Context: an optimization exercise on an open-source flow, tuned for small area. The choices shown serve that exercise and are no tape-out recipe.
Where RTL was checked, it was by simulation tests only, not by an equivalence proof against the original.
The series may have gaps, and a smaller design here may also do less where the tests do not look.
For run 1, only the layout was checked, not whether the RTL still works.

File: flow/design.v
module PID (
  input  logic       clock,
  input  logic       reset,
  input  logic [8:0] KP, KI, KD,
  input  logic [8:0] set_point, process_point,
  output logic [9:0] out_n       
);
  logic [9:0]  e, prev_e, ie;
  logic [10:0] d;
  logic [16:0] integ, integ_nx;
  logic        lt;
  assign e[0] = ~(set_point[0] ^ ~process_point[0]);
  wire eac1 = set_point[0] | ~process_point[0];
  wire eac2;
  FA ea1 (.a(set_point[1]), .b(~process_point[1]), .ci(eac1), .s(e[1]), .co(eac2));
  wire eac3;
  FA ea2 (.a(set_point[2]), .b(~process_point[2]), .ci(eac2), .s(e[2]), .co(eac3));
  wire eac4;
  FA ea3 (.a(set_point[3]), .b(~process_point[3]), .ci(eac3), .s(e[3]), .co(eac4));
  wire eac5;
  FA ea4 (.a(set_point[4]), .b(~process_point[4]), .ci(eac4), .s(e[4]), .co(eac5));
  wire eac6;
  FA ea5 (.a(set_point[5]), .b(~process_point[5]), .ci(eac5), .s(e[5]), .co(eac6));
  wire eac7;
  FA ea6 (.a(set_point[6]), .b(~process_point[6]), .ci(eac6), .s(e[6]), .co(eac7));
  wire eac8;
  FA ea7 (.a(set_point[7]), .b(~process_point[7]), .ci(eac7), .s(e[7]), .co(eac8));
  wire eac9;
  FA ea8 (.a(set_point[8]), .b(~process_point[8]), .ci(eac8), .s(e[8]), .co(eac9));
  assign e[9] = set_point[8] ^ ~process_point[8] ^ eac9;
  assign d[0] = ~(e[0] ^ ~prev_e[0]);
  wire dac1 = e[0] | ~prev_e[0];
  wire dac2;
  FA da1 (.a(e[1]), .b(~prev_e[1]), .ci(dac1), .s(d[1]), .co(dac2));
  wire dac3;
  FA da2 (.a(e[2]), .b(~prev_e[2]), .ci(dac2), .s(d[2]), .co(dac3));
  wire dac4;
  FA da3 (.a(e[3]), .b(~prev_e[3]), .ci(dac3), .s(d[3]), .co(dac4));
  wire dac5;
  FA da4 (.a(e[4]), .b(~prev_e[4]), .ci(dac4), .s(d[4]), .co(dac5));
  wire dac6;
  FA da5 (.a(e[5]), .b(~prev_e[5]), .ci(dac5), .s(d[5]), .co(dac6));
  wire dac7;
  FA da6 (.a(e[6]), .b(~prev_e[6]), .ci(dac6), .s(d[6]), .co(dac7));
  wire dac8;
  FA da7 (.a(e[7]), .b(~prev_e[7]), .ci(dac7), .s(d[7]), .co(dac8));
  wire dac9;
  FA da8 (.a(e[8]), .b(~prev_e[8]), .ci(dac8), .s(d[8]), .co(dac9));
  wire dac10;
  FA da9 (.a(e[9]), .b(~prev_e[9]), .ci(dac9), .s(d[9]), .co(dac10));
  assign d[10] = ~(1'b0 ^ dac10);
  assign lt = integ < 17'd100000;
  assign ie = e & {10{lt}};
  assign integ_nx[0] = integ[0] ^ ie[0];
  wire iac1 = integ[0] & ie[0];
  wire iac2;
  FA ia1 (.a(integ[1]), .b(ie[1]), .ci(iac1), .s(integ_nx[1]), .co(iac2));
  wire iac3;
  FA ia2 (.a(integ[2]), .b(ie[2]), .ci(iac2), .s(integ_nx[2]), .co(iac3));
  wire iac4;
  FA ia3 (.a(integ[3]), .b(ie[3]), .ci(iac3), .s(integ_nx[3]), .co(iac4));
  wire iac5;
  FA ia4 (.a(integ[4]), .b(ie[4]), .ci(iac4), .s(integ_nx[4]), .co(iac5));
  wire iac6;
  FA ia5 (.a(integ[5]), .b(ie[5]), .ci(iac5), .s(integ_nx[5]), .co(iac6));
  wire iac7;
  FA ia6 (.a(integ[6]), .b(ie[6]), .ci(iac6), .s(integ_nx[6]), .co(iac7));
  wire iac8;
  FA ia7 (.a(integ[7]), .b(ie[7]), .ci(iac7), .s(integ_nx[7]), .co(iac8));
  wire iac9;
  FA ia8 (.a(integ[8]), .b(ie[8]), .ci(iac8), .s(integ_nx[8]), .co(iac9));
  wire iac10;
  FA ia9 (.a(integ[9]), .b(ie[9]), .ci(iac9), .s(integ_nx[9]), .co(iac10));
  assign integ_nx[10] = integ[10] ^ iac10;
  wire iac11 = integ[10] & iac10;
  assign integ_nx[11] = integ[11] ^ iac11;
  wire iac12 = integ[11] & iac11;
  assign integ_nx[12] = integ[12] ^ iac12;
  wire iac13 = integ[12] & iac12;
  assign integ_nx[13] = integ[13] ^ iac13;
  wire iac14 = integ[13] & iac13;
  assign integ_nx[14] = integ[14] ^ iac14;
  wire iac15 = integ[14] & iac14;
  assign integ_nx[15] = integ[15] ^ iac15;
  wire iac16 = integ[15] & iac15;
  assign integ_nx[16] = integ[16] ^ iac16;
  always_ff @(posedge clock, posedge reset) begin
    if (reset) begin
      prev_e <= 10'd0;
      integ  <= 17'd0;
    end else begin
      prev_e <= e;
      integ  <= integ_nx;
    end
  end
  wire n1 = ~(e[0] & KP[0]);
  wire n2 = ~(e[0] & KP[1]);
  wire n3 = ~(e[0] & KP[2]);
  wire n4 = ~(e[0] & KP[3]);
  wire n5 = ~(e[0] & KP[4]);
  wire n6 = ~(e[0] & KP[5]);
  wire n7 = ~(e[0] & KP[6]);
  wire n8 = ~(e[0] & KP[7]);
  wire n9 = ~(e[0] & KP[8]);
  wire n10 = ~(e[1] & KP[0]);
  wire n11 = ~(e[1] & KP[1]);
  wire n12 = ~(e[1] & KP[2]);
  wire n13 = ~(e[1] & KP[3]);
  wire n14 = ~(e[1] & KP[4]);
  wire n15 = ~(e[1] & KP[5]);
  wire n16 = ~(e[1] & KP[6]);
  wire n17 = ~(e[1] & KP[7]);
  wire n18 = ~(e[1] & KP[8]);
  wire n19 = ~(e[2] & KP[0]);
  wire n20 = ~(e[2] & KP[1]);
  wire n21 = ~(e[2] & KP[2]);
  wire n22 = ~(e[2] & KP[3]);
  wire n23 = ~(e[2] & KP[4]);
  wire n24 = ~(e[2] & KP[5]);
  wire n25 = ~(e[2] & KP[6]);
  wire n26 = ~(e[2] & KP[7]);
  wire n27 = ~(e[2] & KP[8]);
  wire n28 = ~(e[3] & KP[0]);
  wire n29 = ~(e[3] & KP[1]);
  wire n30 = ~(e[3] & KP[2]);
  wire n31 = ~(e[3] & KP[3]);
  wire n32 = ~(e[3] & KP[4]);
  wire n33 = ~(e[3] & KP[5]);
  wire n34 = ~(e[3] & KP[6]);
  wire n35 = ~(e[3] & KP[7]);
  wire n36 = ~(e[3] & KP[8]);
  wire n37 = ~(e[4] & KP[0]);
  wire n38 = ~(e[4] & KP[1]);
  wire n39 = ~(e[4] & KP[2]);
  wire n40 = ~(e[4] & KP[3]);
  wire n41 = ~(e[4] & KP[4]);
  wire n42 = ~(e[4] & KP[5]);
  wire n43 = ~(e[4] & KP[6]);
  wire n44 = ~(e[4] & KP[7]);
  wire n45 = ~(e[4] & KP[8]);
  wire n46 = ~(e[5] & KP[0]);
  wire n47 = ~(e[5] & KP[1]);
  wire n48 = ~(e[5] & KP[2]);
  wire n49 = ~(e[5] & KP[3]);
  wire n50 = ~(e[5] & KP[4]);
  wire n51 = ~(e[5] & KP[5]);
  wire n52 = ~(e[5] & KP[6]);
  wire n53 = ~(e[5] & KP[7]);
  wire n54 = ~(e[5] & KP[8]);
  wire n55 = ~(e[6] & KP[0]);
  wire n56 = ~(e[6] & KP[1]);
  wire n57 = ~(e[6] & KP[2]);
  wire n58 = ~(e[6] & KP[3]);
  wire n59 = ~(e[6] & KP[4]);
  wire n60 = ~(e[6] & KP[5]);
  wire n61 = ~(e[6] & KP[6]);
  wire n62 = ~(e[6] & KP[7]);
  wire n63 = ~(e[6] & KP[8]);
  wire n64 = ~(e[7] & KP[0]);
  wire n65 = ~(e[7] & KP[1]);
  wire n66 = ~(e[7] & KP[2]);
  wire n67 = ~(e[7] & KP[3]);
  wire n68 = ~(e[7] & KP[4]);
  wire n69 = ~(e[7] & KP[5]);
  wire n70 = ~(e[7] & KP[6]);
  wire n71 = ~(e[7] & KP[7]);
  wire n72 = ~(e[7] & KP[8]);
  wire n73 = ~(e[8] & KP[0]);
  wire n74 = ~(e[8] & KP[1]);
  wire n75 = ~(e[8] & KP[2]);
  wire n76 = ~(e[8] & KP[3]);
  wire n77 = ~(e[8] & KP[4]);
  wire n78 = ~(e[8] & KP[5]);
  wire n79 = ~(e[8] & KP[6]);
  wire n80 = ~(e[8] & KP[7]);
  wire n81 = ~(e[8] & KP[8]);
  wire n82 = ~(e[9] & KP[0]);
  wire n83 = ~(e[9] & KP[1]);
  wire n84 = ~(e[9] & KP[2]);
  wire n85 = ~(e[9] & KP[3]);
  wire n86 = ~(e[9] & KP[4]);
  wire n87 = ~(e[9] & KP[5]);
  wire n88 = ~(e[9] & KP[6]);
  wire n89 = ~(e[9] & KP[7]);
  wire n90 = ~(e[9] & KP[8]);
  wire n91 = ~(d[0] & KD[0]);
  wire n92 = ~(d[0] & KD[1]);
  wire n93 = ~(d[0] & KD[2]);
  wire n94 = ~(d[0] & KD[3]);
  wire n95 = ~(d[0] & KD[4]);
  wire n96 = ~(d[0] & KD[5]);
  wire n97 = ~(d[0] & KD[6]);
  wire n98 = ~(d[0] & KD[7]);
  wire n99 = ~(d[0] & KD[8]);
  wire n100 = ~(d[1] & KD[0]);
  wire n101 = ~(d[1] & KD[1]);
  wire n102 = ~(d[1] & KD[2]);
  wire n103 = ~(d[1] & KD[3]);
  wire n104 = ~(d[1] & KD[4]);
  wire n105 = ~(d[1] & KD[5]);
  wire n106 = ~(d[1] & KD[6]);
  wire n107 = ~(d[1] & KD[7]);
  wire n108 = ~(d[1] & KD[8]);
  wire n109 = ~(d[2] & KD[0]);
  wire n110 = ~(d[2] & KD[1]);
  wire n111 = ~(d[2] & KD[2]);
  wire n112 = ~(d[2] & KD[3]);
  wire n113 = ~(d[2] & KD[4]);
  wire n114 = ~(d[2] & KD[5]);
  wire n115 = ~(d[2] & KD[6]);
  wire n116 = ~(d[2] & KD[7]);
  wire n117 = ~(d[2] & KD[8]);
  wire n118 = ~(d[3] & KD[0]);
  wire n119 = ~(d[3] & KD[1]);
  wire n120 = ~(d[3] & KD[2]);
  wire n121 = ~(d[3] & KD[3]);
  wire n122 = ~(d[3] & KD[4]);
  wire n123 = ~(d[3] & KD[5]);
  wire n124 = ~(d[3] & KD[6]);
  wire n125 = ~(d[3] & KD[7]);
  wire n126 = ~(d[3] & KD[8]);
  wire n127 = ~(d[4] & KD[0]);
  wire n128 = ~(d[4] & KD[1]);
  wire n129 = ~(d[4] & KD[2]);
  wire n130 = ~(d[4] & KD[3]);
  wire n131 = ~(d[4] & KD[4]);
  wire n132 = ~(d[4] & KD[5]);
  wire n133 = ~(d[4] & KD[6]);
  wire n134 = ~(d[4] & KD[7]);
  wire n135 = ~(d[4] & KD[8]);
  wire n136 = ~(d[5] & KD[0]);
  wire n137 = ~(d[5] & KD[1]);
  wire n138 = ~(d[5] & KD[2]);
  wire n139 = ~(d[5] & KD[3]);
  wire n140 = ~(d[5] & KD[4]);
  wire n141 = ~(d[5] & KD[5]);
  wire n142 = ~(d[5] & KD[6]);
  wire n143 = ~(d[5] & KD[7]);
  wire n144 = ~(d[5] & KD[8]);
  wire n145 = ~(d[6] & KD[0]);
  wire n146 = ~(d[6] & KD[1]);
  wire n147 = ~(d[6] & KD[2]);
  wire n148 = ~(d[6] & KD[3]);
  wire n149 = ~(d[6] & KD[4]);
  wire n150 = ~(d[6] & KD[5]);
  wire n151 = ~(d[6] & KD[6]);
  wire n152 = ~(d[6] & KD[7]);
  wire n153 = ~(d[6] & KD[8]);
  wire n154 = ~(d[7] & KD[0]);
  wire n155 = ~(d[7] & KD[1]);
  wire n156 = ~(d[7] & KD[2]);
  wire n157 = ~(d[7] & KD[3]);
  wire n158 = ~(d[7] & KD[4]);
  wire n159 = ~(d[7] & KD[5]);
  wire n160 = ~(d[7] & KD[6]);
  wire n161 = ~(d[7] & KD[7]);
  wire n162 = ~(d[7] & KD[8]);
  wire n163 = ~(d[8] & KD[0]);
  wire n164 = ~(d[8] & KD[1]);
  wire n165 = ~(d[8] & KD[2]);
  wire n166 = ~(d[8] & KD[3]);
  wire n167 = ~(d[8] & KD[4]);
  wire n168 = ~(d[8] & KD[5]);
  wire n169 = ~(d[8] & KD[6]);
  wire n170 = ~(d[8] & KD[7]);
  wire n171 = ~(d[8] & KD[8]);
  wire n172 = ~(d[9] & KD[0]);
  wire n173 = ~(d[9] & KD[1]);
  wire n174 = ~(d[9] & KD[2]);
  wire n175 = ~(d[9] & KD[3]);
  wire n176 = ~(d[9] & KD[4]);
  wire n177 = ~(d[9] & KD[5]);
  wire n178 = ~(d[9] & KD[6]);
  wire n179 = ~(d[9] & KD[7]);
  wire n180 = ~(d[9] & KD[8]);
  wire p181 = d[10] & KD[0];
  wire p182 = d[10] & KD[1];
  wire p183 = d[10] & KD[2];
  wire p184 = d[10] & KD[3];
  wire p185 = d[10] & KD[4];
  wire p186 = d[10] & KD[5];
  wire p187 = d[10] & KD[6];
  wire p188 = d[10] & KD[7];
  wire n189 = ~(integ[0] & KI[0]);
  wire n190 = ~(integ[0] & KI[1]);
  wire n191 = ~(integ[0] & KI[2]);
  wire n192 = ~(integ[0] & KI[3]);
  wire n193 = ~(integ[0] & KI[4]);
  wire n194 = ~(integ[0] & KI[5]);
  wire n195 = ~(integ[0] & KI[6]);
  wire n196 = ~(integ[0] & KI[7]);
  wire p197 = integ[0] & KI[8];
  wire n198 = ~(integ[1] & KI[0]);
  wire n199 = ~(integ[1] & KI[1]);
  wire n200 = ~(integ[1] & KI[2]);
  wire n201 = ~(integ[1] & KI[3]);
  wire n202 = ~(integ[1] & KI[4]);
  wire n203 = ~(integ[1] & KI[5]);
  wire n204 = ~(integ[1] & KI[6]);
  wire n205 = ~(integ[1] & KI[7]);
  wire p206 = integ[1] & KI[8];
  wire n207 = ~(integ[2] & KI[0]);
  wire n208 = ~(integ[2] & KI[1]);
  wire n209 = ~(integ[2] & KI[2]);
  wire n210 = ~(integ[2] & KI[3]);
  wire n211 = ~(integ[2] & KI[4]);
  wire n212 = ~(integ[2] & KI[5]);
  wire n213 = ~(integ[2] & KI[6]);
  wire n214 = ~(integ[2] & KI[7]);
  wire p215 = integ[2] & KI[8];
  wire n216 = ~(integ[3] & KI[0]);
  wire n217 = ~(integ[3] & KI[1]);
  wire n218 = ~(integ[3] & KI[2]);
  wire n219 = ~(integ[3] & KI[3]);
  wire n220 = ~(integ[3] & KI[4]);
  wire n221 = ~(integ[3] & KI[5]);
  wire n222 = ~(integ[3] & KI[6]);
  wire n223 = ~(integ[3] & KI[7]);
  wire p224 = integ[3] & KI[8];
  wire n225 = ~(integ[4] & KI[0]);
  wire n226 = ~(integ[4] & KI[1]);
  wire n227 = ~(integ[4] & KI[2]);
  wire n228 = ~(integ[4] & KI[3]);
  wire n229 = ~(integ[4] & KI[4]);
  wire n230 = ~(integ[4] & KI[5]);
  wire n231 = ~(integ[4] & KI[6]);
  wire n232 = ~(integ[4] & KI[7]);
  wire p233 = integ[4] & KI[8];
  wire n234 = ~(integ[5] & KI[0]);
  wire n235 = ~(integ[5] & KI[1]);
  wire n236 = ~(integ[5] & KI[2]);
  wire n237 = ~(integ[5] & KI[3]);
  wire n238 = ~(integ[5] & KI[4]);
  wire n239 = ~(integ[5] & KI[5]);
  wire n240 = ~(integ[5] & KI[6]);
  wire n241 = ~(integ[5] & KI[7]);
  wire p242 = integ[5] & KI[8];
  wire n243 = ~(integ[6] & KI[0]);
  wire n244 = ~(integ[6] & KI[1]);
  wire n245 = ~(integ[6] & KI[2]);
  wire n246 = ~(integ[6] & KI[3]);
  wire n247 = ~(integ[6] & KI[4]);
  wire n248 = ~(integ[6] & KI[5]);
  wire n249 = ~(integ[6] & KI[6]);
  wire n250 = ~(integ[6] & KI[7]);
  wire p251 = integ[6] & KI[8];
  wire n252 = ~(integ[7] & KI[0]);
  wire n253 = ~(integ[7] & KI[1]);
  wire n254 = ~(integ[7] & KI[2]);
  wire n255 = ~(integ[7] & KI[3]);
  wire n256 = ~(integ[7] & KI[4]);
  wire n257 = ~(integ[7] & KI[5]);
  wire n258 = ~(integ[7] & KI[6]);
  wire n259 = ~(integ[7] & KI[7]);
  wire p260 = integ[7] & KI[8];
  wire n261 = ~(integ[8] & KI[0]);
  wire n262 = ~(integ[8] & KI[1]);
  wire n263 = ~(integ[8] & KI[2]);
  wire n264 = ~(integ[8] & KI[3]);
  wire n265 = ~(integ[8] & KI[4]);
  wire n266 = ~(integ[8] & KI[5]);
  wire n267 = ~(integ[8] & KI[6]);
  wire n268 = ~(integ[8] & KI[7]);
  wire p269 = integ[8] & KI[8];
  wire n270 = ~(integ[9] & KI[0]);
  wire n271 = ~(integ[9] & KI[1]);
  wire n272 = ~(integ[9] & KI[2]);
  wire n273 = ~(integ[9] & KI[3]);
  wire n274 = ~(integ[9] & KI[4]);
  wire n275 = ~(integ[9] & KI[5]);
  wire n276 = ~(integ[9] & KI[6]);
  wire n277 = ~(integ[9] & KI[7]);
  wire p278 = integ[9] & KI[8];
  wire n279 = ~(integ[10] & KI[0]);
  wire n280 = ~(integ[10] & KI[1]);
  wire n281 = ~(integ[10] & KI[2]);
  wire n282 = ~(integ[10] & KI[3]);
  wire n283 = ~(integ[10] & KI[4]);
  wire n284 = ~(integ[10] & KI[5]);
  wire n285 = ~(integ[10] & KI[6]);
  wire n286 = ~(integ[10] & KI[7]);
  wire n287 = ~(integ[11] & KI[0]);
  wire n288 = ~(integ[11] & KI[1]);
  wire n289 = ~(integ[11] & KI[2]);
  wire n290 = ~(integ[11] & KI[3]);
  wire n291 = ~(integ[11] & KI[4]);
  wire n292 = ~(integ[11] & KI[5]);
  wire n293 = ~(integ[11] & KI[6]);
  wire n294 = ~(integ[12] & KI[0]);
  wire n295 = ~(integ[12] & KI[1]);
  wire n296 = ~(integ[12] & KI[2]);
  wire n297 = ~(integ[12] & KI[3]);
  wire n298 = ~(integ[12] & KI[4]);
  wire n299 = ~(integ[12] & KI[5]);
  wire n300 = ~(integ[13] & KI[0]);
  wire n301 = ~(integ[13] & KI[1]);
  wire n302 = ~(integ[13] & KI[2]);
  wire n303 = ~(integ[13] & KI[3]);
  wire n304 = ~(integ[13] & KI[4]);
  wire n305 = ~(integ[14] & KI[0]);
  wire n306 = ~(integ[14] & KI[1]);
  wire n307 = ~(integ[14] & KI[2]);
  wire n308 = ~(integ[14] & KI[3]);
  wire n309 = ~(integ[15] & KI[0]);
  wire n310 = ~(integ[15] & KI[1]);
  wire n311 = ~(integ[15] & KI[2]);
  wire n312 = ~(integ[16] & KI[0]);
  wire n313 = ~(integ[16] & KI[1]);
  wire c314 = (n1 & n91) | (n1 & n189) | (n91 & n189);
  wire s316, c315;
  FA uc315 (.a(n2), .b(n10), .ci(n92), .s(s316), .co(c315));
  wire s318, c317;
  FA uc317 (.a(n100), .b(n190), .ci(n198), .s(s318), .co(c317));
  wire c319 = (c314 & s316) | (c314 & s318) | (s316 & s318);
  wire s321, c320;
  FA uc320 (.a(n3), .b(n11), .ci(n19), .s(s321), .co(c320));
  wire s323, c322;
  FA uc322 (.a(n93), .b(n101), .ci(n109), .s(s323), .co(c322));
  wire s325, c324;
  FA uc324 (.a(n191), .b(n199), .ci(n207), .s(s325), .co(c324));
  wire s327, c326;
  FA uc326 (.a(c315), .b(c317), .ci(c319), .s(s327), .co(c326));
  wire s329, c328;
  FA uc328 (.a(s321), .b(s323), .ci(s325), .s(s329), .co(c328));
  wire c330 = s327 | s329;
  wire s332, c331;
  FA uc331 (.a(n4), .b(n12), .ci(n20), .s(s332), .co(c331));
  wire s334, c333;
  FA uc333 (.a(n28), .b(n94), .ci(n102), .s(s334), .co(c333));
  wire s336, c335;
  FA uc335 (.a(n110), .b(n118), .ci(n192), .s(s336), .co(c335));
  wire s338, c337;
  FA uc337 (.a(n200), .b(n208), .ci(n216), .s(s338), .co(c337));
  wire s340, c339;
  FA uc339 (.a(c320), .b(c322), .ci(c324), .s(s340), .co(c339));
  wire s342, c341;
  FA uc341 (.a(c326), .b(c328), .ci(c330), .s(s342), .co(c341));
  wire s344, c343;
  FA uc343 (.a(s332), .b(s334), .ci(s336), .s(s344), .co(c343));
  wire s346, c345;
  FA uc345 (.a(s338), .b(s340), .ci(s342), .s(s346), .co(c345));
  wire c347 = s344 | s346;
  wire s349, c348;
  FA uc348 (.a(n5), .b(n13), .ci(n21), .s(s349), .co(c348));
  wire s351, c350;
  FA uc350 (.a(n29), .b(n37), .ci(n95), .s(s351), .co(c350));
  wire s353, c352;
  FA uc352 (.a(n103), .b(n111), .ci(n119), .s(s353), .co(c352));
  wire s355, c354;
  FA uc354 (.a(n127), .b(n193), .ci(n201), .s(s355), .co(c354));
  wire s357, c356;
  FA uc356 (.a(n209), .b(n217), .ci(n225), .s(s357), .co(c356));
  wire s359, c358;
  FA uc358 (.a(c331), .b(c333), .ci(c335), .s(s359), .co(c358));
  wire s361, c360;
  FA uc360 (.a(c337), .b(c339), .ci(c341), .s(s361), .co(c360));
  wire s363, c362;
  FA uc362 (.a(c343), .b(c345), .ci(c347), .s(s363), .co(c362));
  wire s365, c364;
  FA uc364 (.a(s349), .b(s351), .ci(s353), .s(s365), .co(c364));
  wire s367, c366;
  FA uc366 (.a(s355), .b(s357), .ci(s359), .s(s367), .co(c366));
  wire s369, c368;
  FA uc368 (.a(s361), .b(s363), .ci(s365), .s(s369), .co(c368));
  wire c370 = s367 | s369;
  wire s372, c371;
  FA uc371 (.a(n6), .b(n14), .ci(n22), .s(s372), .co(c371));
  wire s374, c373;
  FA uc373 (.a(n30), .b(n38), .ci(n46), .s(s374), .co(c373));
  wire s376, c375;
  FA uc375 (.a(n96), .b(n104), .ci(n112), .s(s376), .co(c375));
  wire s378, c377;
  FA uc377 (.a(n120), .b(n128), .ci(n136), .s(s378), .co(c377));
  wire s380, c379;
  FA uc379 (.a(n194), .b(n202), .ci(n210), .s(s380), .co(c379));
  wire s382, c381;
  FA uc381 (.a(n218), .b(n226), .ci(n234), .s(s382), .co(c381));
  wire s384, c383;
  FA uc383 (.a(c348), .b(c350), .ci(c352), .s(s384), .co(c383));
  wire s386, c385;
  FA uc385 (.a(c354), .b(c356), .ci(c358), .s(s386), .co(c385));
  wire s388, c387;
  FA uc387 (.a(c360), .b(c362), .ci(c364), .s(s388), .co(c387));
  wire s390, c389;
  FA uc389 (.a(c366), .b(c368), .ci(c370), .s(s390), .co(c389));
  wire s392, c391;
  FA uc391 (.a(s372), .b(s374), .ci(s376), .s(s392), .co(c391));
  wire s394, c393;
  FA uc393 (.a(s378), .b(s380), .ci(s382), .s(s394), .co(c393));
  wire s396, c395;
  FA uc395 (.a(s384), .b(s386), .ci(s388), .s(s396), .co(c395));
  wire s398, c397;
  FA uc397 (.a(s390), .b(s392), .ci(s394), .s(s398), .co(c397));
  wire c399 = s396 | s398;
  wire s401, c400;
  FA uc400 (.a(n7), .b(n15), .ci(n23), .s(s401), .co(c400));
  wire s403, c402;
  FA uc402 (.a(n31), .b(n39), .ci(n47), .s(s403), .co(c402));
  wire s405, c404;
  FA uc404 (.a(n55), .b(n97), .ci(n105), .s(s405), .co(c404));
  wire s407, c406;
  FA uc406 (.a(n113), .b(n121), .ci(n129), .s(s407), .co(c406));
  wire s409, c408;
  FA uc408 (.a(n137), .b(n145), .ci(n195), .s(s409), .co(c408));
  wire s411, c410;
  FA uc410 (.a(n203), .b(n211), .ci(n219), .s(s411), .co(c410));
  wire s413, c412;
  FA uc412 (.a(n227), .b(n235), .ci(n243), .s(s413), .co(c412));
  wire s415, c414;
  FA uc414 (.a(c371), .b(c373), .ci(c375), .s(s415), .co(c414));
  wire s417, c416;
  FA uc416 (.a(c377), .b(c379), .ci(c381), .s(s417), .co(c416));
  wire s419, c418;
  FA uc418 (.a(c383), .b(c385), .ci(c387), .s(s419), .co(c418));
  wire s421, c420;
  FA uc420 (.a(c389), .b(c391), .ci(c393), .s(s421), .co(c420));
  wire s423, c422;
  FA uc422 (.a(c395), .b(c397), .ci(c399), .s(s423), .co(c422));
  wire s425, c424;
  FA uc424 (.a(s401), .b(s403), .ci(s405), .s(s425), .co(c424));
  wire s427, c426;
  FA uc426 (.a(s407), .b(s409), .ci(s411), .s(s427), .co(c426));
  wire s429, c428;
  FA uc428 (.a(s413), .b(s415), .ci(s417), .s(s429), .co(c428));
  wire s431, c430;
  FA uc430 (.a(s419), .b(s421), .ci(s423), .s(s431), .co(c430));
  wire s433, c432;
  FA uc432 (.a(s425), .b(s427), .ci(s429), .s(s433), .co(c432));
  wire c434 = s431 | s433;
  wire s436, c435;
  FA uc435 (.a(n8), .b(n16), .ci(n24), .s(s436), .co(c435));
  wire s438, c437;
  FA uc437 (.a(n32), .b(n40), .ci(n48), .s(s438), .co(c437));
  wire s440, c439;
  FA uc439 (.a(n56), .b(n64), .ci(n98), .s(s440), .co(c439));
  wire s442, c441;
  FA uc441 (.a(n106), .b(n114), .ci(n122), .s(s442), .co(c441));
  wire s444, c443;
  FA uc443 (.a(n130), .b(n138), .ci(n146), .s(s444), .co(c443));
  wire s446, c445;
  FA uc445 (.a(n154), .b(n196), .ci(n204), .s(s446), .co(c445));
  wire s448, c447;
  FA uc447 (.a(n212), .b(n220), .ci(n228), .s(s448), .co(c447));
  wire s450, c449;
  FA uc449 (.a(n236), .b(n244), .ci(n252), .s(s450), .co(c449));
  wire s452, c451;
  FA uc451 (.a(c400), .b(c402), .ci(c404), .s(s452), .co(c451));
  wire s454, c453;
  FA uc453 (.a(c406), .b(c408), .ci(c410), .s(s454), .co(c453));
  wire s456, c455;
  FA uc455 (.a(c412), .b(c414), .ci(c416), .s(s456), .co(c455));
  wire s458, c457;
  FA uc457 (.a(c418), .b(c420), .ci(c422), .s(s458), .co(c457));
  wire s460, c459;
  FA uc459 (.a(c424), .b(c426), .ci(c428), .s(s460), .co(c459));
  wire s462, c461;
  FA uc461 (.a(c430), .b(c432), .ci(c434), .s(s462), .co(c461));
  wire s464, c463;
  FA uc463 (.a(s436), .b(s438), .ci(s440), .s(s464), .co(c463));
  wire s466, c465;
  FA uc465 (.a(s442), .b(s444), .ci(s446), .s(s466), .co(c465));
  wire s468, c467;
  FA uc467 (.a(s448), .b(s450), .ci(s452), .s(s468), .co(c467));
  wire s470, c469;
  FA uc469 (.a(s454), .b(s456), .ci(s458), .s(s470), .co(c469));
  wire s472, c471;
  FA uc471 (.a(s460), .b(s462), .ci(s464), .s(s472), .co(c471));
  wire s474, c473;
  FA uc473 (.a(s466), .b(s468), .ci(s470), .s(s474), .co(c473));
  wire c475 = s472 | s474;
  wire s476 = n9 ^ n17;
  wire c477 = n9 & n17;
  wire s479, c478;
  FA uc478 (.a(n25), .b(n33), .ci(n41), .s(s479), .co(c478));
  wire s481, c480;
  FA uc480 (.a(n49), .b(n57), .ci(n65), .s(s481), .co(c480));
  wire s483, c482;
  FA uc482 (.a(n73), .b(n99), .ci(n107), .s(s483), .co(c482));
  wire s485, c484;
  FA uc484 (.a(n115), .b(n123), .ci(n131), .s(s485), .co(c484));
  wire s487, c486;
  FA uc486 (.a(n139), .b(n147), .ci(n155), .s(s487), .co(c486));
  wire s489, c488;
  FA uc488 (.a(n163), .b(p197), .ci(n205), .s(s489), .co(c488));
  wire s491, c490;
  FA uc490 (.a(n213), .b(n221), .ci(n229), .s(s491), .co(c490));
  wire s493, c492;
  FA uc492 (.a(n237), .b(n245), .ci(n253), .s(s493), .co(c492));
  wire s495, c494;
  FA uc494 (.a(n261), .b(c435), .ci(c437), .s(s495), .co(c494));
  wire s497, c496;
  FA uc496 (.a(c439), .b(c441), .ci(c443), .s(s497), .co(c496));
  wire s499, c498;
  FA uc498 (.a(c445), .b(c447), .ci(c449), .s(s499), .co(c498));
  wire s501, c500;
  FA uc500 (.a(c451), .b(c453), .ci(c455), .s(s501), .co(c500));
  wire s503, c502;
  FA uc502 (.a(c457), .b(c459), .ci(c461), .s(s503), .co(c502));
  wire s505, c504;
  FA uc504 (.a(c463), .b(c465), .ci(c467), .s(s505), .co(c504));
  wire s507, c506;
  FA uc506 (.a(c469), .b(c471), .ci(c473), .s(s507), .co(c506));
  wire s509, c508;
  FA uc508 (.a(c475), .b(s476), .ci(s479), .s(s509), .co(c508));
  wire s511, c510;
  FA uc510 (.a(s481), .b(s483), .ci(s485), .s(s511), .co(c510));
  wire s513, c512;
  FA uc512 (.a(s487), .b(s489), .ci(s491), .s(s513), .co(c512));
  wire s515, c514;
  FA uc514 (.a(s493), .b(s495), .ci(s497), .s(s515), .co(c514));
  wire s517, c516;
  FA uc516 (.a(s499), .b(s501), .ci(s503), .s(s517), .co(c516));
  wire s519, c518;
  FA uc518 (.a(s505), .b(s507), .ci(s509), .s(s519), .co(c518));
  wire s521, c520;
  FA uc520 (.a(s511), .b(s513), .ci(s515), .s(s521), .co(c520));
  wire s523, c522;
  FA uc522 (.a(s517), .b(s519), .ci(s521), .s(s523), .co(c522));
  wire s525, c524;
  FA uc524 (.a(n18), .b(n26), .ci(n34), .s(s525), .co(c524));
  wire s527, c526;
  FA uc526 (.a(n42), .b(n50), .ci(n58), .s(s527), .co(c526));
  wire s529, c528;
  FA uc528 (.a(n66), .b(n74), .ci(n82), .s(s529), .co(c528));
  wire s531, c530;
  FA uc530 (.a(n108), .b(n116), .ci(n124), .s(s531), .co(c530));
  wire s533, c532;
  FA uc532 (.a(n132), .b(n140), .ci(n148), .s(s533), .co(c532));
  wire s535, c534;
  FA uc534 (.a(n156), .b(n164), .ci(n172), .s(s535), .co(c534));
  wire s537, c536;
  FA uc536 (.a(p206), .b(n214), .ci(n222), .s(s537), .co(c536));
  wire s539, c538;
  FA uc538 (.a(n230), .b(n238), .ci(n246), .s(s539), .co(c538));
  wire s541, c540;
  FA uc540 (.a(n254), .b(n262), .ci(n270), .s(s541), .co(c540));
  wire s543, c542;
  FA uc542 (.a(c477), .b(c478), .ci(c480), .s(s543), .co(c542));
  wire s545, c544;
  FA uc544 (.a(c482), .b(c484), .ci(c486), .s(s545), .co(c544));
  wire s547, c546;
  FA uc546 (.a(c488), .b(c490), .ci(c492), .s(s547), .co(c546));
  wire s549, c548;
  FA uc548 (.a(c494), .b(c496), .ci(c498), .s(s549), .co(c548));
  wire s551, c550;
  FA uc550 (.a(c500), .b(c502), .ci(c504), .s(s551), .co(c550));
  wire s553, c552;
  FA uc552 (.a(c506), .b(c508), .ci(c510), .s(s553), .co(c552));
  wire s555, c554;
  FA uc554 (.a(c512), .b(c514), .ci(c516), .s(s555), .co(c554));
  wire s557, c556;
  FA uc556 (.a(c518), .b(c520), .ci(c522), .s(s557), .co(c556));
  wire s559, c558;
  FA uc558 (.a(s525), .b(s527), .ci(s529), .s(s559), .co(c558));
  wire s561, c560;
  FA uc560 (.a(s531), .b(s533), .ci(s535), .s(s561), .co(c560));
  wire s563, c562;
  FA uc562 (.a(s537), .b(s539), .ci(s541), .s(s563), .co(c562));
  wire s565, c564;
  FA uc564 (.a(s543), .b(s545), .ci(s547), .s(s565), .co(c564));
  wire s567, c566;
  FA uc566 (.a(s549), .b(s551), .ci(s553), .s(s567), .co(c566));
  wire s569, c568;
  FA uc568 (.a(s555), .b(s557), .ci(s559), .s(s569), .co(c568));
  wire s571, c570;
  FA uc570 (.a(s561), .b(s563), .ci(s565), .s(s571), .co(c570));
  wire s573, c572;
  FA uc572 (.a(s567), .b(s569), .ci(s571), .s(s573), .co(c572));
  wire s574 = n27 ^ n35;
  wire c575 = n27 & n35;
  wire s577, c576;
  FA uc576 (.a(n43), .b(n51), .ci(n59), .s(s577), .co(c576));
  wire s579, c578;
  FA uc578 (.a(n67), .b(n75), .ci(n83), .s(s579), .co(c578));
  wire s581, c580;
  FA uc580 (.a(n117), .b(n125), .ci(n133), .s(s581), .co(c580));
  wire s583, c582;
  FA uc582 (.a(n141), .b(n149), .ci(n157), .s(s583), .co(c582));
  wire s585, c584;
  FA uc584 (.a(n165), .b(n173), .ci(p181), .s(s585), .co(c584));
  wire s587, c586;
  FA uc586 (.a(p215), .b(n223), .ci(n231), .s(s587), .co(c586));
  wire s589, c588;
  FA uc588 (.a(n239), .b(n247), .ci(n255), .s(s589), .co(c588));
  wire s591, c590;
  FA uc590 (.a(n263), .b(n271), .ci(n279), .s(s591), .co(c590));
  wire s593, c592;
  FA uc592 (.a(c524), .b(c526), .ci(c528), .s(s593), .co(c592));
  wire s595, c594;
  FA uc594 (.a(c530), .b(c532), .ci(c534), .s(s595), .co(c594));
  wire s597, c596;
  FA uc596 (.a(c536), .b(c538), .ci(c540), .s(s597), .co(c596));
  wire s599, c598;
  FA uc598 (.a(c542), .b(c544), .ci(c546), .s(s599), .co(c598));
  wire s601, c600;
  FA uc600 (.a(c548), .b(c550), .ci(c552), .s(s601), .co(c600));
  wire s603, c602;
  FA uc602 (.a(c554), .b(c556), .ci(c558), .s(s603), .co(c602));
  wire s605, c604;
  FA uc604 (.a(c560), .b(c562), .ci(c564), .s(s605), .co(c604));
  wire s607, c606;
  FA uc606 (.a(c566), .b(c568), .ci(c570), .s(s607), .co(c606));
  wire s609, c608;
  FA uc608 (.a(c572), .b(s574), .ci(s577), .s(s609), .co(c608));
  wire s611, c610;
  FA uc610 (.a(s579), .b(s581), .ci(s583), .s(s611), .co(c610));
  wire s613, c612;
  FA uc612 (.a(s585), .b(s587), .ci(s589), .s(s613), .co(c612));
  wire s615, c614;
  FA uc614 (.a(s591), .b(s593), .ci(s595), .s(s615), .co(c614));
  wire s617, c616;
  FA uc616 (.a(s597), .b(s599), .ci(s601), .s(s617), .co(c616));
  wire s619, c618;
  FA uc618 (.a(s603), .b(s605), .ci(s607), .s(s619), .co(c618));
  wire s621, c620;
  FA uc620 (.a(s609), .b(s611), .ci(s613), .s(s621), .co(c620));
  wire s623, c622;
  FA uc622 (.a(s615), .b(s617), .ci(s619), .s(s623), .co(c622));
  wire c624 = s621 | s623;
  wire s625 = ~(s621 ^ s623);
  wire s627, c626;
  FA uc626 (.a(n36), .b(n44), .ci(n52), .s(s627), .co(c626));
  wire s629, c628;
  FA uc628 (.a(n60), .b(n68), .ci(n76), .s(s629), .co(c628));
  wire s631, c630;
  FA uc630 (.a(n84), .b(n126), .ci(n134), .s(s631), .co(c630));
  wire s633, c632;
  FA uc632 (.a(n142), .b(n150), .ci(n158), .s(s633), .co(c632));
  wire s635, c634;
  FA uc634 (.a(n166), .b(n174), .ci(p182), .s(s635), .co(c634));
  wire s637, c636;
  FA uc636 (.a(p224), .b(n232), .ci(n240), .s(s637), .co(c636));
  wire s639, c638;
  FA uc638 (.a(n248), .b(n256), .ci(n264), .s(s639), .co(c638));
  wire s641, c640;
  FA uc640 (.a(n272), .b(n280), .ci(n287), .s(s641), .co(c640));
  wire s643, c642;
  FA uc642 (.a(c575), .b(c576), .ci(c578), .s(s643), .co(c642));
  wire s645, c644;
  FA uc644 (.a(c580), .b(c582), .ci(c584), .s(s645), .co(c644));
  wire s647, c646;
  FA uc646 (.a(c586), .b(c588), .ci(c590), .s(s647), .co(c646));
  wire s649, c648;
  FA uc648 (.a(c592), .b(c594), .ci(c596), .s(s649), .co(c648));
  wire s651, c650;
  FA uc650 (.a(c598), .b(c600), .ci(c602), .s(s651), .co(c650));
  wire s653, c652;
  FA uc652 (.a(c604), .b(c606), .ci(c608), .s(s653), .co(c652));
  wire s655, c654;
  FA uc654 (.a(c610), .b(c612), .ci(c614), .s(s655), .co(c654));
  wire s657, c656;
  FA uc656 (.a(c616), .b(c618), .ci(c620), .s(s657), .co(c656));
  wire s659, c658;
  FA uc658 (.a(c622), .b(c624), .ci(s627), .s(s659), .co(c658));
  wire s661, c660;
  FA uc660 (.a(s629), .b(s631), .ci(s633), .s(s661), .co(c660));
  wire s663, c662;
  FA uc662 (.a(s635), .b(s637), .ci(s639), .s(s663), .co(c662));
  wire s665, c664;
  FA uc664 (.a(s641), .b(s643), .ci(s645), .s(s665), .co(c664));
  wire s667, c666;
  FA uc666 (.a(s647), .b(s649), .ci(s651), .s(s667), .co(c666));
  wire s669, c668;
  FA uc668 (.a(s653), .b(s655), .ci(s657), .s(s669), .co(c668));
  wire s671, c670;
  FA uc670 (.a(s659), .b(s661), .ci(s663), .s(s671), .co(c670));
  wire s673, c672;
  FA uc672 (.a(s665), .b(s667), .ci(s669), .s(s673), .co(c672));
  wire c674 = s671 | s673;
  wire s675 = ~(s671 ^ s673);
  wire s677, c676;
  FA uc676 (.a(n45), .b(n53), .ci(n61), .s(s677), .co(c676));
  wire s679, c678;
  FA uc678 (.a(n69), .b(n77), .ci(n85), .s(s679), .co(c678));
  wire s681, c680;
  FA uc680 (.a(n135), .b(n143), .ci(n151), .s(s681), .co(c680));
  wire s683, c682;
  FA uc682 (.a(n159), .b(n167), .ci(n175), .s(s683), .co(c682));
  wire s685, c684;
  FA uc684 (.a(p183), .b(p233), .ci(n241), .s(s685), .co(c684));
  wire s687, c686;
  FA uc686 (.a(n249), .b(n257), .ci(n265), .s(s687), .co(c686));
  wire s689, c688;
  FA uc688 (.a(n273), .b(n281), .ci(n288), .s(s689), .co(c688));
  wire s691, c690;
  FA uc690 (.a(n294), .b(c626), .ci(c628), .s(s691), .co(c690));
  wire s693, c692;
  FA uc692 (.a(c630), .b(c632), .ci(c634), .s(s693), .co(c692));
  wire s695, c694;
  FA uc694 (.a(c636), .b(c638), .ci(c640), .s(s695), .co(c694));
  wire s697, c696;
  FA uc696 (.a(c642), .b(c644), .ci(c646), .s(s697), .co(c696));
  wire s699, c698;
  FA uc698 (.a(c648), .b(c650), .ci(c652), .s(s699), .co(c698));
  wire s701, c700;
  FA uc700 (.a(c654), .b(c656), .ci(c658), .s(s701), .co(c700));
  wire s703, c702;
  FA uc702 (.a(c660), .b(c662), .ci(c664), .s(s703), .co(c702));
  wire s705, c704;
  FA uc704 (.a(c666), .b(c668), .ci(c670), .s(s705), .co(c704));
  wire s707, c706;
  FA uc706 (.a(c672), .b(c674), .ci(s677), .s(s707), .co(c706));
  wire s709, c708;
  FA uc708 (.a(s679), .b(s681), .ci(s683), .s(s709), .co(c708));
  wire s711, c710;
  FA uc710 (.a(s685), .b(s687), .ci(s689), .s(s711), .co(c710));
  wire s713, c712;
  FA uc712 (.a(s691), .b(s693), .ci(s695), .s(s713), .co(c712));
  wire s715, c714;
  FA uc714 (.a(s697), .b(s699), .ci(s701), .s(s715), .co(c714));
  wire s717, c716;
  FA uc716 (.a(s703), .b(s705), .ci(s707), .s(s717), .co(c716));
  wire s719, c718;
  FA uc718 (.a(s709), .b(s711), .ci(s713), .s(s719), .co(c718));
  wire s721, c720;
  FA uc720 (.a(s715), .b(s717), .ci(s719), .s(s721), .co(c720));
  wire s723, c722;
  FA uc722 (.a(n54), .b(n62), .ci(n70), .s(s723), .co(c722));
  wire s725, c724;
  FA uc724 (.a(n78), .b(n86), .ci(n144), .s(s725), .co(c724));
  wire s727, c726;
  FA uc726 (.a(n152), .b(n160), .ci(n168), .s(s727), .co(c726));
  wire s729, c728;
  FA uc728 (.a(n176), .b(p184), .ci(p242), .s(s729), .co(c728));
  wire s731, c730;
  FA uc730 (.a(n250), .b(n258), .ci(n266), .s(s731), .co(c730));
  wire s733, c732;
  FA uc732 (.a(n274), .b(n282), .ci(n289), .s(s733), .co(c732));
  wire s735, c734;
  FA uc734 (.a(n295), .b(n300), .ci(c676), .s(s735), .co(c734));
  wire s737, c736;
  FA uc736 (.a(c678), .b(c680), .ci(c682), .s(s737), .co(c736));
  wire s739, c738;
  FA uc738 (.a(c684), .b(c686), .ci(c688), .s(s739), .co(c738));
  wire s741, c740;
  FA uc740 (.a(c690), .b(c692), .ci(c694), .s(s741), .co(c740));
  wire s743, c742;
  FA uc742 (.a(c696), .b(c698), .ci(c700), .s(s743), .co(c742));
  wire s745, c744;
  FA uc744 (.a(c702), .b(c704), .ci(c706), .s(s745), .co(c744));
  wire s747, c746;
  FA uc746 (.a(c708), .b(c710), .ci(c712), .s(s747), .co(c746));
  wire s749, c748;
  FA uc748 (.a(c714), .b(c716), .ci(c718), .s(s749), .co(c748));
  wire s751, c750;
  FA uc750 (.a(c720), .b(s723), .ci(s725), .s(s751), .co(c750));
  wire s753, c752;
  FA uc752 (.a(s727), .b(s729), .ci(s731), .s(s753), .co(c752));
  wire s755, c754;
  FA uc754 (.a(s733), .b(s735), .ci(s737), .s(s755), .co(c754));
  wire s757, c756;
  FA uc756 (.a(s739), .b(s741), .ci(s743), .s(s757), .co(c756));
  wire s759, c758;
  FA uc758 (.a(s745), .b(s747), .ci(s749), .s(s759), .co(c758));
  wire s761, c760;
  FA uc760 (.a(s751), .b(s753), .ci(s755), .s(s761), .co(c760));
  wire s763, c762;
  FA uc762 (.a(s757), .b(s759), .ci(s761), .s(s763), .co(c762));
  wire s765, c764;
  FA uc764 (.a(n63), .b(n71), .ci(n79), .s(s765), .co(c764));
  wire s767, c766;
  FA uc766 (.a(n87), .b(n153), .ci(n161), .s(s767), .co(c766));
  wire s769, c768;
  FA uc768 (.a(n169), .b(n177), .ci(p185), .s(s769), .co(c768));
  wire s771, c770;
  FA uc770 (.a(p251), .b(n259), .ci(n267), .s(s771), .co(c770));
  wire s773, c772;
  FA uc772 (.a(n275), .b(n283), .ci(n290), .s(s773), .co(c772));
  wire s775, c774;
  FA uc774 (.a(n296), .b(n301), .ci(n305), .s(s775), .co(c774));
  wire s777, c776;
  FA uc776 (.a(c722), .b(c724), .ci(c726), .s(s777), .co(c776));
  wire s779, c778;
  FA uc778 (.a(c728), .b(c730), .ci(c732), .s(s779), .co(c778));
  wire s781, c780;
  FA uc780 (.a(c734), .b(c736), .ci(c738), .s(s781), .co(c780));
  wire s783, c782;
  FA uc782 (.a(c740), .b(c742), .ci(c744), .s(s783), .co(c782));
  wire s785, c784;
  FA uc784 (.a(c746), .b(c748), .ci(c750), .s(s785), .co(c784));
  wire s787, c786;
  FA uc786 (.a(c752), .b(c754), .ci(c756), .s(s787), .co(c786));
  wire s789, c788;
  FA uc788 (.a(c758), .b(c760), .ci(c762), .s(s789), .co(c788));
  wire s791, c790;
  FA uc790 (.a(s765), .b(s767), .ci(s769), .s(s791), .co(c790));
  wire s793, c792;
  FA uc792 (.a(s771), .b(s773), .ci(s775), .s(s793), .co(c792));
  wire s795, c794;
  FA uc794 (.a(s777), .b(s779), .ci(s781), .s(s795), .co(c794));
  wire s797, c796;
  FA uc796 (.a(s783), .b(s785), .ci(s787), .s(s797), .co(c796));
  wire s799, c798;
  FA uc798 (.a(s789), .b(s791), .ci(s793), .s(s799), .co(c798));
  wire s801, c800;
  FA uc800 (.a(s795), .b(s797), .ci(s799), .s(s801), .co(c800));
  wire s803, c802;
  FA uc802 (.a(n72), .b(n80), .ci(n88), .s(s803), .co(c802));
  wire s805, c804;
  FA uc804 (.a(n162), .b(n170), .ci(n178), .s(s805), .co(c804));
  wire s807, c806;
  FA uc806 (.a(p186), .b(p260), .ci(n268), .s(s807), .co(c806));
  wire s809, c808;
  FA uc808 (.a(n276), .b(n284), .ci(n291), .s(s809), .co(c808));
  wire s811, c810;
  FA uc810 (.a(n297), .b(n302), .ci(n306), .s(s811), .co(c810));
  wire s813, c812;
  FA uc812 (.a(n309), .b(c764), .ci(c766), .s(s813), .co(c812));
  wire s815, c814;
  FA uc814 (.a(c768), .b(c770), .ci(c772), .s(s815), .co(c814));
  wire s817, c816;
  FA uc816 (.a(c774), .b(c776), .ci(c778), .s(s817), .co(c816));
  wire s819, c818;
  FA uc818 (.a(c780), .b(c782), .ci(c784), .s(s819), .co(c818));
  wire s821, c820;
  FA uc820 (.a(c786), .b(c788), .ci(c790), .s(s821), .co(c820));
  wire s823, c822;
  FA uc822 (.a(c792), .b(c794), .ci(c796), .s(s823), .co(c822));
  wire s825, c824;
  FA uc824 (.a(c798), .b(c800), .ci(s803), .s(s825), .co(c824));
  wire s827, c826;
  FA uc826 (.a(s805), .b(s807), .ci(s809), .s(s827), .co(c826));
  wire s829, c828;
  FA uc828 (.a(s811), .b(s813), .ci(s815), .s(s829), .co(c828));
  wire s831, c830;
  FA uc830 (.a(s817), .b(s819), .ci(s821), .s(s831), .co(c830));
  wire s833, c832;
  FA uc832 (.a(s823), .b(s825), .ci(s827), .s(s833), .co(c832));
  wire s835, c834;
  FA uc834 (.a(s829), .b(s831), .ci(s833), .s(s835), .co(c834));
  wire s837, c836;
  FA uc836 (.a(n81), .b(n89), .ci(n171), .s(s837), .co(c836));
  wire s839, c838;
  FA uc838 (.a(n179), .b(p187), .ci(p269), .s(s839), .co(c838));
  wire s841, c840;
  FA uc840 (.a(n277), .b(n285), .ci(n292), .s(s841), .co(c840));
  wire s843, c842;
  FA uc842 (.a(n298), .b(n303), .ci(n307), .s(s843), .co(c842));
  wire s845, c844;
  FA uc844 (.a(n310), .b(n312), .ci(c802), .s(s845), .co(c844));
  wire s847, c846;
  FA uc846 (.a(c804), .b(c806), .ci(c808), .s(s847), .co(c846));
  wire s849, c848;
  FA uc848 (.a(c810), .b(c812), .ci(c814), .s(s849), .co(c848));
  wire s851, c850;
  FA uc850 (.a(c816), .b(c818), .ci(c820), .s(s851), .co(c850));
  wire s853, c852;
  FA uc852 (.a(c822), .b(c824), .ci(c826), .s(s853), .co(c852));
  wire s855, c854;
  FA uc854 (.a(c828), .b(c830), .ci(c832), .s(s855), .co(c854));
  wire s857, c856;
  FA uc856 (.a(c834), .b(s837), .ci(s839), .s(s857), .co(c856));
  wire s859, c858;
  FA uc858 (.a(s841), .b(s843), .ci(s845), .s(s859), .co(c858));
  wire s861, c860;
  FA uc860 (.a(s847), .b(s849), .ci(s851), .s(s861), .co(c860));
  wire s863, c862;
  FA uc862 (.a(s853), .b(s855), .ci(s857), .s(s863), .co(c862));
  wire s865, c864;
  FA uc864 (.a(s859), .b(s861), .ci(s863), .s(s865), .co(c864));
  wire o866 = ~n90 ^ ~n180 ^ ~p188 ^ ~p278 ^ ~n286 ^ ~n293 ^ ~n299 ^ ~n304 ^ ~n308 ^ ~n311 ^ ~n313 ^ ~c836 ^ ~c838 ^ ~c840 ^ ~c842 ^ ~c844 ^ ~c846 ^ ~c848 ^ ~c850 ^ ~c852 ^ ~c854 ^ ~c856 ^ ~c858 ^ ~c860 ^ ~c862 ^ ~c864;
  assign out_n = {~o866, s865, s835, s801, s763, s721, s675, s625, s573, s523};
endmodule
module FA (input logic a, b, ci, output logic s, co);
  assign s  = a ^ b ^ ci;
  assign co = (a & b) | (a & ci) | (b & ci);
endmodule
module ControlLoop (
  input  logic       clock, reset,
  input  logic [8:0] pitch_kP, pitch_kI, pitch_kD,
  input  logic [8:0] yaw_kP, yaw_kI, yaw_kD,
  input  logic [8:0] mpu_pitch, mpu_yaw,
  input  logic [8:0] set_pitch, set_yaw,
  output logic [9:0] target_speed_left, target_speed_right
);
  logic [9:0] pn, yn;     
  PID pitch_pid (.clock(clock), .reset(reset), .KP(pitch_kP), .KI(pitch_kI), .KD(pitch_kD),
                 .set_point(set_pitch), .process_point(mpu_pitch), .out_n(pn));
  PID yaw_pid   (.clock(clock), .reset(reset), .KP(yaw_kP), .KI(yaw_kI), .KD(yaw_kD),
                 .set_point(set_yaw), .process_point(mpu_yaw), .out_n(yn));
  logic [10:0] l, r, ln, rn;
  logic [10:0] lc, rc;
  assign ln[0] = ~(pn[0] ^ yn[0]);
  assign lc[1] = pn[0] | yn[0];
  assign rn[0] = pn[0] ^ ~yn[0];
  assign rc[1] = pn[0] & ~yn[0];
  genvar i;
  generate for (i = 1; i < 10; i = i + 1) begin : g_mix
    FA fal (.a(pn[i]), .b(yn[i]), .ci(lc[i]), .s(ln[i]), .co(lc[i+1]));
    FA far (.a(pn[i]), .b(~yn[i]), .ci(rc[i]), .s(rn[i]), .co(rc[i+1]));
  end endgenerate
  assign ln[10] = pn[9] ^ yn[9] ^ lc[10];
  assign rn[10] = pn[9] ^ ~yn[9] ^ rc[10];
  assign l = ~ln;
  assign r = ~rn;
  always_comb begin
    if (!l[10] && l[9])                        target_speed_left = 10'd511;
    else if (l[10] && (!l[9] || l[8:0] == 9'd0)) target_speed_left = 10'b1000000001;
    else                                       target_speed_left = l[9:0];
    if (!r[10] && r[9])                        target_speed_right = 10'd511;
    else if (r[10] && (!r[9] || r[8:0] == 9'd0)) target_speed_right = 10'b1000000001;
    else                                       target_speed_right = r[9:0];
  end
endmodule
module MotorDriver (
  input  logic       clock,
  input  logic       reset,
  input  logic       run_en,
  input  logic [9:0] target,     
  output logic       step
);
  localparam logic [26:0] R_INIT = 27'd99998978;    
  localparam logic [26:0] N_INIT = 27'd3;           
  logic        hi, lo;        
  logic [26:0] n;             
  logic [26:0] r;
  logic [8:0]  sn;            
  logic [8:0] xt;
  logic [9:0] gc;
  assign xt    = target[8:0] ^ {9{target[9]}};
  assign gc[0] = target[9];
  genvar i;
  generate for (i = 0; i < 9; i = i + 1) begin : g_gt
    assign gc[i+1] = (sn[i] & xt[i]) | (sn[i] & gc[i]) | (xt[i] & gc[i]);
  end endgenerate
  logic go, hend, gt, inc;
  assign go   = run_en & (|target);
  assign hend = n[8] & n[7] & n[6] & n[5] & n[4] & n[2] & n[1];    
  assign gt   = gc[9];
  assign inc  = hi | (lo & go & ~gt);
  logic [26:0] n1;
  logic [27:0] nc;
  assign n1[0] = ~n[0];
  assign nc[1] = n[0];
  generate for (i = 1; i < 27; i = i + 1) begin : g_n
    HA ha (.a(n[i]), .b(nc[i]), .s(n1[i]), .co(nc[i+1]));
  end endgenerate
  logic [8:0] t;
  logic [9:0] tc;
  assign t[0]  = ~(r[0] ^ sn[0]);
  assign tc[1] = r[0] | sn[0];
  generate for (i = 1; i < 9; i = i + 1) begin : g_t
    FA fa (.a(r[i]), .b(sn[i]), .ci(tc[i]), .s(t[i]), .co(tc[i+1]));
  end endgenerate
  logic b9, borrow;
  assign b9     = ~tc[9];
  assign borrow = b9 & ~(|r[26:9]);             
  logic [8:0] u;
  logic [9:0] uc;
  assign u[0]  = n[0] ^ t[0];
  assign uc[1] = n[0] & t[0];
  generate for (i = 1; i < 9; i = i + 1) begin : g_u
    FA fa (.a(n[i]), .b(t[i]), .ci(uc[i]), .s(u[i]), .co(uc[i+1]));
  end endgenerate
  logic [17:0] x, y;
  logic [18:0] xb;
  assign x     = r[26:9] | ({18{borrow}} & n[26:9]);    
  assign xb[0] = borrow ? ~uc[9] : b9;
  generate for (i = 0; i < 18; i = i + 1) begin : g_x
    assign y[i]    = x[i] ^ xb[i];
    assign xb[i+1] = ~x[i] & xb[i];
  end endgenerate
  logic [26:0] r_nx;
  assign r_nx = {y, borrow ? u : t};
  logic [8:0] sn1;
  logic [9:0] sb;
  assign sb[0] = borrow;
  generate for (i = 0; i < 9; i = i + 1) begin : g_s
    HA ha (.a(sn[i]), .b(sb[i]), .s(sn1[i]), .co(sb[i+1]));
  end endgenerate
  always_ff @(posedge clock) begin
    if (reset) begin
      hi <= 1'b0;
      lo <= 1'b0;
    end else begin
      hi <= (~hi & ~lo & go) | (hi & ~hend) | (lo & go & gt);
      lo <= (hi & hend) | (lo & go & ~gt);
    end
    if (reset || !inc) begin
      n <= N_INIT;
      r <= R_INIT;
      sn <= 9'd0;
    end else begin
      n <= n1;
      r <= r_nx;
      sn <= sn1;
    end
  end
  assign step = hi;
endmodule
module HA (input logic a, b, output logic s, co);
  assign s  = a ^ b;
  assign co = a & b;
endmodule
module bb8_drive (
  input  logic              clock,
  input  logic              reset,    
  input  logic              run_en,
  input  logic signed [8:0] pitch_kP, pitch_kI, pitch_kD,
  input  logic signed [8:0] yaw_kP, yaw_kI, yaw_kD,
  input  logic signed [9:0] mpu_pitch, mpu_yaw,
  input  logic signed [8:0] set_pitch, set_yaw,
  output logic signed [9:0] target_speed_left, target_speed_right,
  output logic              step_l, dir_l,
  output logic              step_r, dir_r,
  output logic              en_n
);
  ControlLoop controlloop (.clock(clock), .reset(reset),
                           .pitch_kP(pitch_kP), .pitch_kI(pitch_kI), .pitch_kD(pitch_kD),
                           .yaw_kP(yaw_kP), .yaw_kI(yaw_kI), .yaw_kD(yaw_kD),
                           .mpu_pitch(mpu_pitch[8:0]), .mpu_yaw(mpu_yaw[8:0]),
                           .set_pitch(set_pitch), .set_yaw(set_yaw),
                           .target_speed_left(target_speed_left),
                           .target_speed_right(target_speed_right));
  assign dir_l = ~target_speed_left[9];
  assign dir_r = ~target_speed_right[9];
  MotorDriver motor_l (.clock(clock), .reset(reset), .run_en(run_en), .target(target_speed_left), .step(step_l));
  MotorDriver motor_r (.clock(clock), .reset(reset), .run_en(run_en), .target(target_speed_right), .step(step_r));
  assign en_n = ~run_en;
endmodule
File: flow/flow/run.sh
#!/bin/bash
# Own layout flow: the standard ORFS flow (standard.sh) with these
# settings changed, to keep the buffering the layout adds small:
#  - the buffer put on every input and output port is the smallest buffer,
#    sky130_fd_sc_hd__buf_1 (BUFFER_PORTS_ARGS); repair_design still fixes any
#    slew or capacitance it causes;
#  - the buffers ABC inserts are removed at floorplan (REMOVE_ABC_BUFFERS=1)
#    and global placement is not timing driven, so it keeps no buffers of its
#    own (the clock period leaves > 50 ns of slack);
#  - clock tree: clkbuf_8 buffers and no dummy loads (CTS_ARGS).
# Synthesis, floorplan, power grid, taps and routing are the standard flow.
# make's output goes to flow_make.log; each ORFS step keeps its own log under
# orfs/logs/.
set -euo pipefail
bash standard.sh \
  "BUFFER_PORTS_ARGS=-buffer_cell sky130_fd_sc_hd__buf_1" \
  REMOVE_ABC_BUFFERS=1 \
  GPL_TIMING_DRIVEN=0 \
  "CTS_ARGS=-sink_clustering_enable -repair_clock_nets -dont_use_dummy_load -buf_list sky130_fd_sc_hd__clkbuf_8" \
  finish > flow_make.log 2>&1
File: flow/standard.sh
#!/bin/bash
# synth_recipe.tcl (not shown) runs the flow's synth.tcl, then flattens the netlist and writes it again
# the make line also repeats each setting of config.mk as NAME=value (left out here)
make -C /OpenROAD-flow-scripts/flow DESIGN_CONFIG=/design/flow/config.mk WORK_HOME=/design/flow/orfs CLKGATE_MAP_FILE= SYNTH_SCRIPT=/design/flow/synth_recipe.tcl "${@:-finish}"
File: flow/config.mk
export PLATFORM = sky130hd
export DESIGN_NAME = bb8_drive
export DESIGN_NICKNAME = bb8_drive
export VERILOG_FILES = /design/flow/design.v
export SDC_FILE = /design/flow/constraint.sdc
export NUM_CORES = 4
export LEC_CHECK = 0
export CAP_MARGIN = 20
export CORE_MARGIN = 2
export CORE_UTILIZATION = 40
export SLEW_MARGIN = 20
export SYNTH_HIERARCHICAL = 1
File: flow/constraint.sdc
create_clock -name core_clock -period 130.0 [get_ports {clock}]
set_input_delay 26.0000 -clock core_clock [delete_from_list [all_inputs] [get_ports {clock}]]
set_output_delay 26.0000 -clock core_clock [all_outputs]
set_load 0.01 [all_outputs]
run_1/final_all.png
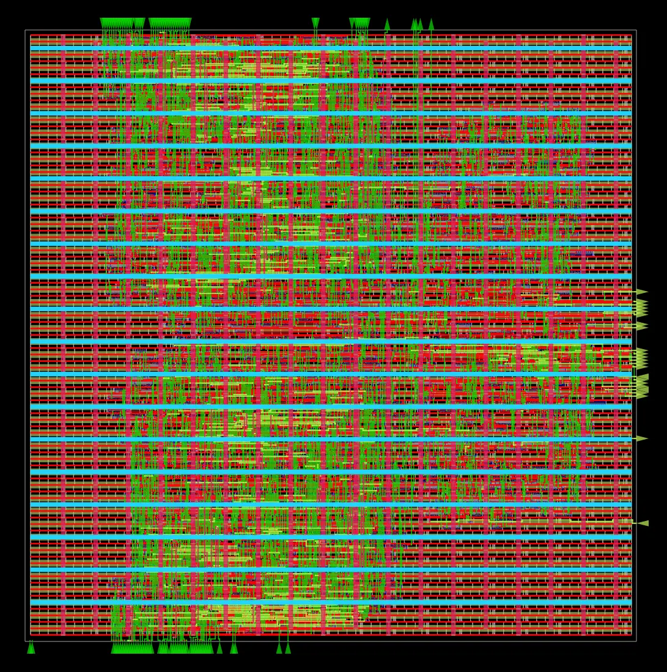
Post-Layout Inst Area: 26,300 sq um
IO Count: 120
Die Span Y: 255 um
routed wire length: 66.1 mm

run_1/pdn.png
Pins as bars on the die edge.
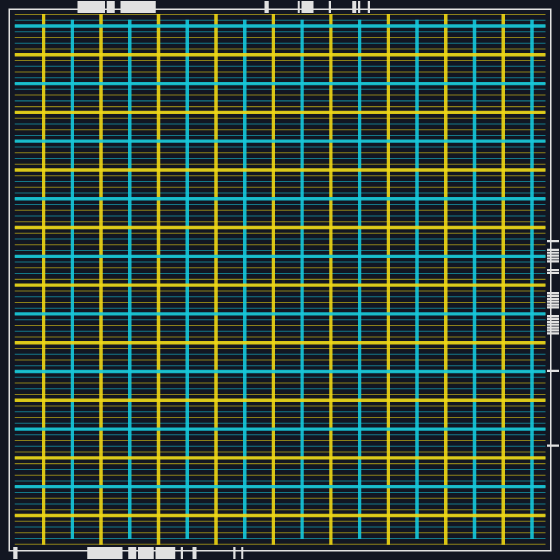
VDD: shown in cyan. VSS: shown in yellow.
The core has 92 rows. 120 signal pins sit on the boundary.

run_1/registers.png
Bar = 100 um. Other sequential cells in the stronger gray, the rest of the logic in the fainter gray.
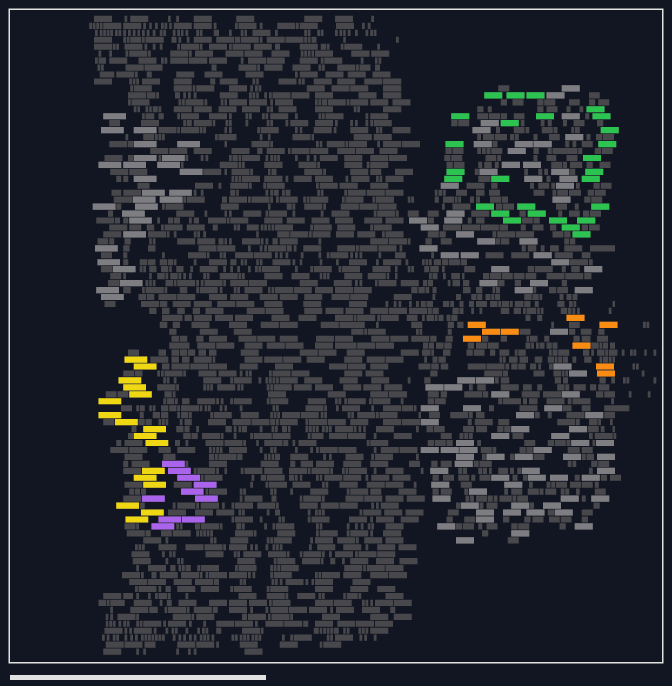
`controlloop.pitch_pid.prev_e`: shown in purple, placed flops 10, where bottom left. `controlloop.pitch_pid.integ`: shown in yellow, placed flops 17. `motor_r.n`: shown in green, placed flops 27, where top right. `motor_l.sn`: shown in orange, placed flops 9, where right middle.

run_1/zoom.png
Bar = 10 um. Region (115, 64) to (140, 89) um. Cells in gray, sequential cells in the stronger gray; small squares are vias.
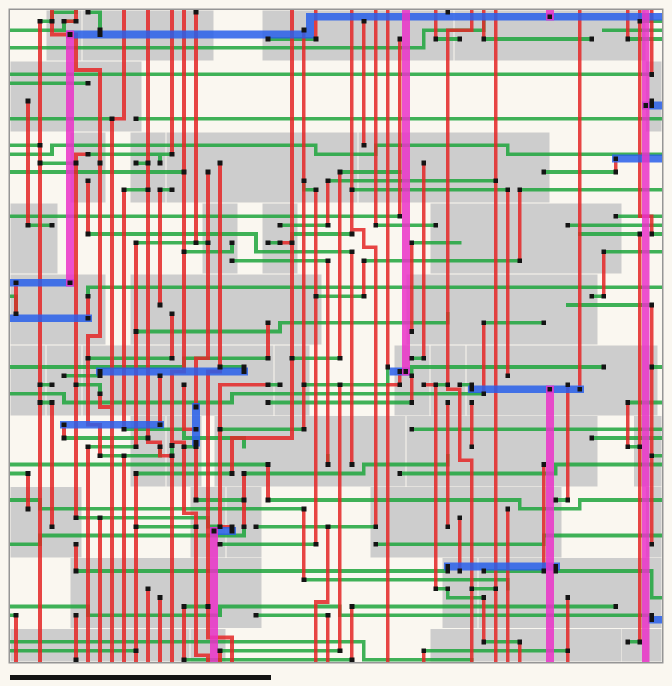
met2: shown in red. met3: shown in blue. met4: shown in magenta. met1: shown in green.
Sequential cells in the window: 0. Most frequent: nand2_1 (15), fa_1 (15), clkbuf_8 (2). 32 logic cells have their middle in the window.

==> impl_metrics.ini, run 1 <==
[routing]
drt_first_pass_iters = 6
via_per_inst = 5.42
wl_per_cell_um = 21.2
drt_iter0_drc = 1291
vias = 16900
drc = 0
final_antenna_net_count = 0

[final_layout]
multi_input_area_share = 0.765
clock_area_frac = 0.00890
drive_above_1_share = 0.0282
nClkBuffers = 17
largest_cell_class = multi-input gates
multi_input_area_sq_um = 20100
buffer_area_frac = 0.0207
seq_area_sq_um = 3950
final_nets = 3143
diodes = 1
seq_cells = 184
num-nonclk-buffers = 122
fillers = 5857
layout_commonest_cell = fa_1
area_growth_pct = 4.20
final_cell_mix = fa_1 (638), nand2_1 (582), ha_1 (138)
multi_input_comb_cells = 1844
nNonClkInverters = 103
sh_seq_area = 0.150

[sta]
timing.fmax_ghz = 0.0129
finalSetupViolations = 0
relSlewSlack = 0.272
min_period_ns = 77.65
hold_viol = 0
worst_pin_slew_ns = 1.09
final.setup_skew_ns = 0.0428
rsz0062_at_grt = no
worst_slack_ns = 52.35
finalMaxSlewViolations = 0
fin_crit_sh = 0.597
setup_tns_ns = 0

[critical_path]
worstPathRequired_ns = 104.00
worstReg2RegStart = controlloop.pitch_pid.prev_e[0]$_DFF_PP0_
timing.reg2reg.setup_slack_ns = 103.32
crit_end = target_speed_right[4]
reg2reg_depth = 66
critPathLaunchType = primary input
cp_common_cell = fa_1
cpPeakStageDelay_ns = 0.84
arrival_ns = 51.65
cp_max_fo = 33
slowest_stage = fa_1
crit_path_end_kind = output pin
crit_start = set_pitch[0]
r2r_end = motor_l.n[6]$_SDFF_PP0_
worst-setup-path-type = in2out

[floorplan]
die_area_sq_um = 65100
start_util = 0.402
die_w_um = 255
n_tap_cell = 846
coreArea_sq_um = 62700
rows = 92

[hold_path]
hold_start = motor_r.n[0]$_SDFF_PP1_
hold_path_end = motor_r.n[0]$_SDFF_PP1_
hp-class = reg2reg
holdPathStages = 1

[logic_synthesis]
ys_seq_area_frac = 0.157
synth-edff-count = 0
muxShareOfSynthArea = 0.00635
synth_top_flop_cell = dfxtp_1
synth.most_common_cell = fa_1
synth-async-reset-ratio = 0.293
synth_adder_area_share = 0.577
synth-simple-area-share = 0.122
synth_compound_area_frac = 0.0657
synth.top_cells.by_area = fa_1 (51%), dfxtp_1 (10%), nand2_1 (8.7%)
synth_area_sq_um = 25200
synth_top_area_cell = fa_1
synth_top_family_by_area = adder cells
synth.distinct_cells = 54
synthDominantCellAreaShare = 0.506
syn_inst = 2303
ys_top_cells_by_count = fa_1 (638), nand2_1 (582), ha_1 (138)
synth-xor-area-share = 0.0240
yosysWarnings = 9
synth-seq-cells = 184
syn_area_per_cell_sq_um = 11.0

[global_routing]
grt_overflow = 0
grt_pass1_wl_mm = 107
grtUsageTotal = 0.216
grt_pass1_vias = 19200
grt_antenna_before_repair = 1
grt_max_degree = 48

[outcome]
status = complete, no violations

[job]
maxCapViolations = 0

[place]
post-place-ws_ns = 52.37
io_buffers = 117
gp_congestion = 0.887
placed_area_sq_um = 26000
post-dp-hpwl_mm = 51.8

[cts]
clk_latency_ns = 0.54
cts_buffer_depth = 2
root_buffer = clkbuf_8
cts.clk_slew.worst_paths_ns = 0.09
htreeDepth = 4
numCtsBuffers = 17
cts_setup_buffers = 0
ctsResizeCount = 0
clock-sinks = 184
hold_buffers = 0
cts_tree = done
## run 1: critical path, delay by kind of cell
kind	cells	cell delay [ns]
buffers and inverters	6	0.57
AND/OR/NAND/NOR	7	2.00
AO/OA/AOI/OAI	1	0.73
XOR/XNOR	5	1.45
adder cells (fa/ha/maj)	44	20.87
## run 1: metrics by stage
step	hold slack, ns	std cells	utilization
after floorplan	0.390	2131	-
after global placement	0.407	3094	0.413
after detailed placement	0.411	3099	0.415
after CTS	0.434	3116	0.419
after global routing	0.463	3117	0.419
final	0.433	3117	0.419
## run 1: per-layer routing
layer	share of wire	vias up	global-route usage
met5	0	-	0
met4	0.027	0	0.0705
met3	0.084	147	0.0584
met2	0.49	757	0.351
met1	0.40	8831	0.281
li1	-	7149	-
## run 1: modules after synthesis, one instance, submodules excluded
| module | copies in the design | area, sq um | flops+latches | cells inside |
|---|---|---|---|---|
| PID | 2 | 2890 | 27 | 501 |
| MotorDriver | 2 | 2680 | 65 | 266 |
| ControlLoop | 1 | 423 | 0 | 58 |
| FA | 638 | 20.0 | 0 | 1 |
| HA | 70 | 12.5 | 0 | 1 |
| bb8_drive | 1 | 11.3 | 0 | 3 |
--- run 2: outline of the changes from run 1 ---
flow/design.v: 1120 -> 994 lines; modules unchanged: 5
  PID: edited, 963 -> 831 lines
  AOI222: new, 3 lines
  AOI22: new, 3 lines
==> module AOI222 as of run 2 <==
module AOI222 (input logic a0, b0, a1, b1, a2, b2, output logic y);
  assign y = ~((a0 & b0) | (a1 & b1) | (a2 & b2));
endmodule
==> module AOI22 as of run 2 <==
module AOI22 (input logic a0, b0, a1, b1, output logic y);
  assign y = ~((a0 & b0) | (a1 & b1));
endmodule
--- a/flow/config.mk
+++ b/flow/config.mk
@@ -8,5 +8,6 @@
 export CAP_MARGIN = 20
 export CORE_MARGIN = 2
-export CORE_UTILIZATION = 40
+export CORE_UTILIZATION = 30
+export PLACE_DENSITY = 0.4
 export SLEW_MARGIN = 20
 export SYNTH_HIERARCHICAL = 1
run_2/pdn.png
Pins as bars on the die edge.
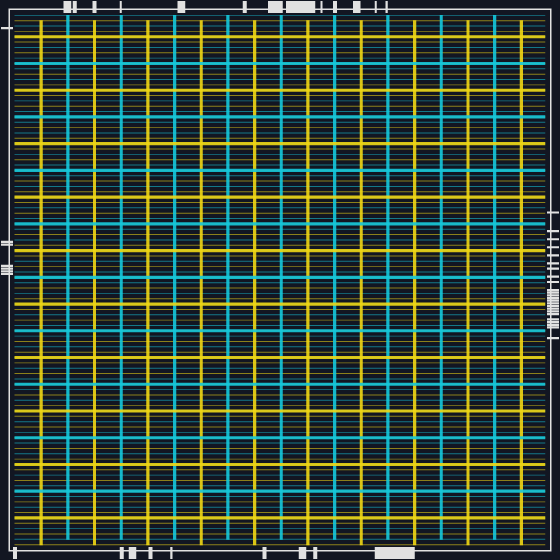
VSS: shown in yellow. VDD: shown in cyan.
100 met1 rails follow the rows. The core has 99 rows. 120 signal pins sit on the boundary. 19 straps on met4.

run_2/final_all.png
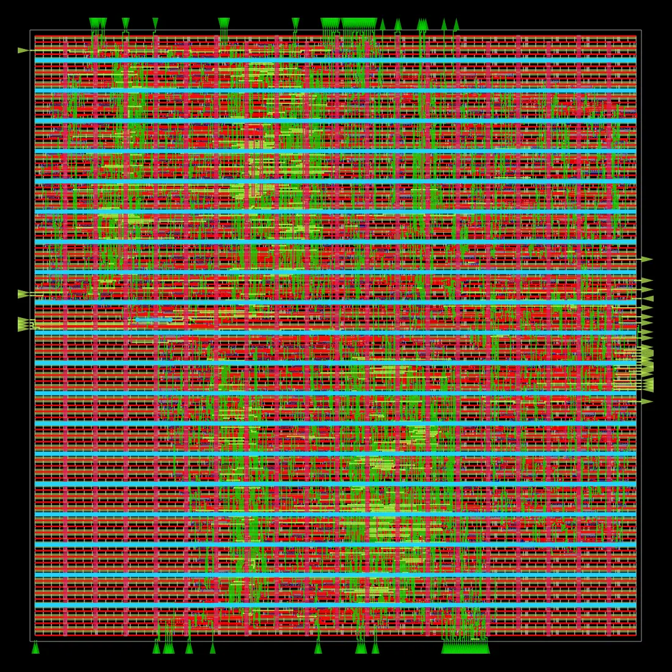
die width: 275 um
Row Count: 99
fin util: 0.328
routed wire length: 68.6 mm
Finished Layout Cells: 2,843

==> run 2 against run 1 <==
Compared with the run above: still clean; synthesized cell count shrank 23%; non-clock buffer count is 4 higher; fmax increased by 3.7%; critical path type unchanged.
==> impl_metrics.ini, run 2 <==
[outcome]
status = complete, no violations

[place]
placed_area_sq_um = 23600
post-dp-hpwl_mm = 53.6
post-place-ws_ns = 55.15
place_inst = 2821

[logic_synthesis]
ys_seq_area_frac = 0.180
synth_top_flop_cell = dfxtp_1
synth-seq-cells = 184
synth_area_sq_um = 22000
yosysWarnings = 9
synth-edff-count = 0
syn_area_per_cell_sq_um = 12.4
syn_inst = 1779
synth_compound_area_frac = 0.231
synthDominantCellAreaShare = 0.386
synth_top_area_cell = fa_1
synth_top_family_by_area = adder cells
synth.distinct_cells = 56
synth-xor-area-share = 0.0219
ys_top_cells_by_count = fa_1 (424), a222oi_1 (292), ha_1 (144)
synth_adder_area_share = 0.472

[global_routing]
grt_antenna_before_repair = 10
grt_pass1_wl_mm = 109
grt_max_degree = 48
grtUsageMet2 = 0.289
use_met3 = 0.0381
busiest_layer = met2
grt_pass1_vias = 17700
grtUsageTotal = 0.187
grt_use_met1 = 0.268

[cts]
root_buffer = clkbuf_8
htreeDepth = 4
ctsResizeCount = 0
cts.clk_slew.worst_paths_ns = 0.07
clk_latency_ns = 0.56
clock-sinks = 184
cts_tree = done
numCtsBuffers = 17

[routing]
route.met2.wl_mm = 31.4
via_per_inst = 5.88
wl_per_cell_um = 24.1
wl_met1_mm = 31.3
vias = 16700
final_antenna_net_count = 0

[critical_path]
crit_buf_inv = 8
crit_path_end_kind = output pin
worst-setup-path-type = in2out
cp_max_fo = 33
worstPathRequired_ns = 104.00
cp_top_family = adder cells
cp_common_cell = fa_1
slowest_stage = fa_1

[sta]
rsz0062_at_grt = no
final.setup_skew_ns = 0.0674
min_period_ns = 74.85
timing.fmax_ghz = 0.0134
worst_slack_ns = 55.15
worst_pin_slew_ns = 1.21
relSlewSlack = 0.191

[final_layout]
layout_commonest_cell = fa_1
finalInstanceArea_sq_um = 23800
final_nets = 2545
fillers = 7310

[job]
maxCapViolations = 0

[floorplan]
start_util = 0.302
run_2/met3.png
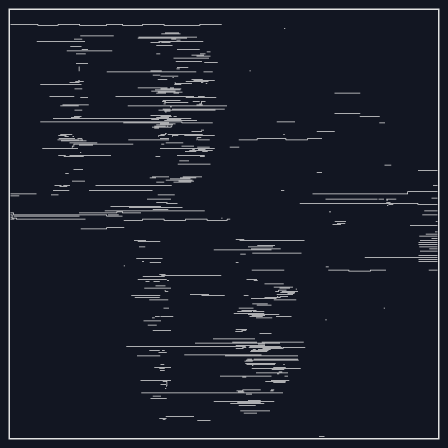
The layer carries 5,030 um of wire. The layer holds 7.3% of the routed length. The longest straight run is 90.9 um. The wires run mostly horizontal.

run 2: worst paths after layout:
kind                                                          from                                        end  slack [ns]  cells after the start
min                                        motor_r.n[0]$_SDFF_PP1_                    motor_r.n[0]$_SDFF_PP1_        0.43                      1
max                                                     set_yaw[0]                      target_speed_right[1]       55.15                     57
min reg2reg                                motor_r.n[0]$_SDFF_PP1_                    motor_r.n[0]$_SDFF_PP1_        0.43                      1
max in group asynchronous                                    reset  controlloop.pitch_pid.integ[10]$_DFF_PP0_      103.48                      2
max reg2reg                controlloop.yaw_pid.prev_e[0]$_DFF_PP0_                    motor_r.n[1]$_SDFF_PP1_      106.35                     59
min in group asynchronous                                    reset  controlloop.pitch_pid.prev_e[5]$_DFF_PP0_       26.00                      2
run 2: layout make-up:
| class | instances | area, sq um | area share |
|---|---|---|---|
| Clock buffer | 17 | 234 | 0.00981 |
| Timing Repair Buffer | 126 | 594 | 0.0249 |
| Antenna cell | 4 | 10.0 | 0.000420 |
| Tap cell | 959 | 1200 | 0.0503 |
| Inverter | 129 | 484 | 0.0203 |
| Sequential cell | 184 | 3950 | 0.166 |
| Multi-Input combinational cell | 1424 | 17400 | 0.728 |
==> run 2 -> run 3 <==
--- a/flow/config.mk
+++ b/flow/config.mk
@@ -7,7 +7,6 @@
 export LEC_CHECK = 0
 export CAP_MARGIN = 20
 export CORE_MARGIN = 2
-export CORE_UTILIZATION = 30
-export PLACE_DENSITY = 0.4
+export CORE_UTILIZATION = 40
 export SLEW_MARGIN = 20
 export SYNTH_HIERARCHICAL = 1
run_3/pdn.png
Pins as bars on the die edge.
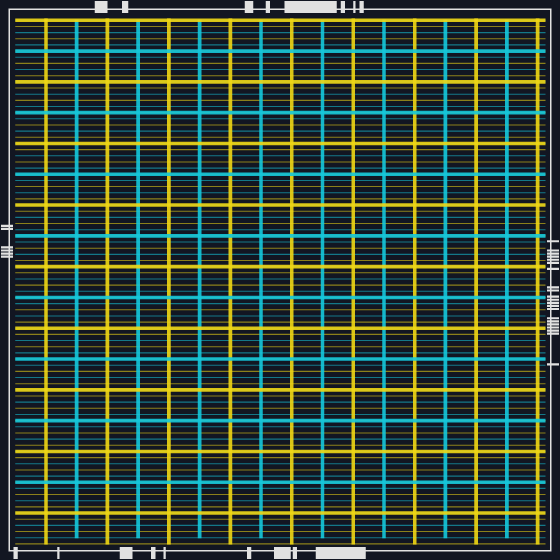
VSS: shown in yellow. VDD: shown in cyan.
The core has 85 rows. 86 met1 rails follow the rows. 17 straps on met5.

run_3/registers.png
Bar = 50 um. Other sequential cells in the stronger gray, the rest of the logic in the fainter gray.
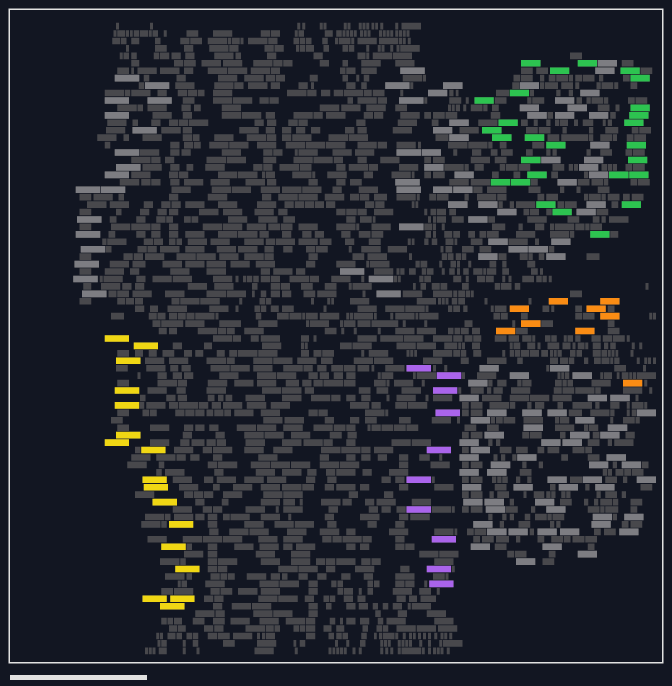
`motor_r.n`: shown in green, placed flops 27, where top right. `controlloop.pitch_pid.prev_e`: shown in purple, placed flops 10. `motor_l.sn`: shown in orange, placed flops 9, where right middle. `controlloop.pitch_pid.integ`: shown in yellow, placed flops 17.
Another 121 sequential cells are not colored.

==> run 3 against run 2 <==
Compared with the run above: flip-flop and latch count unchanged; utilization up 11 points; via count up 0.72%; fmax up 0.19%; final area down 1.7%; clock-buffer cell count unchanged; critical endpoint is now target_speed_right[7].
==> impl_metrics.ini, run 3 <==
[outcome]
status = complete, no violations

[final_layout]
multi_input_comb_cells = 1424
diodes = 4
clock_area_frac = 0.00998
sh_seq_area = 0.169
fin_util = 0.433
final_cell_mix = fa_1 (424), a222oi_1 (292), ha_1 (144)
final_nets = 2541
num-nonclk-buffers = 122
multi_input_area_sq_um = 17400
layout_commonest_cell = fa_1
fillers = 5020
buffer_area_frac = 0.0226
seq_cells = 184
area_growth_pct = 6.61
drive_above_1_share = 0.0698
nNonClkInverters = 129
seq_area_sq_um = 3950
nClkBuffers = 17
fin_cells = 2576

[floorplan]
n_tap_cell = 696
start_util = 0.406
die_h_um = 238
die_w_um = 238
coreArea_sq_um = 54100
die_area_sq_um = 56900

[cts]
clock-sinks = 184
htreeDepth = 4
cts.clk_slew.worst_paths_ns = 0.06
numCtsBuffers = 17
root_buffer = clkbuf_8
cts_buffer_depth = 2

[logic_synthesis]
ys_top_cells_by_count = fa_1 (424), a222oi_1 (292), ha_1 (144)
synth.distinct_cells = 56
synth_compound_area_frac = 0.231
ys_seq_area_frac = 0.180
synthDominantCellAreaShare = 0.386
synth-seq-cells = 184
synth-simple-area-share = 0.0537
synth-xor-area-share = 0.0219
synth-edff-count = 0
yosysWarnings = 9
synth.most_common_cell = fa_1
syn_inst = 1779
synth_adder_area_share = 0.472
synth.top_cells.by_area = fa_1 (39%), a222oi_1 (13%), dfxtp_1 (12%)
synth-async-reset-ratio = 0.293
synth_top_family_by_area = adder cells
syn_area_per_cell_sq_um = 12.4

[sta]
hold_viol = 0
whs_ns = 0.425
rsz0062_at_grt = no
relSlewSlack = 0.218
worst_slack_ns = 55.30
worst_pin_slew_ns = 1.17
setup_tns_ns = 0
finalSetupViolations = 0
fin_crit_sh = 0.575
finalMaxSlewViolations = 0
final.setup_skew_ns = 0.0560
min_period_ns = 74.70
timing.fmax_ghz = 0.0134

[global_routing]
grt_use_met1 = 0.312
busiest_layer = met2
grtUsageTotal = 0.224
grtUsageMet2 = 0.346
grt_max_degree = 48
grt_pass1_vias = 17600
use_met3 = 0.0566
grt_antenna_before_repair = 7
grt_overflow = 0
grt_pass1_wl_mm = 99.9

[routing]
route.met2.wl_mm = 28.5
drc = 0
vias = 16800
via_per_inst = 6.53
drt_iter0_drc = 3380
final_antenna_net_count = 0
maxUsedRoutingLayer = met5
wl_per_cell_um = 24.0
dr_wl_met3_mm = 6.12
wl_met1_mm = 25.9

[place]
placed_area_sq_um = 23200
io_buffers = 117
post-place-ws_ns = 55.41
gp_congestion = 0.932
place_inst = 2555

[hold_path]
hp-class = reg2reg

[critical_path]
critPathLaunchType = primary input
cp_max_fo = 33
crit_path_end_kind = output pin
cpPeakStageDelay_ns = 1.00
arrival_ns = 48.70

[job]
maxCapViolations = 0
run_3/zoom.png
Bar = 10 um. Region (107, 59) to (132, 84) um. Cells in gray, sequential cells in the stronger gray; small squares are vias.
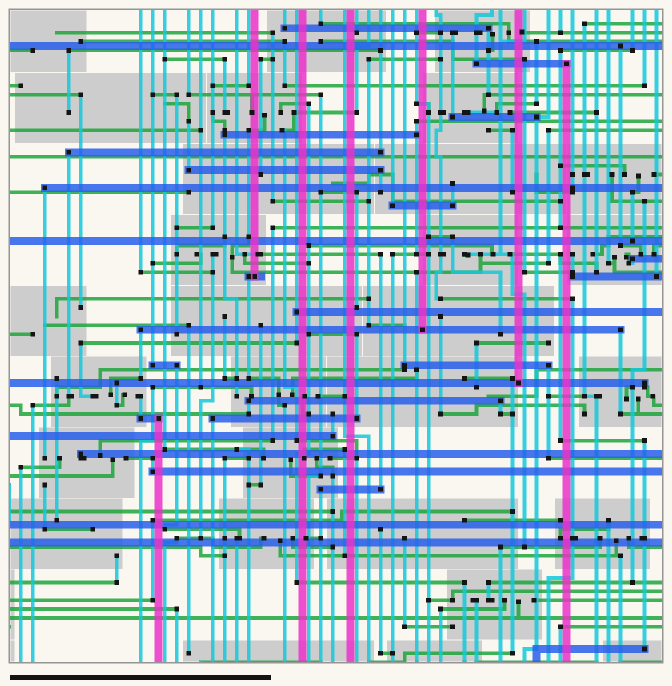
met2: shown in cyan. met4: shown in magenta. met3: shown in blue. met1: shown in green.
24 logic cells have their middle in the window. Sequential cells in the window: 0. Most frequent: a222oi_1 (15), fa_1 (7), ha_1 (2).

-- run 3: cell families after synthesis --
family | count (synthesis)
buf+inv | 171
flops | 184
xor+xnor | 48
fa+ha+maj | 576
simple gates | 198
compound gates | 586
mux | 16
-- run 3: worst paths after layout --
kind                       slack, ns  cells after the start                               startpoint                                         to
setup / recovery               55.30                     57                               set_yaw[0]                      target_speed_right[7]
hold / removal                  0.42                      1                  motor_r.n[0]$_SDFF_PP1_                    motor_r.n[0]$_SDFF_PP1_
setup reg to reg              106.17                     59  controlloop.yaw_pid.prev_e[0]$_DFF_PP0_                    motor_r.n[6]$_SDFF_PP0_
hold reg to reg                 0.42                      1                  motor_r.n[0]$_SDFF_PP1_                    motor_r.n[0]$_SDFF_PP1_
max in group asynchronous     103.61                      2                                    reset    controlloop.yaw_pid.integ[15]$_DFF_PP0_
min in group asynchronous      25.87                      2                                    reset  controlloop.pitch_pid.prev_e[3]$_DFF_PP0_
-- run 3: critical path: cells and delay by family --
kind / cells / cell delay, ns
adders and majority gates: 38 / 17.99
xor gates and xnor gates: 5 / 1.90
buffers and inverters: 8 / 0.77
AOI/OAI and AO/OA: 3 / 1.33
and+or+nand+nor: 3 / 0.71
==> run 3 -> run 4 <==
==> flow/run.sh (new file) <==
#!/bin/bash
# synth_recipe.tcl (not shown) runs the flow's synth.tcl, then flattens the netlist and writes it again
# the make line also repeats each setting of config.mk as NAME=value (left out here)
make -C /OpenROAD-flow-scripts/flow DESIGN_CONFIG=/design/flow/config.mk WORK_HOME=/design/flow/orfs CLKGATE_MAP_FILE= SYNTH_SCRIPT=/design/flow/synth_recipe.tcl finish
removed: flow/flow/run.sh
removed: flow/standard.sh
run_4/final_all.png
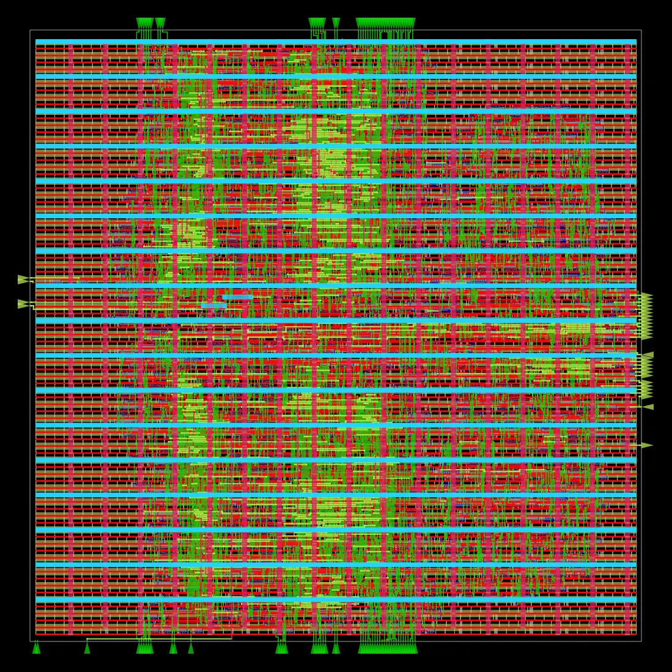
die width: 238 um
fin util: 0.453

run_4/zoom.png
Bar = 10 um. Region (107, 59) to (132, 84) um. Cells in gray, sequential cells in the stronger gray; small squares are vias.
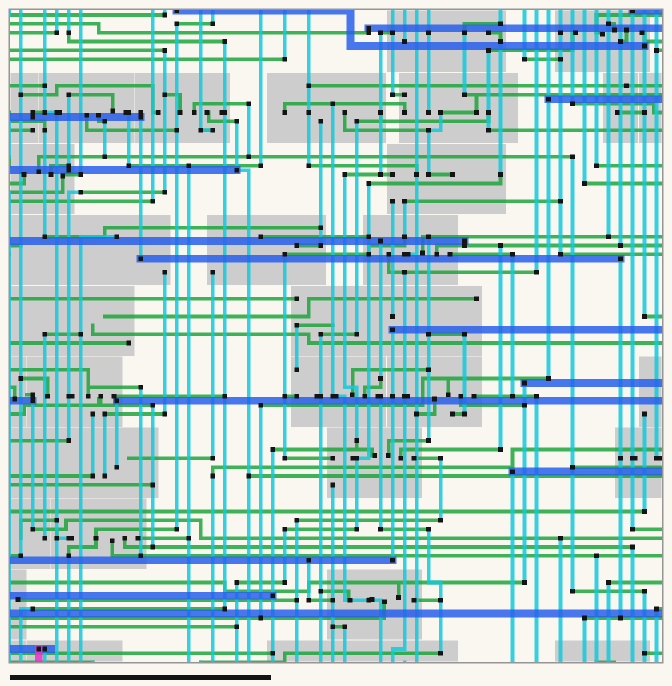
met1: shown in green. met4: shown in magenta. met3: shown in blue. met2: shown in cyan.
Sequential cells in the window: 0. 21 logic cells have their middle in the window. Most frequent: a222oi_1 (11), fa_1 (4), a22oi_2 (4).

==> run 4 against run 3 <==
Compared with the run above: wire length decreased by 3.5%; critical path type unchanged; largest cell class unchanged; sequential share of layout area decreased by 0.73 points; via count grew 0.30%.
==> impl_metrics.ini, run 4 <==
[cts]
numCtsBuffers = 17
cts_tree = done
hold_buffers = 0
clk_latency_ns = 0.45
cts.clk_slew.worst_paths_ns = 0.08
clock-sinks = 184
root_buffer = clkbuf_16
htreeDepth = 4
cts_buffer_depth = 2

[logic_synthesis]
synth_top_flop_cell = dfxtp_1
synth.distinct_cells = 56
synthDominantCellAreaShare = 0.386
synth_area_sq_um = 22000
syn_inst = 1779
muxShareOfSynthArea = 0.00728
synth_top_family_by_area = adder cells
synth-edff-count = 0
ys_seq_area_frac = 0.180
syn_area_per_cell_sq_um = 12.4
yosysWarnings = 9
ys_top_cells_by_count = fa_1 (424), a222oi_1 (292), ha_1 (144)
synth-seq-cells = 184
synth_adder_area_share = 0.472
synth-xor-area-share = 0.0219
synth_top_area_cell = fa_1

[floorplan]
coreArea_sq_um = 54100
n_tap_cell = 696
num_io_pins = 120
die_area_sq_um = 56900

[final_layout]
layout_commonest_cell = fa_1
clock_area_frac = 0.0239
multi_input_comb_cells = 1424
nNonClkInverters = 129
multi_input_area_share = 0.706
finalInstanceArea_sq_um = 24500
drive_above_1_share = 0.0767
nClkBuffers = 18
fin_cells = 2600
final_nets = 2554
buffer_area_frac = 0.0533

[routing]
final_antenna_net_count = 0
drt_first_pass_iters = 17
drt_iter0_drc = 3247
wirelength_mm = 59.6
via_per_inst = 6.49
route.met2.wl_mm = 27.4
wl_per_cell_um = 22.9

[sta]
worst_pin_slew_ns = 1.20
min_period_ns = 75.43
rsz0062_at_grt = no
hold_viol = 0
relSlewSlack = 0.197
timing.fmax_ghz = 0.0133
worst_slack_ns = 54.57
finalMaxSlewViolations = 0
finalSetupViolations = 0
fin_crit_sh = 0.580
final.setup_skew_ns = 0.0124

[hold_path]
holdPathStages = 1
hp-class = reg2reg

[critical_path]
arrival_ns = 49.43
critPathLaunchType = primary input
reg2reg_depth = 59
cp_common_cell = fa_1
cpPeakStageDelay_ns = 0.96
slowest_stage = fa_1
cp_max_fo = 33

[global_routing]
grtUsageMet2 = 0.338
busiest_layer = met2
grt_use_met1 = 0.305
grtUsageTotal = 0.215
grt_pass1_wl_mm = 97.1
grt_max_degree = 48
grt_overflow = 0

[place]
post-place-ws_ns = 54.72
placed_area_sq_um = 23900
place_inst = 2568
io_buffers = 117

[outcome]
status = complete, no violations

[job]
maxCapViolations = 0
run_4/pdn.png
Pins as bars on the die edge.
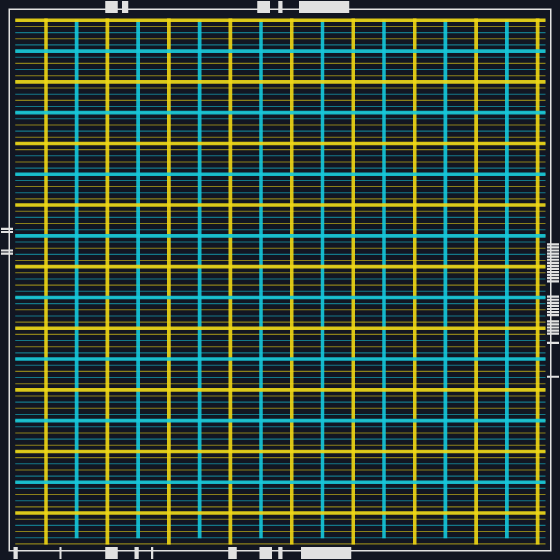
VDD: shown in cyan. VSS: shown in yellow.
The core has 85 rows. 86 met1 rails follow the rows. 17 straps on met5.

-- run 4: critical path: cells and delay by family --
kind / cells / cell delay (ns)
adder cells (fa/ha/maj): 38 / 17.80
AND/OR/NAND/NOR: 3 / 0.70
AO/OA/AOI/OAI: 3 / 1.46
XOR/XNOR: 5 / 1.91
buffers and inverters: 7 / 1.52
-- run 4: path summary, 6_finish.rpt --
path	slack [ns]	endpoint	from
worst max-delay path	54.57	target_speed_right[3]	mpu_yaw[0]
worst min-delay path	0.44	motor_r.n[0]$_SDFF_PP1_	motor_r.n[0]$_SDFF_PP1_
worst max register to register	106.44	motor_r.n[9]$_SDFF_PP0_	controlloop.yaw_pid.prev_e[0]$_DFF_PP0_
worst min register to register	0.44	motor_r.n[0]$_SDFF_PP1_	motor_r.n[0]$_SDFF_PP1_
max in group asynchronous	103.29	controlloop.yaw_pid.integ[15]$_DFF_PP0_	reset
min in group asynchronous	26.41	controlloop.yaw_pid.prev_e[8]$_DFF_PP0_	reset
==> run 4 -> run 5 <==
==> flow/flow/run.sh (new file) <==
#!/bin/bash
# Own layout flow: the standard ORFS flow (standard.sh), with these
# changes, all to keep the cells the layout adds or upsizes small:
#  - after the standard synthesis, every combinational gate of the netlist is
#    set to its _1 drive strength (flow/downsize.py; flip-flops untouched);
#    repair_design upsizes again wherever slew or capacitance needs it;
#  - the buffer put on every input and output port is the smallest buffer,
#    sky130_fd_sc_hd__buf_1 (BUFFER_PORTS_ARGS);
#  - the buffers ABC inserts are removed at floorplan (REMOVE_ABC_BUFFERS=1)
#    and global placement is not timing driven, so it keeps no buffers of its
#    own (the clock period leaves > 50 ns of slack);
#  - clock tree: clkbuf_8 buffers and no dummy loads (CTS_ARGS).
# Synthesis itself, floorplan, power grid, taps and routing are the standard
# flow. Each tool's output goes to its own log here (flow_synth.log,
# flow_downsize.log, flow_make.log); each ORFS step also keeps its log under
# orfs/logs/.
set -euo pipefail
W=$(sed -n 's/.* WORK_HOME=\([^ ]*\) .*/\1/p' standard.sh | head -1 | tr -d "'\"")
R="$W/results/$FLOW_PLATFORM/bb8_drive/base"
bash standard.sh "$R/1_2_yosys.v" > flow_synth.log 2>&1
python3 flow/downsize.py "$R/1_2_yosys.v" \
  "$FLOW_HOME/platforms/$FLOW_PLATFORM/lib/sky130_fd_sc_hd__tt_025C_1v80.lib" > flow_downsize.log 2>&1
bash standard.sh \
  "BUFFER_PORTS_ARGS=-buffer_cell sky130_fd_sc_hd__buf_1" \
  REMOVE_ABC_BUFFERS=1 \
  GPL_TIMING_DRIVEN=0 \
  "CTS_ARGS=-sink_clustering_enable -repair_clock_nets -dont_use_dummy_load -buf_list sky130_fd_sc_hd__clkbuf_8" \
  finish > flow_make.log 2>&1
==> flow/flow/downsize.py (new file) <==
#!/usr/bin/env python3
"""Set every combinational gate of the synthesized netlist to its smallest
drive strength (_1).  ABC's mapping upsizes gates (for example each
one-gate AOI22 module maps to a22oi_2) although the clock period leaves more
than 50 ns of slack; repair_design later upsizes again wherever a slew or
capacitance limit needs it.  Flip-flops, buffers and clock cells are left
alone.  Usage: downsize.py NETLIST LIBERTY"""
import re
import sys

net, lib = sys.argv[1], sys.argv[2]
cells = set(re.findall(r'cell\s*\(\s*"?(sky130_fd_sc_hd__\w+)"?\s*\)', open(lib).read()))
text = open(net).read()
count = {}


def swap(m):
    name, base, size = m.group(0), m.group(1), m.group(2)
    if size in ('0', '1') or re.search(r'buf|clk|df|dl|sdf|edf|conb|tap|fill|decap|probe|lpflow', base):
        return name
    small = f"sky130_fd_sc_hd__{base}_1"
    if small not in cells:
        return name
    count[name] = count.get(name, 0) + 1
    return small


text = re.sub(r'(?m)(?<=^  )sky130_fd_sc_hd__(\w+?)_(\d+)(?= )', swap, text)
open(net, 'w').write(text)
for k, v in sorted(count.items()):
    print(f"{k}: {v} -> _1")
==> flow/standard.sh (new file) <==
#!/bin/bash
# synth_recipe.tcl (not shown) runs the flow's synth.tcl, then flattens the netlist and writes it again
# the make line also repeats each setting of config.mk as NAME=value (left out here)
make -C /OpenROAD-flow-scripts/flow DESIGN_CONFIG=/design/flow/config.mk WORK_HOME=/design/flow/orfs CLKGATE_MAP_FILE= SYNTH_SCRIPT=/design/flow/synth_recipe.tcl "${@:-finish}"
removed: flow/run.sh
run_5/zoom.png
Bar = 10 um. Region (106, 59) to (131, 84) um. Cells in gray, sequential cells in the stronger gray; small squares are vias.
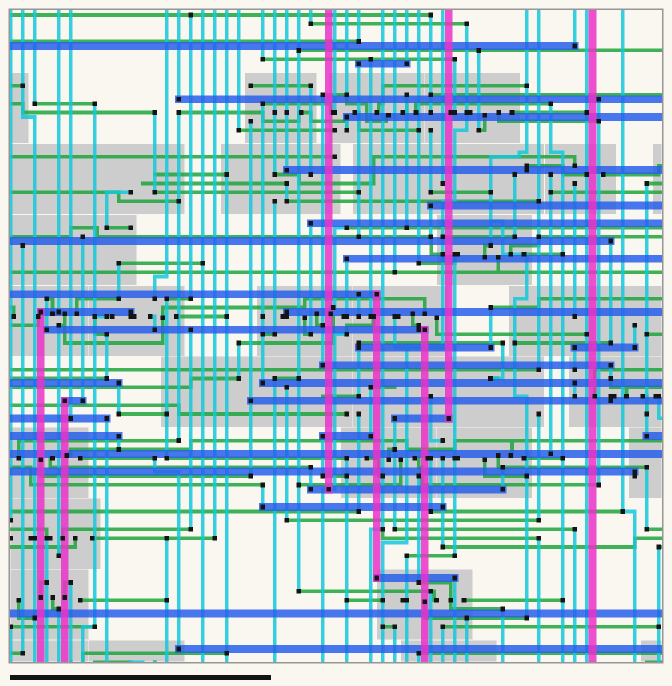
met1: shown in green. met4: shown in magenta. met3: shown in blue. met2: shown in cyan.
Most frequent: a222oi_1 (14), fa_1 (6), a22oi_1 (2). Sequential cells in the window: 0. 23 logic cells have their middle in the window.

run_5/met3.png
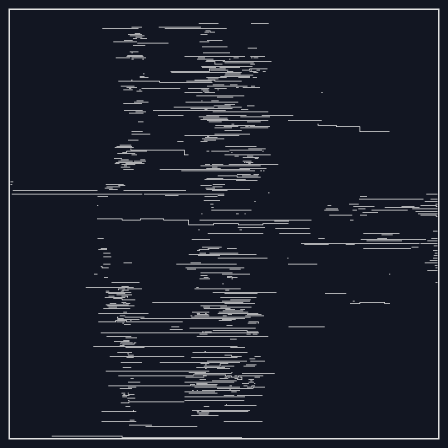
The wires run mostly horizontal. The layer carries 5,830 um of wire. The longest straight run is 87.4 um.

==> run 5 against run 4 <==
Compared with the run above: fmax up 1.1%; final area is 5.5% lower; clock skew is 0.047 ns higher.
==> impl_metrics.ini, run 5 <==
[critical_path]
critPathLaunchType = primary input
worstPathRequired_ns = 104.00
crit_path_end_kind = output pin
crit_end = target_speed_right[4]
crit_buf_inv = 8
critical_path_depth = 57
worstReg2RegStart = controlloop.yaw_pid.prev_e[0]$_DFF_PP0_
r2r_end = motor_r.r[18]$_SDFF_PP1_
slowest_stage = fa_1
cp_common_cell = fa_1
reg2reg_depth = 59
timing.reg2reg.setup_slack_ns = 106.45
arrival_ns = 48.60
cp_max_fo = 33
cp_top_family = adder cells
cpPeakStageDelay_ns = 0.96
worst-setup-path-type = in2out
crit_start = set_yaw[0]

[global_routing]
use_met3 = 0.0403
grt_max_degree = 42
grt_antenna_before_repair = 3
grtUsageTotal = 0.217
grt_overflow = 0
grt_pass1_wl_mm = 97.0
grtUsageMet2 = 0.337
grt_pass1_vias = 17200
busiest_layer = met2
grt_use_met1 = 0.312

[routing]
maxUsedRoutingLayer = met5
drc = 0
route.met2.wl_mm = 27.4
via_per_inst = 6.58
dr_wl_met3_mm = 5.83
wl_met1_mm = 25.5
wl_per_cell_um = 23.3
drt_iter0_drc = 3157
final_antenna_net_count = 0
vias = 16900
wirelength_mm = 60.0
drt_first_pass_iters = 22

[cts]
ctsResizeCount = 0
root_buffer = clkbuf_8
cts.clk_slew.worst_paths_ns = 0.09
cts_tree = done
numCtsBuffers = 17
clock-sinks = 184
hold_buffers = 0
cts_setup_buffers = 0
htreeDepth = 4
cts_buffer_depth = 2
clk_latency_ns = 0.50

[sta]
min_period_ns = 74.60
timing.fmax_ghz = 0.0134
final.setup_skew_ns = 0.0595
rsz0062_at_grt = no
finalSetupViolations = 0
hold_viol = 0
finalMaxSlewViolations = 0
setup_tns_ns = 0
fin_crit_sh = 0.574
relSlewSlack = 0.218
worst_pin_slew_ns = 1.17

[job]
maxCapViolations = 0

[floorplan]
coreArea_sq_um = 53700
die_w_um = 237
rows = 85
die_h_um = 237
start_util = 0.404
die_area_sq_um = 56200
num_io_pins = 120

[logic_synthesis]
yosysWarnings = 9
synth_area_sq_um = 21700
syn_inst = 1779
syn_area_per_cell_sq_um = 12.2

[outcome]
status = complete, no violations

[final_layout]
drive_above_1_share = 0.0234
area_growth_pct = 6.70
finalInstanceArea_sq_um = 23200
final_cell_mix = fa_1 (424), a222oi_1 (292), ha_1 (144)
layout_commonest_cell = fa_1
final_nets = 2543

[hold_path]
holdPathStages = 1
hp-class = reg2reg
hold_start = motor_r.n[0]$_SDFF_PP1_
hold_path_end = motor_r.n[0]$_SDFF_PP1_

[place]
gp_congestion = 0.903
io_buffers = 117
placed_area_sq_um = 22900
post-dp-hpwl_mm = 46.7
run_5/registers.png
Bar = 50 um. Other sequential cells in the stronger gray, the rest of the logic in the fainter gray.
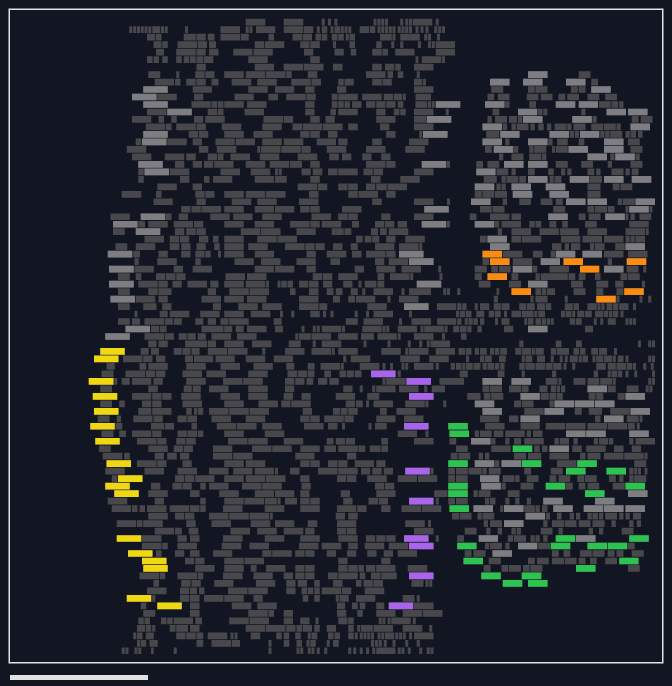
`controlloop.pitch_pid.prev_e`: shown in purple, placed flops 10. `motor_l.sn`: shown in orange, placed flops 9, where right middle. `motor_r.n`: shown in green, placed flops 27, where bottom right. `controlloop.pitch_pid.integ`: shown in yellow, placed flops 17.
Another 121 sequential cells are not colored.

==> run 5: changes by cell type in the layout (fill, tap and decap cells not counted), moves of 17 or more <==
cell,delta
buf_1,+117
clkdlybuf4s50_1,-117
a22oi_1,+40
a22oi_2,-40
and2_1,+18
and2_2,-18
buf_4,-17
clkbuf_16,-17
==> run 5: area by class of cell <==
class,count,area [sq um]
Fill cell,4960,30500
Multi-Input combinational cell,1424,17100
Sequential cell,184,3950
Tap cell,696,871
Timing Repair Buffer,124,557
Inverter,129,484
Clock buffer,17,234
Antenna cell,1,2.50
==> run 5: metrics by stage <==
step	utilization	std cells	worst slack, ns	hold WS [ns]
2_1_floorplan	-	1737	57.49	0.390
5_1_grt	0.431	2575	54.70	0.445
3_3_place_gp	0.424	2550	55.78	0.404
6_report	0.431	2575	55.40	0.442
4_1_cts	0.431	2574	55.30	0.439
3_5_place_dp	0.427	2557	55.38	0.415

## afterwards: timing with drivers on the ports
The flow's constraints put no driver on any port. The routed layouts listed below were extracted and timed again, unchanged, in two steps.
Step 1 sets driving cells, clkbuf_16 on the clock port and buf_2 on the other inputs (assumed; they add their load-dependent delay and slew).
Step 2 also shifts input and output timing later by t, the mid clock arrival at the registers, as if the neighbouring blocks saw the same clock.
Slacks: no drivers / after step 1 / after step 2; pairs: no drivers / after step 1.
run | shift t [ns] | setup WS [ns] | worst setup path after step 2 | clock arrival spread, ns | slew at the worst register clock pin (ns)
run 1 | 0.569 | 52.354 / 52.331 / 52.331 | input to output | 0.042 / 0.042 | 0.11 / 0.11
run 2 | 0.586 | 55.155 / 55.133 / 55.133 | input to output | 0.068 / 0.067 | 0.12 / 0.12
run 3 | 0.596 | 55.297 / 55.274 / 55.274 | input to output | 0.056 / 0.056 | 0.11 / 0.11
run 4 | 0.504 | 54.575 / 54.548 / 54.548 | input to output | 0.012 / 0.013 | 0.08 / 0.08
run 5 | 0.528 | 55.396 / 55.376 / 55.376 | input to output | 0.059 / 0.059 | 0.11 / 0.11
After both steps every run listed still meets setup and hold. The setup slack of run 4, which loses most, moves by -0.027 ns with the drivers and by -0.027 ns with both steps.
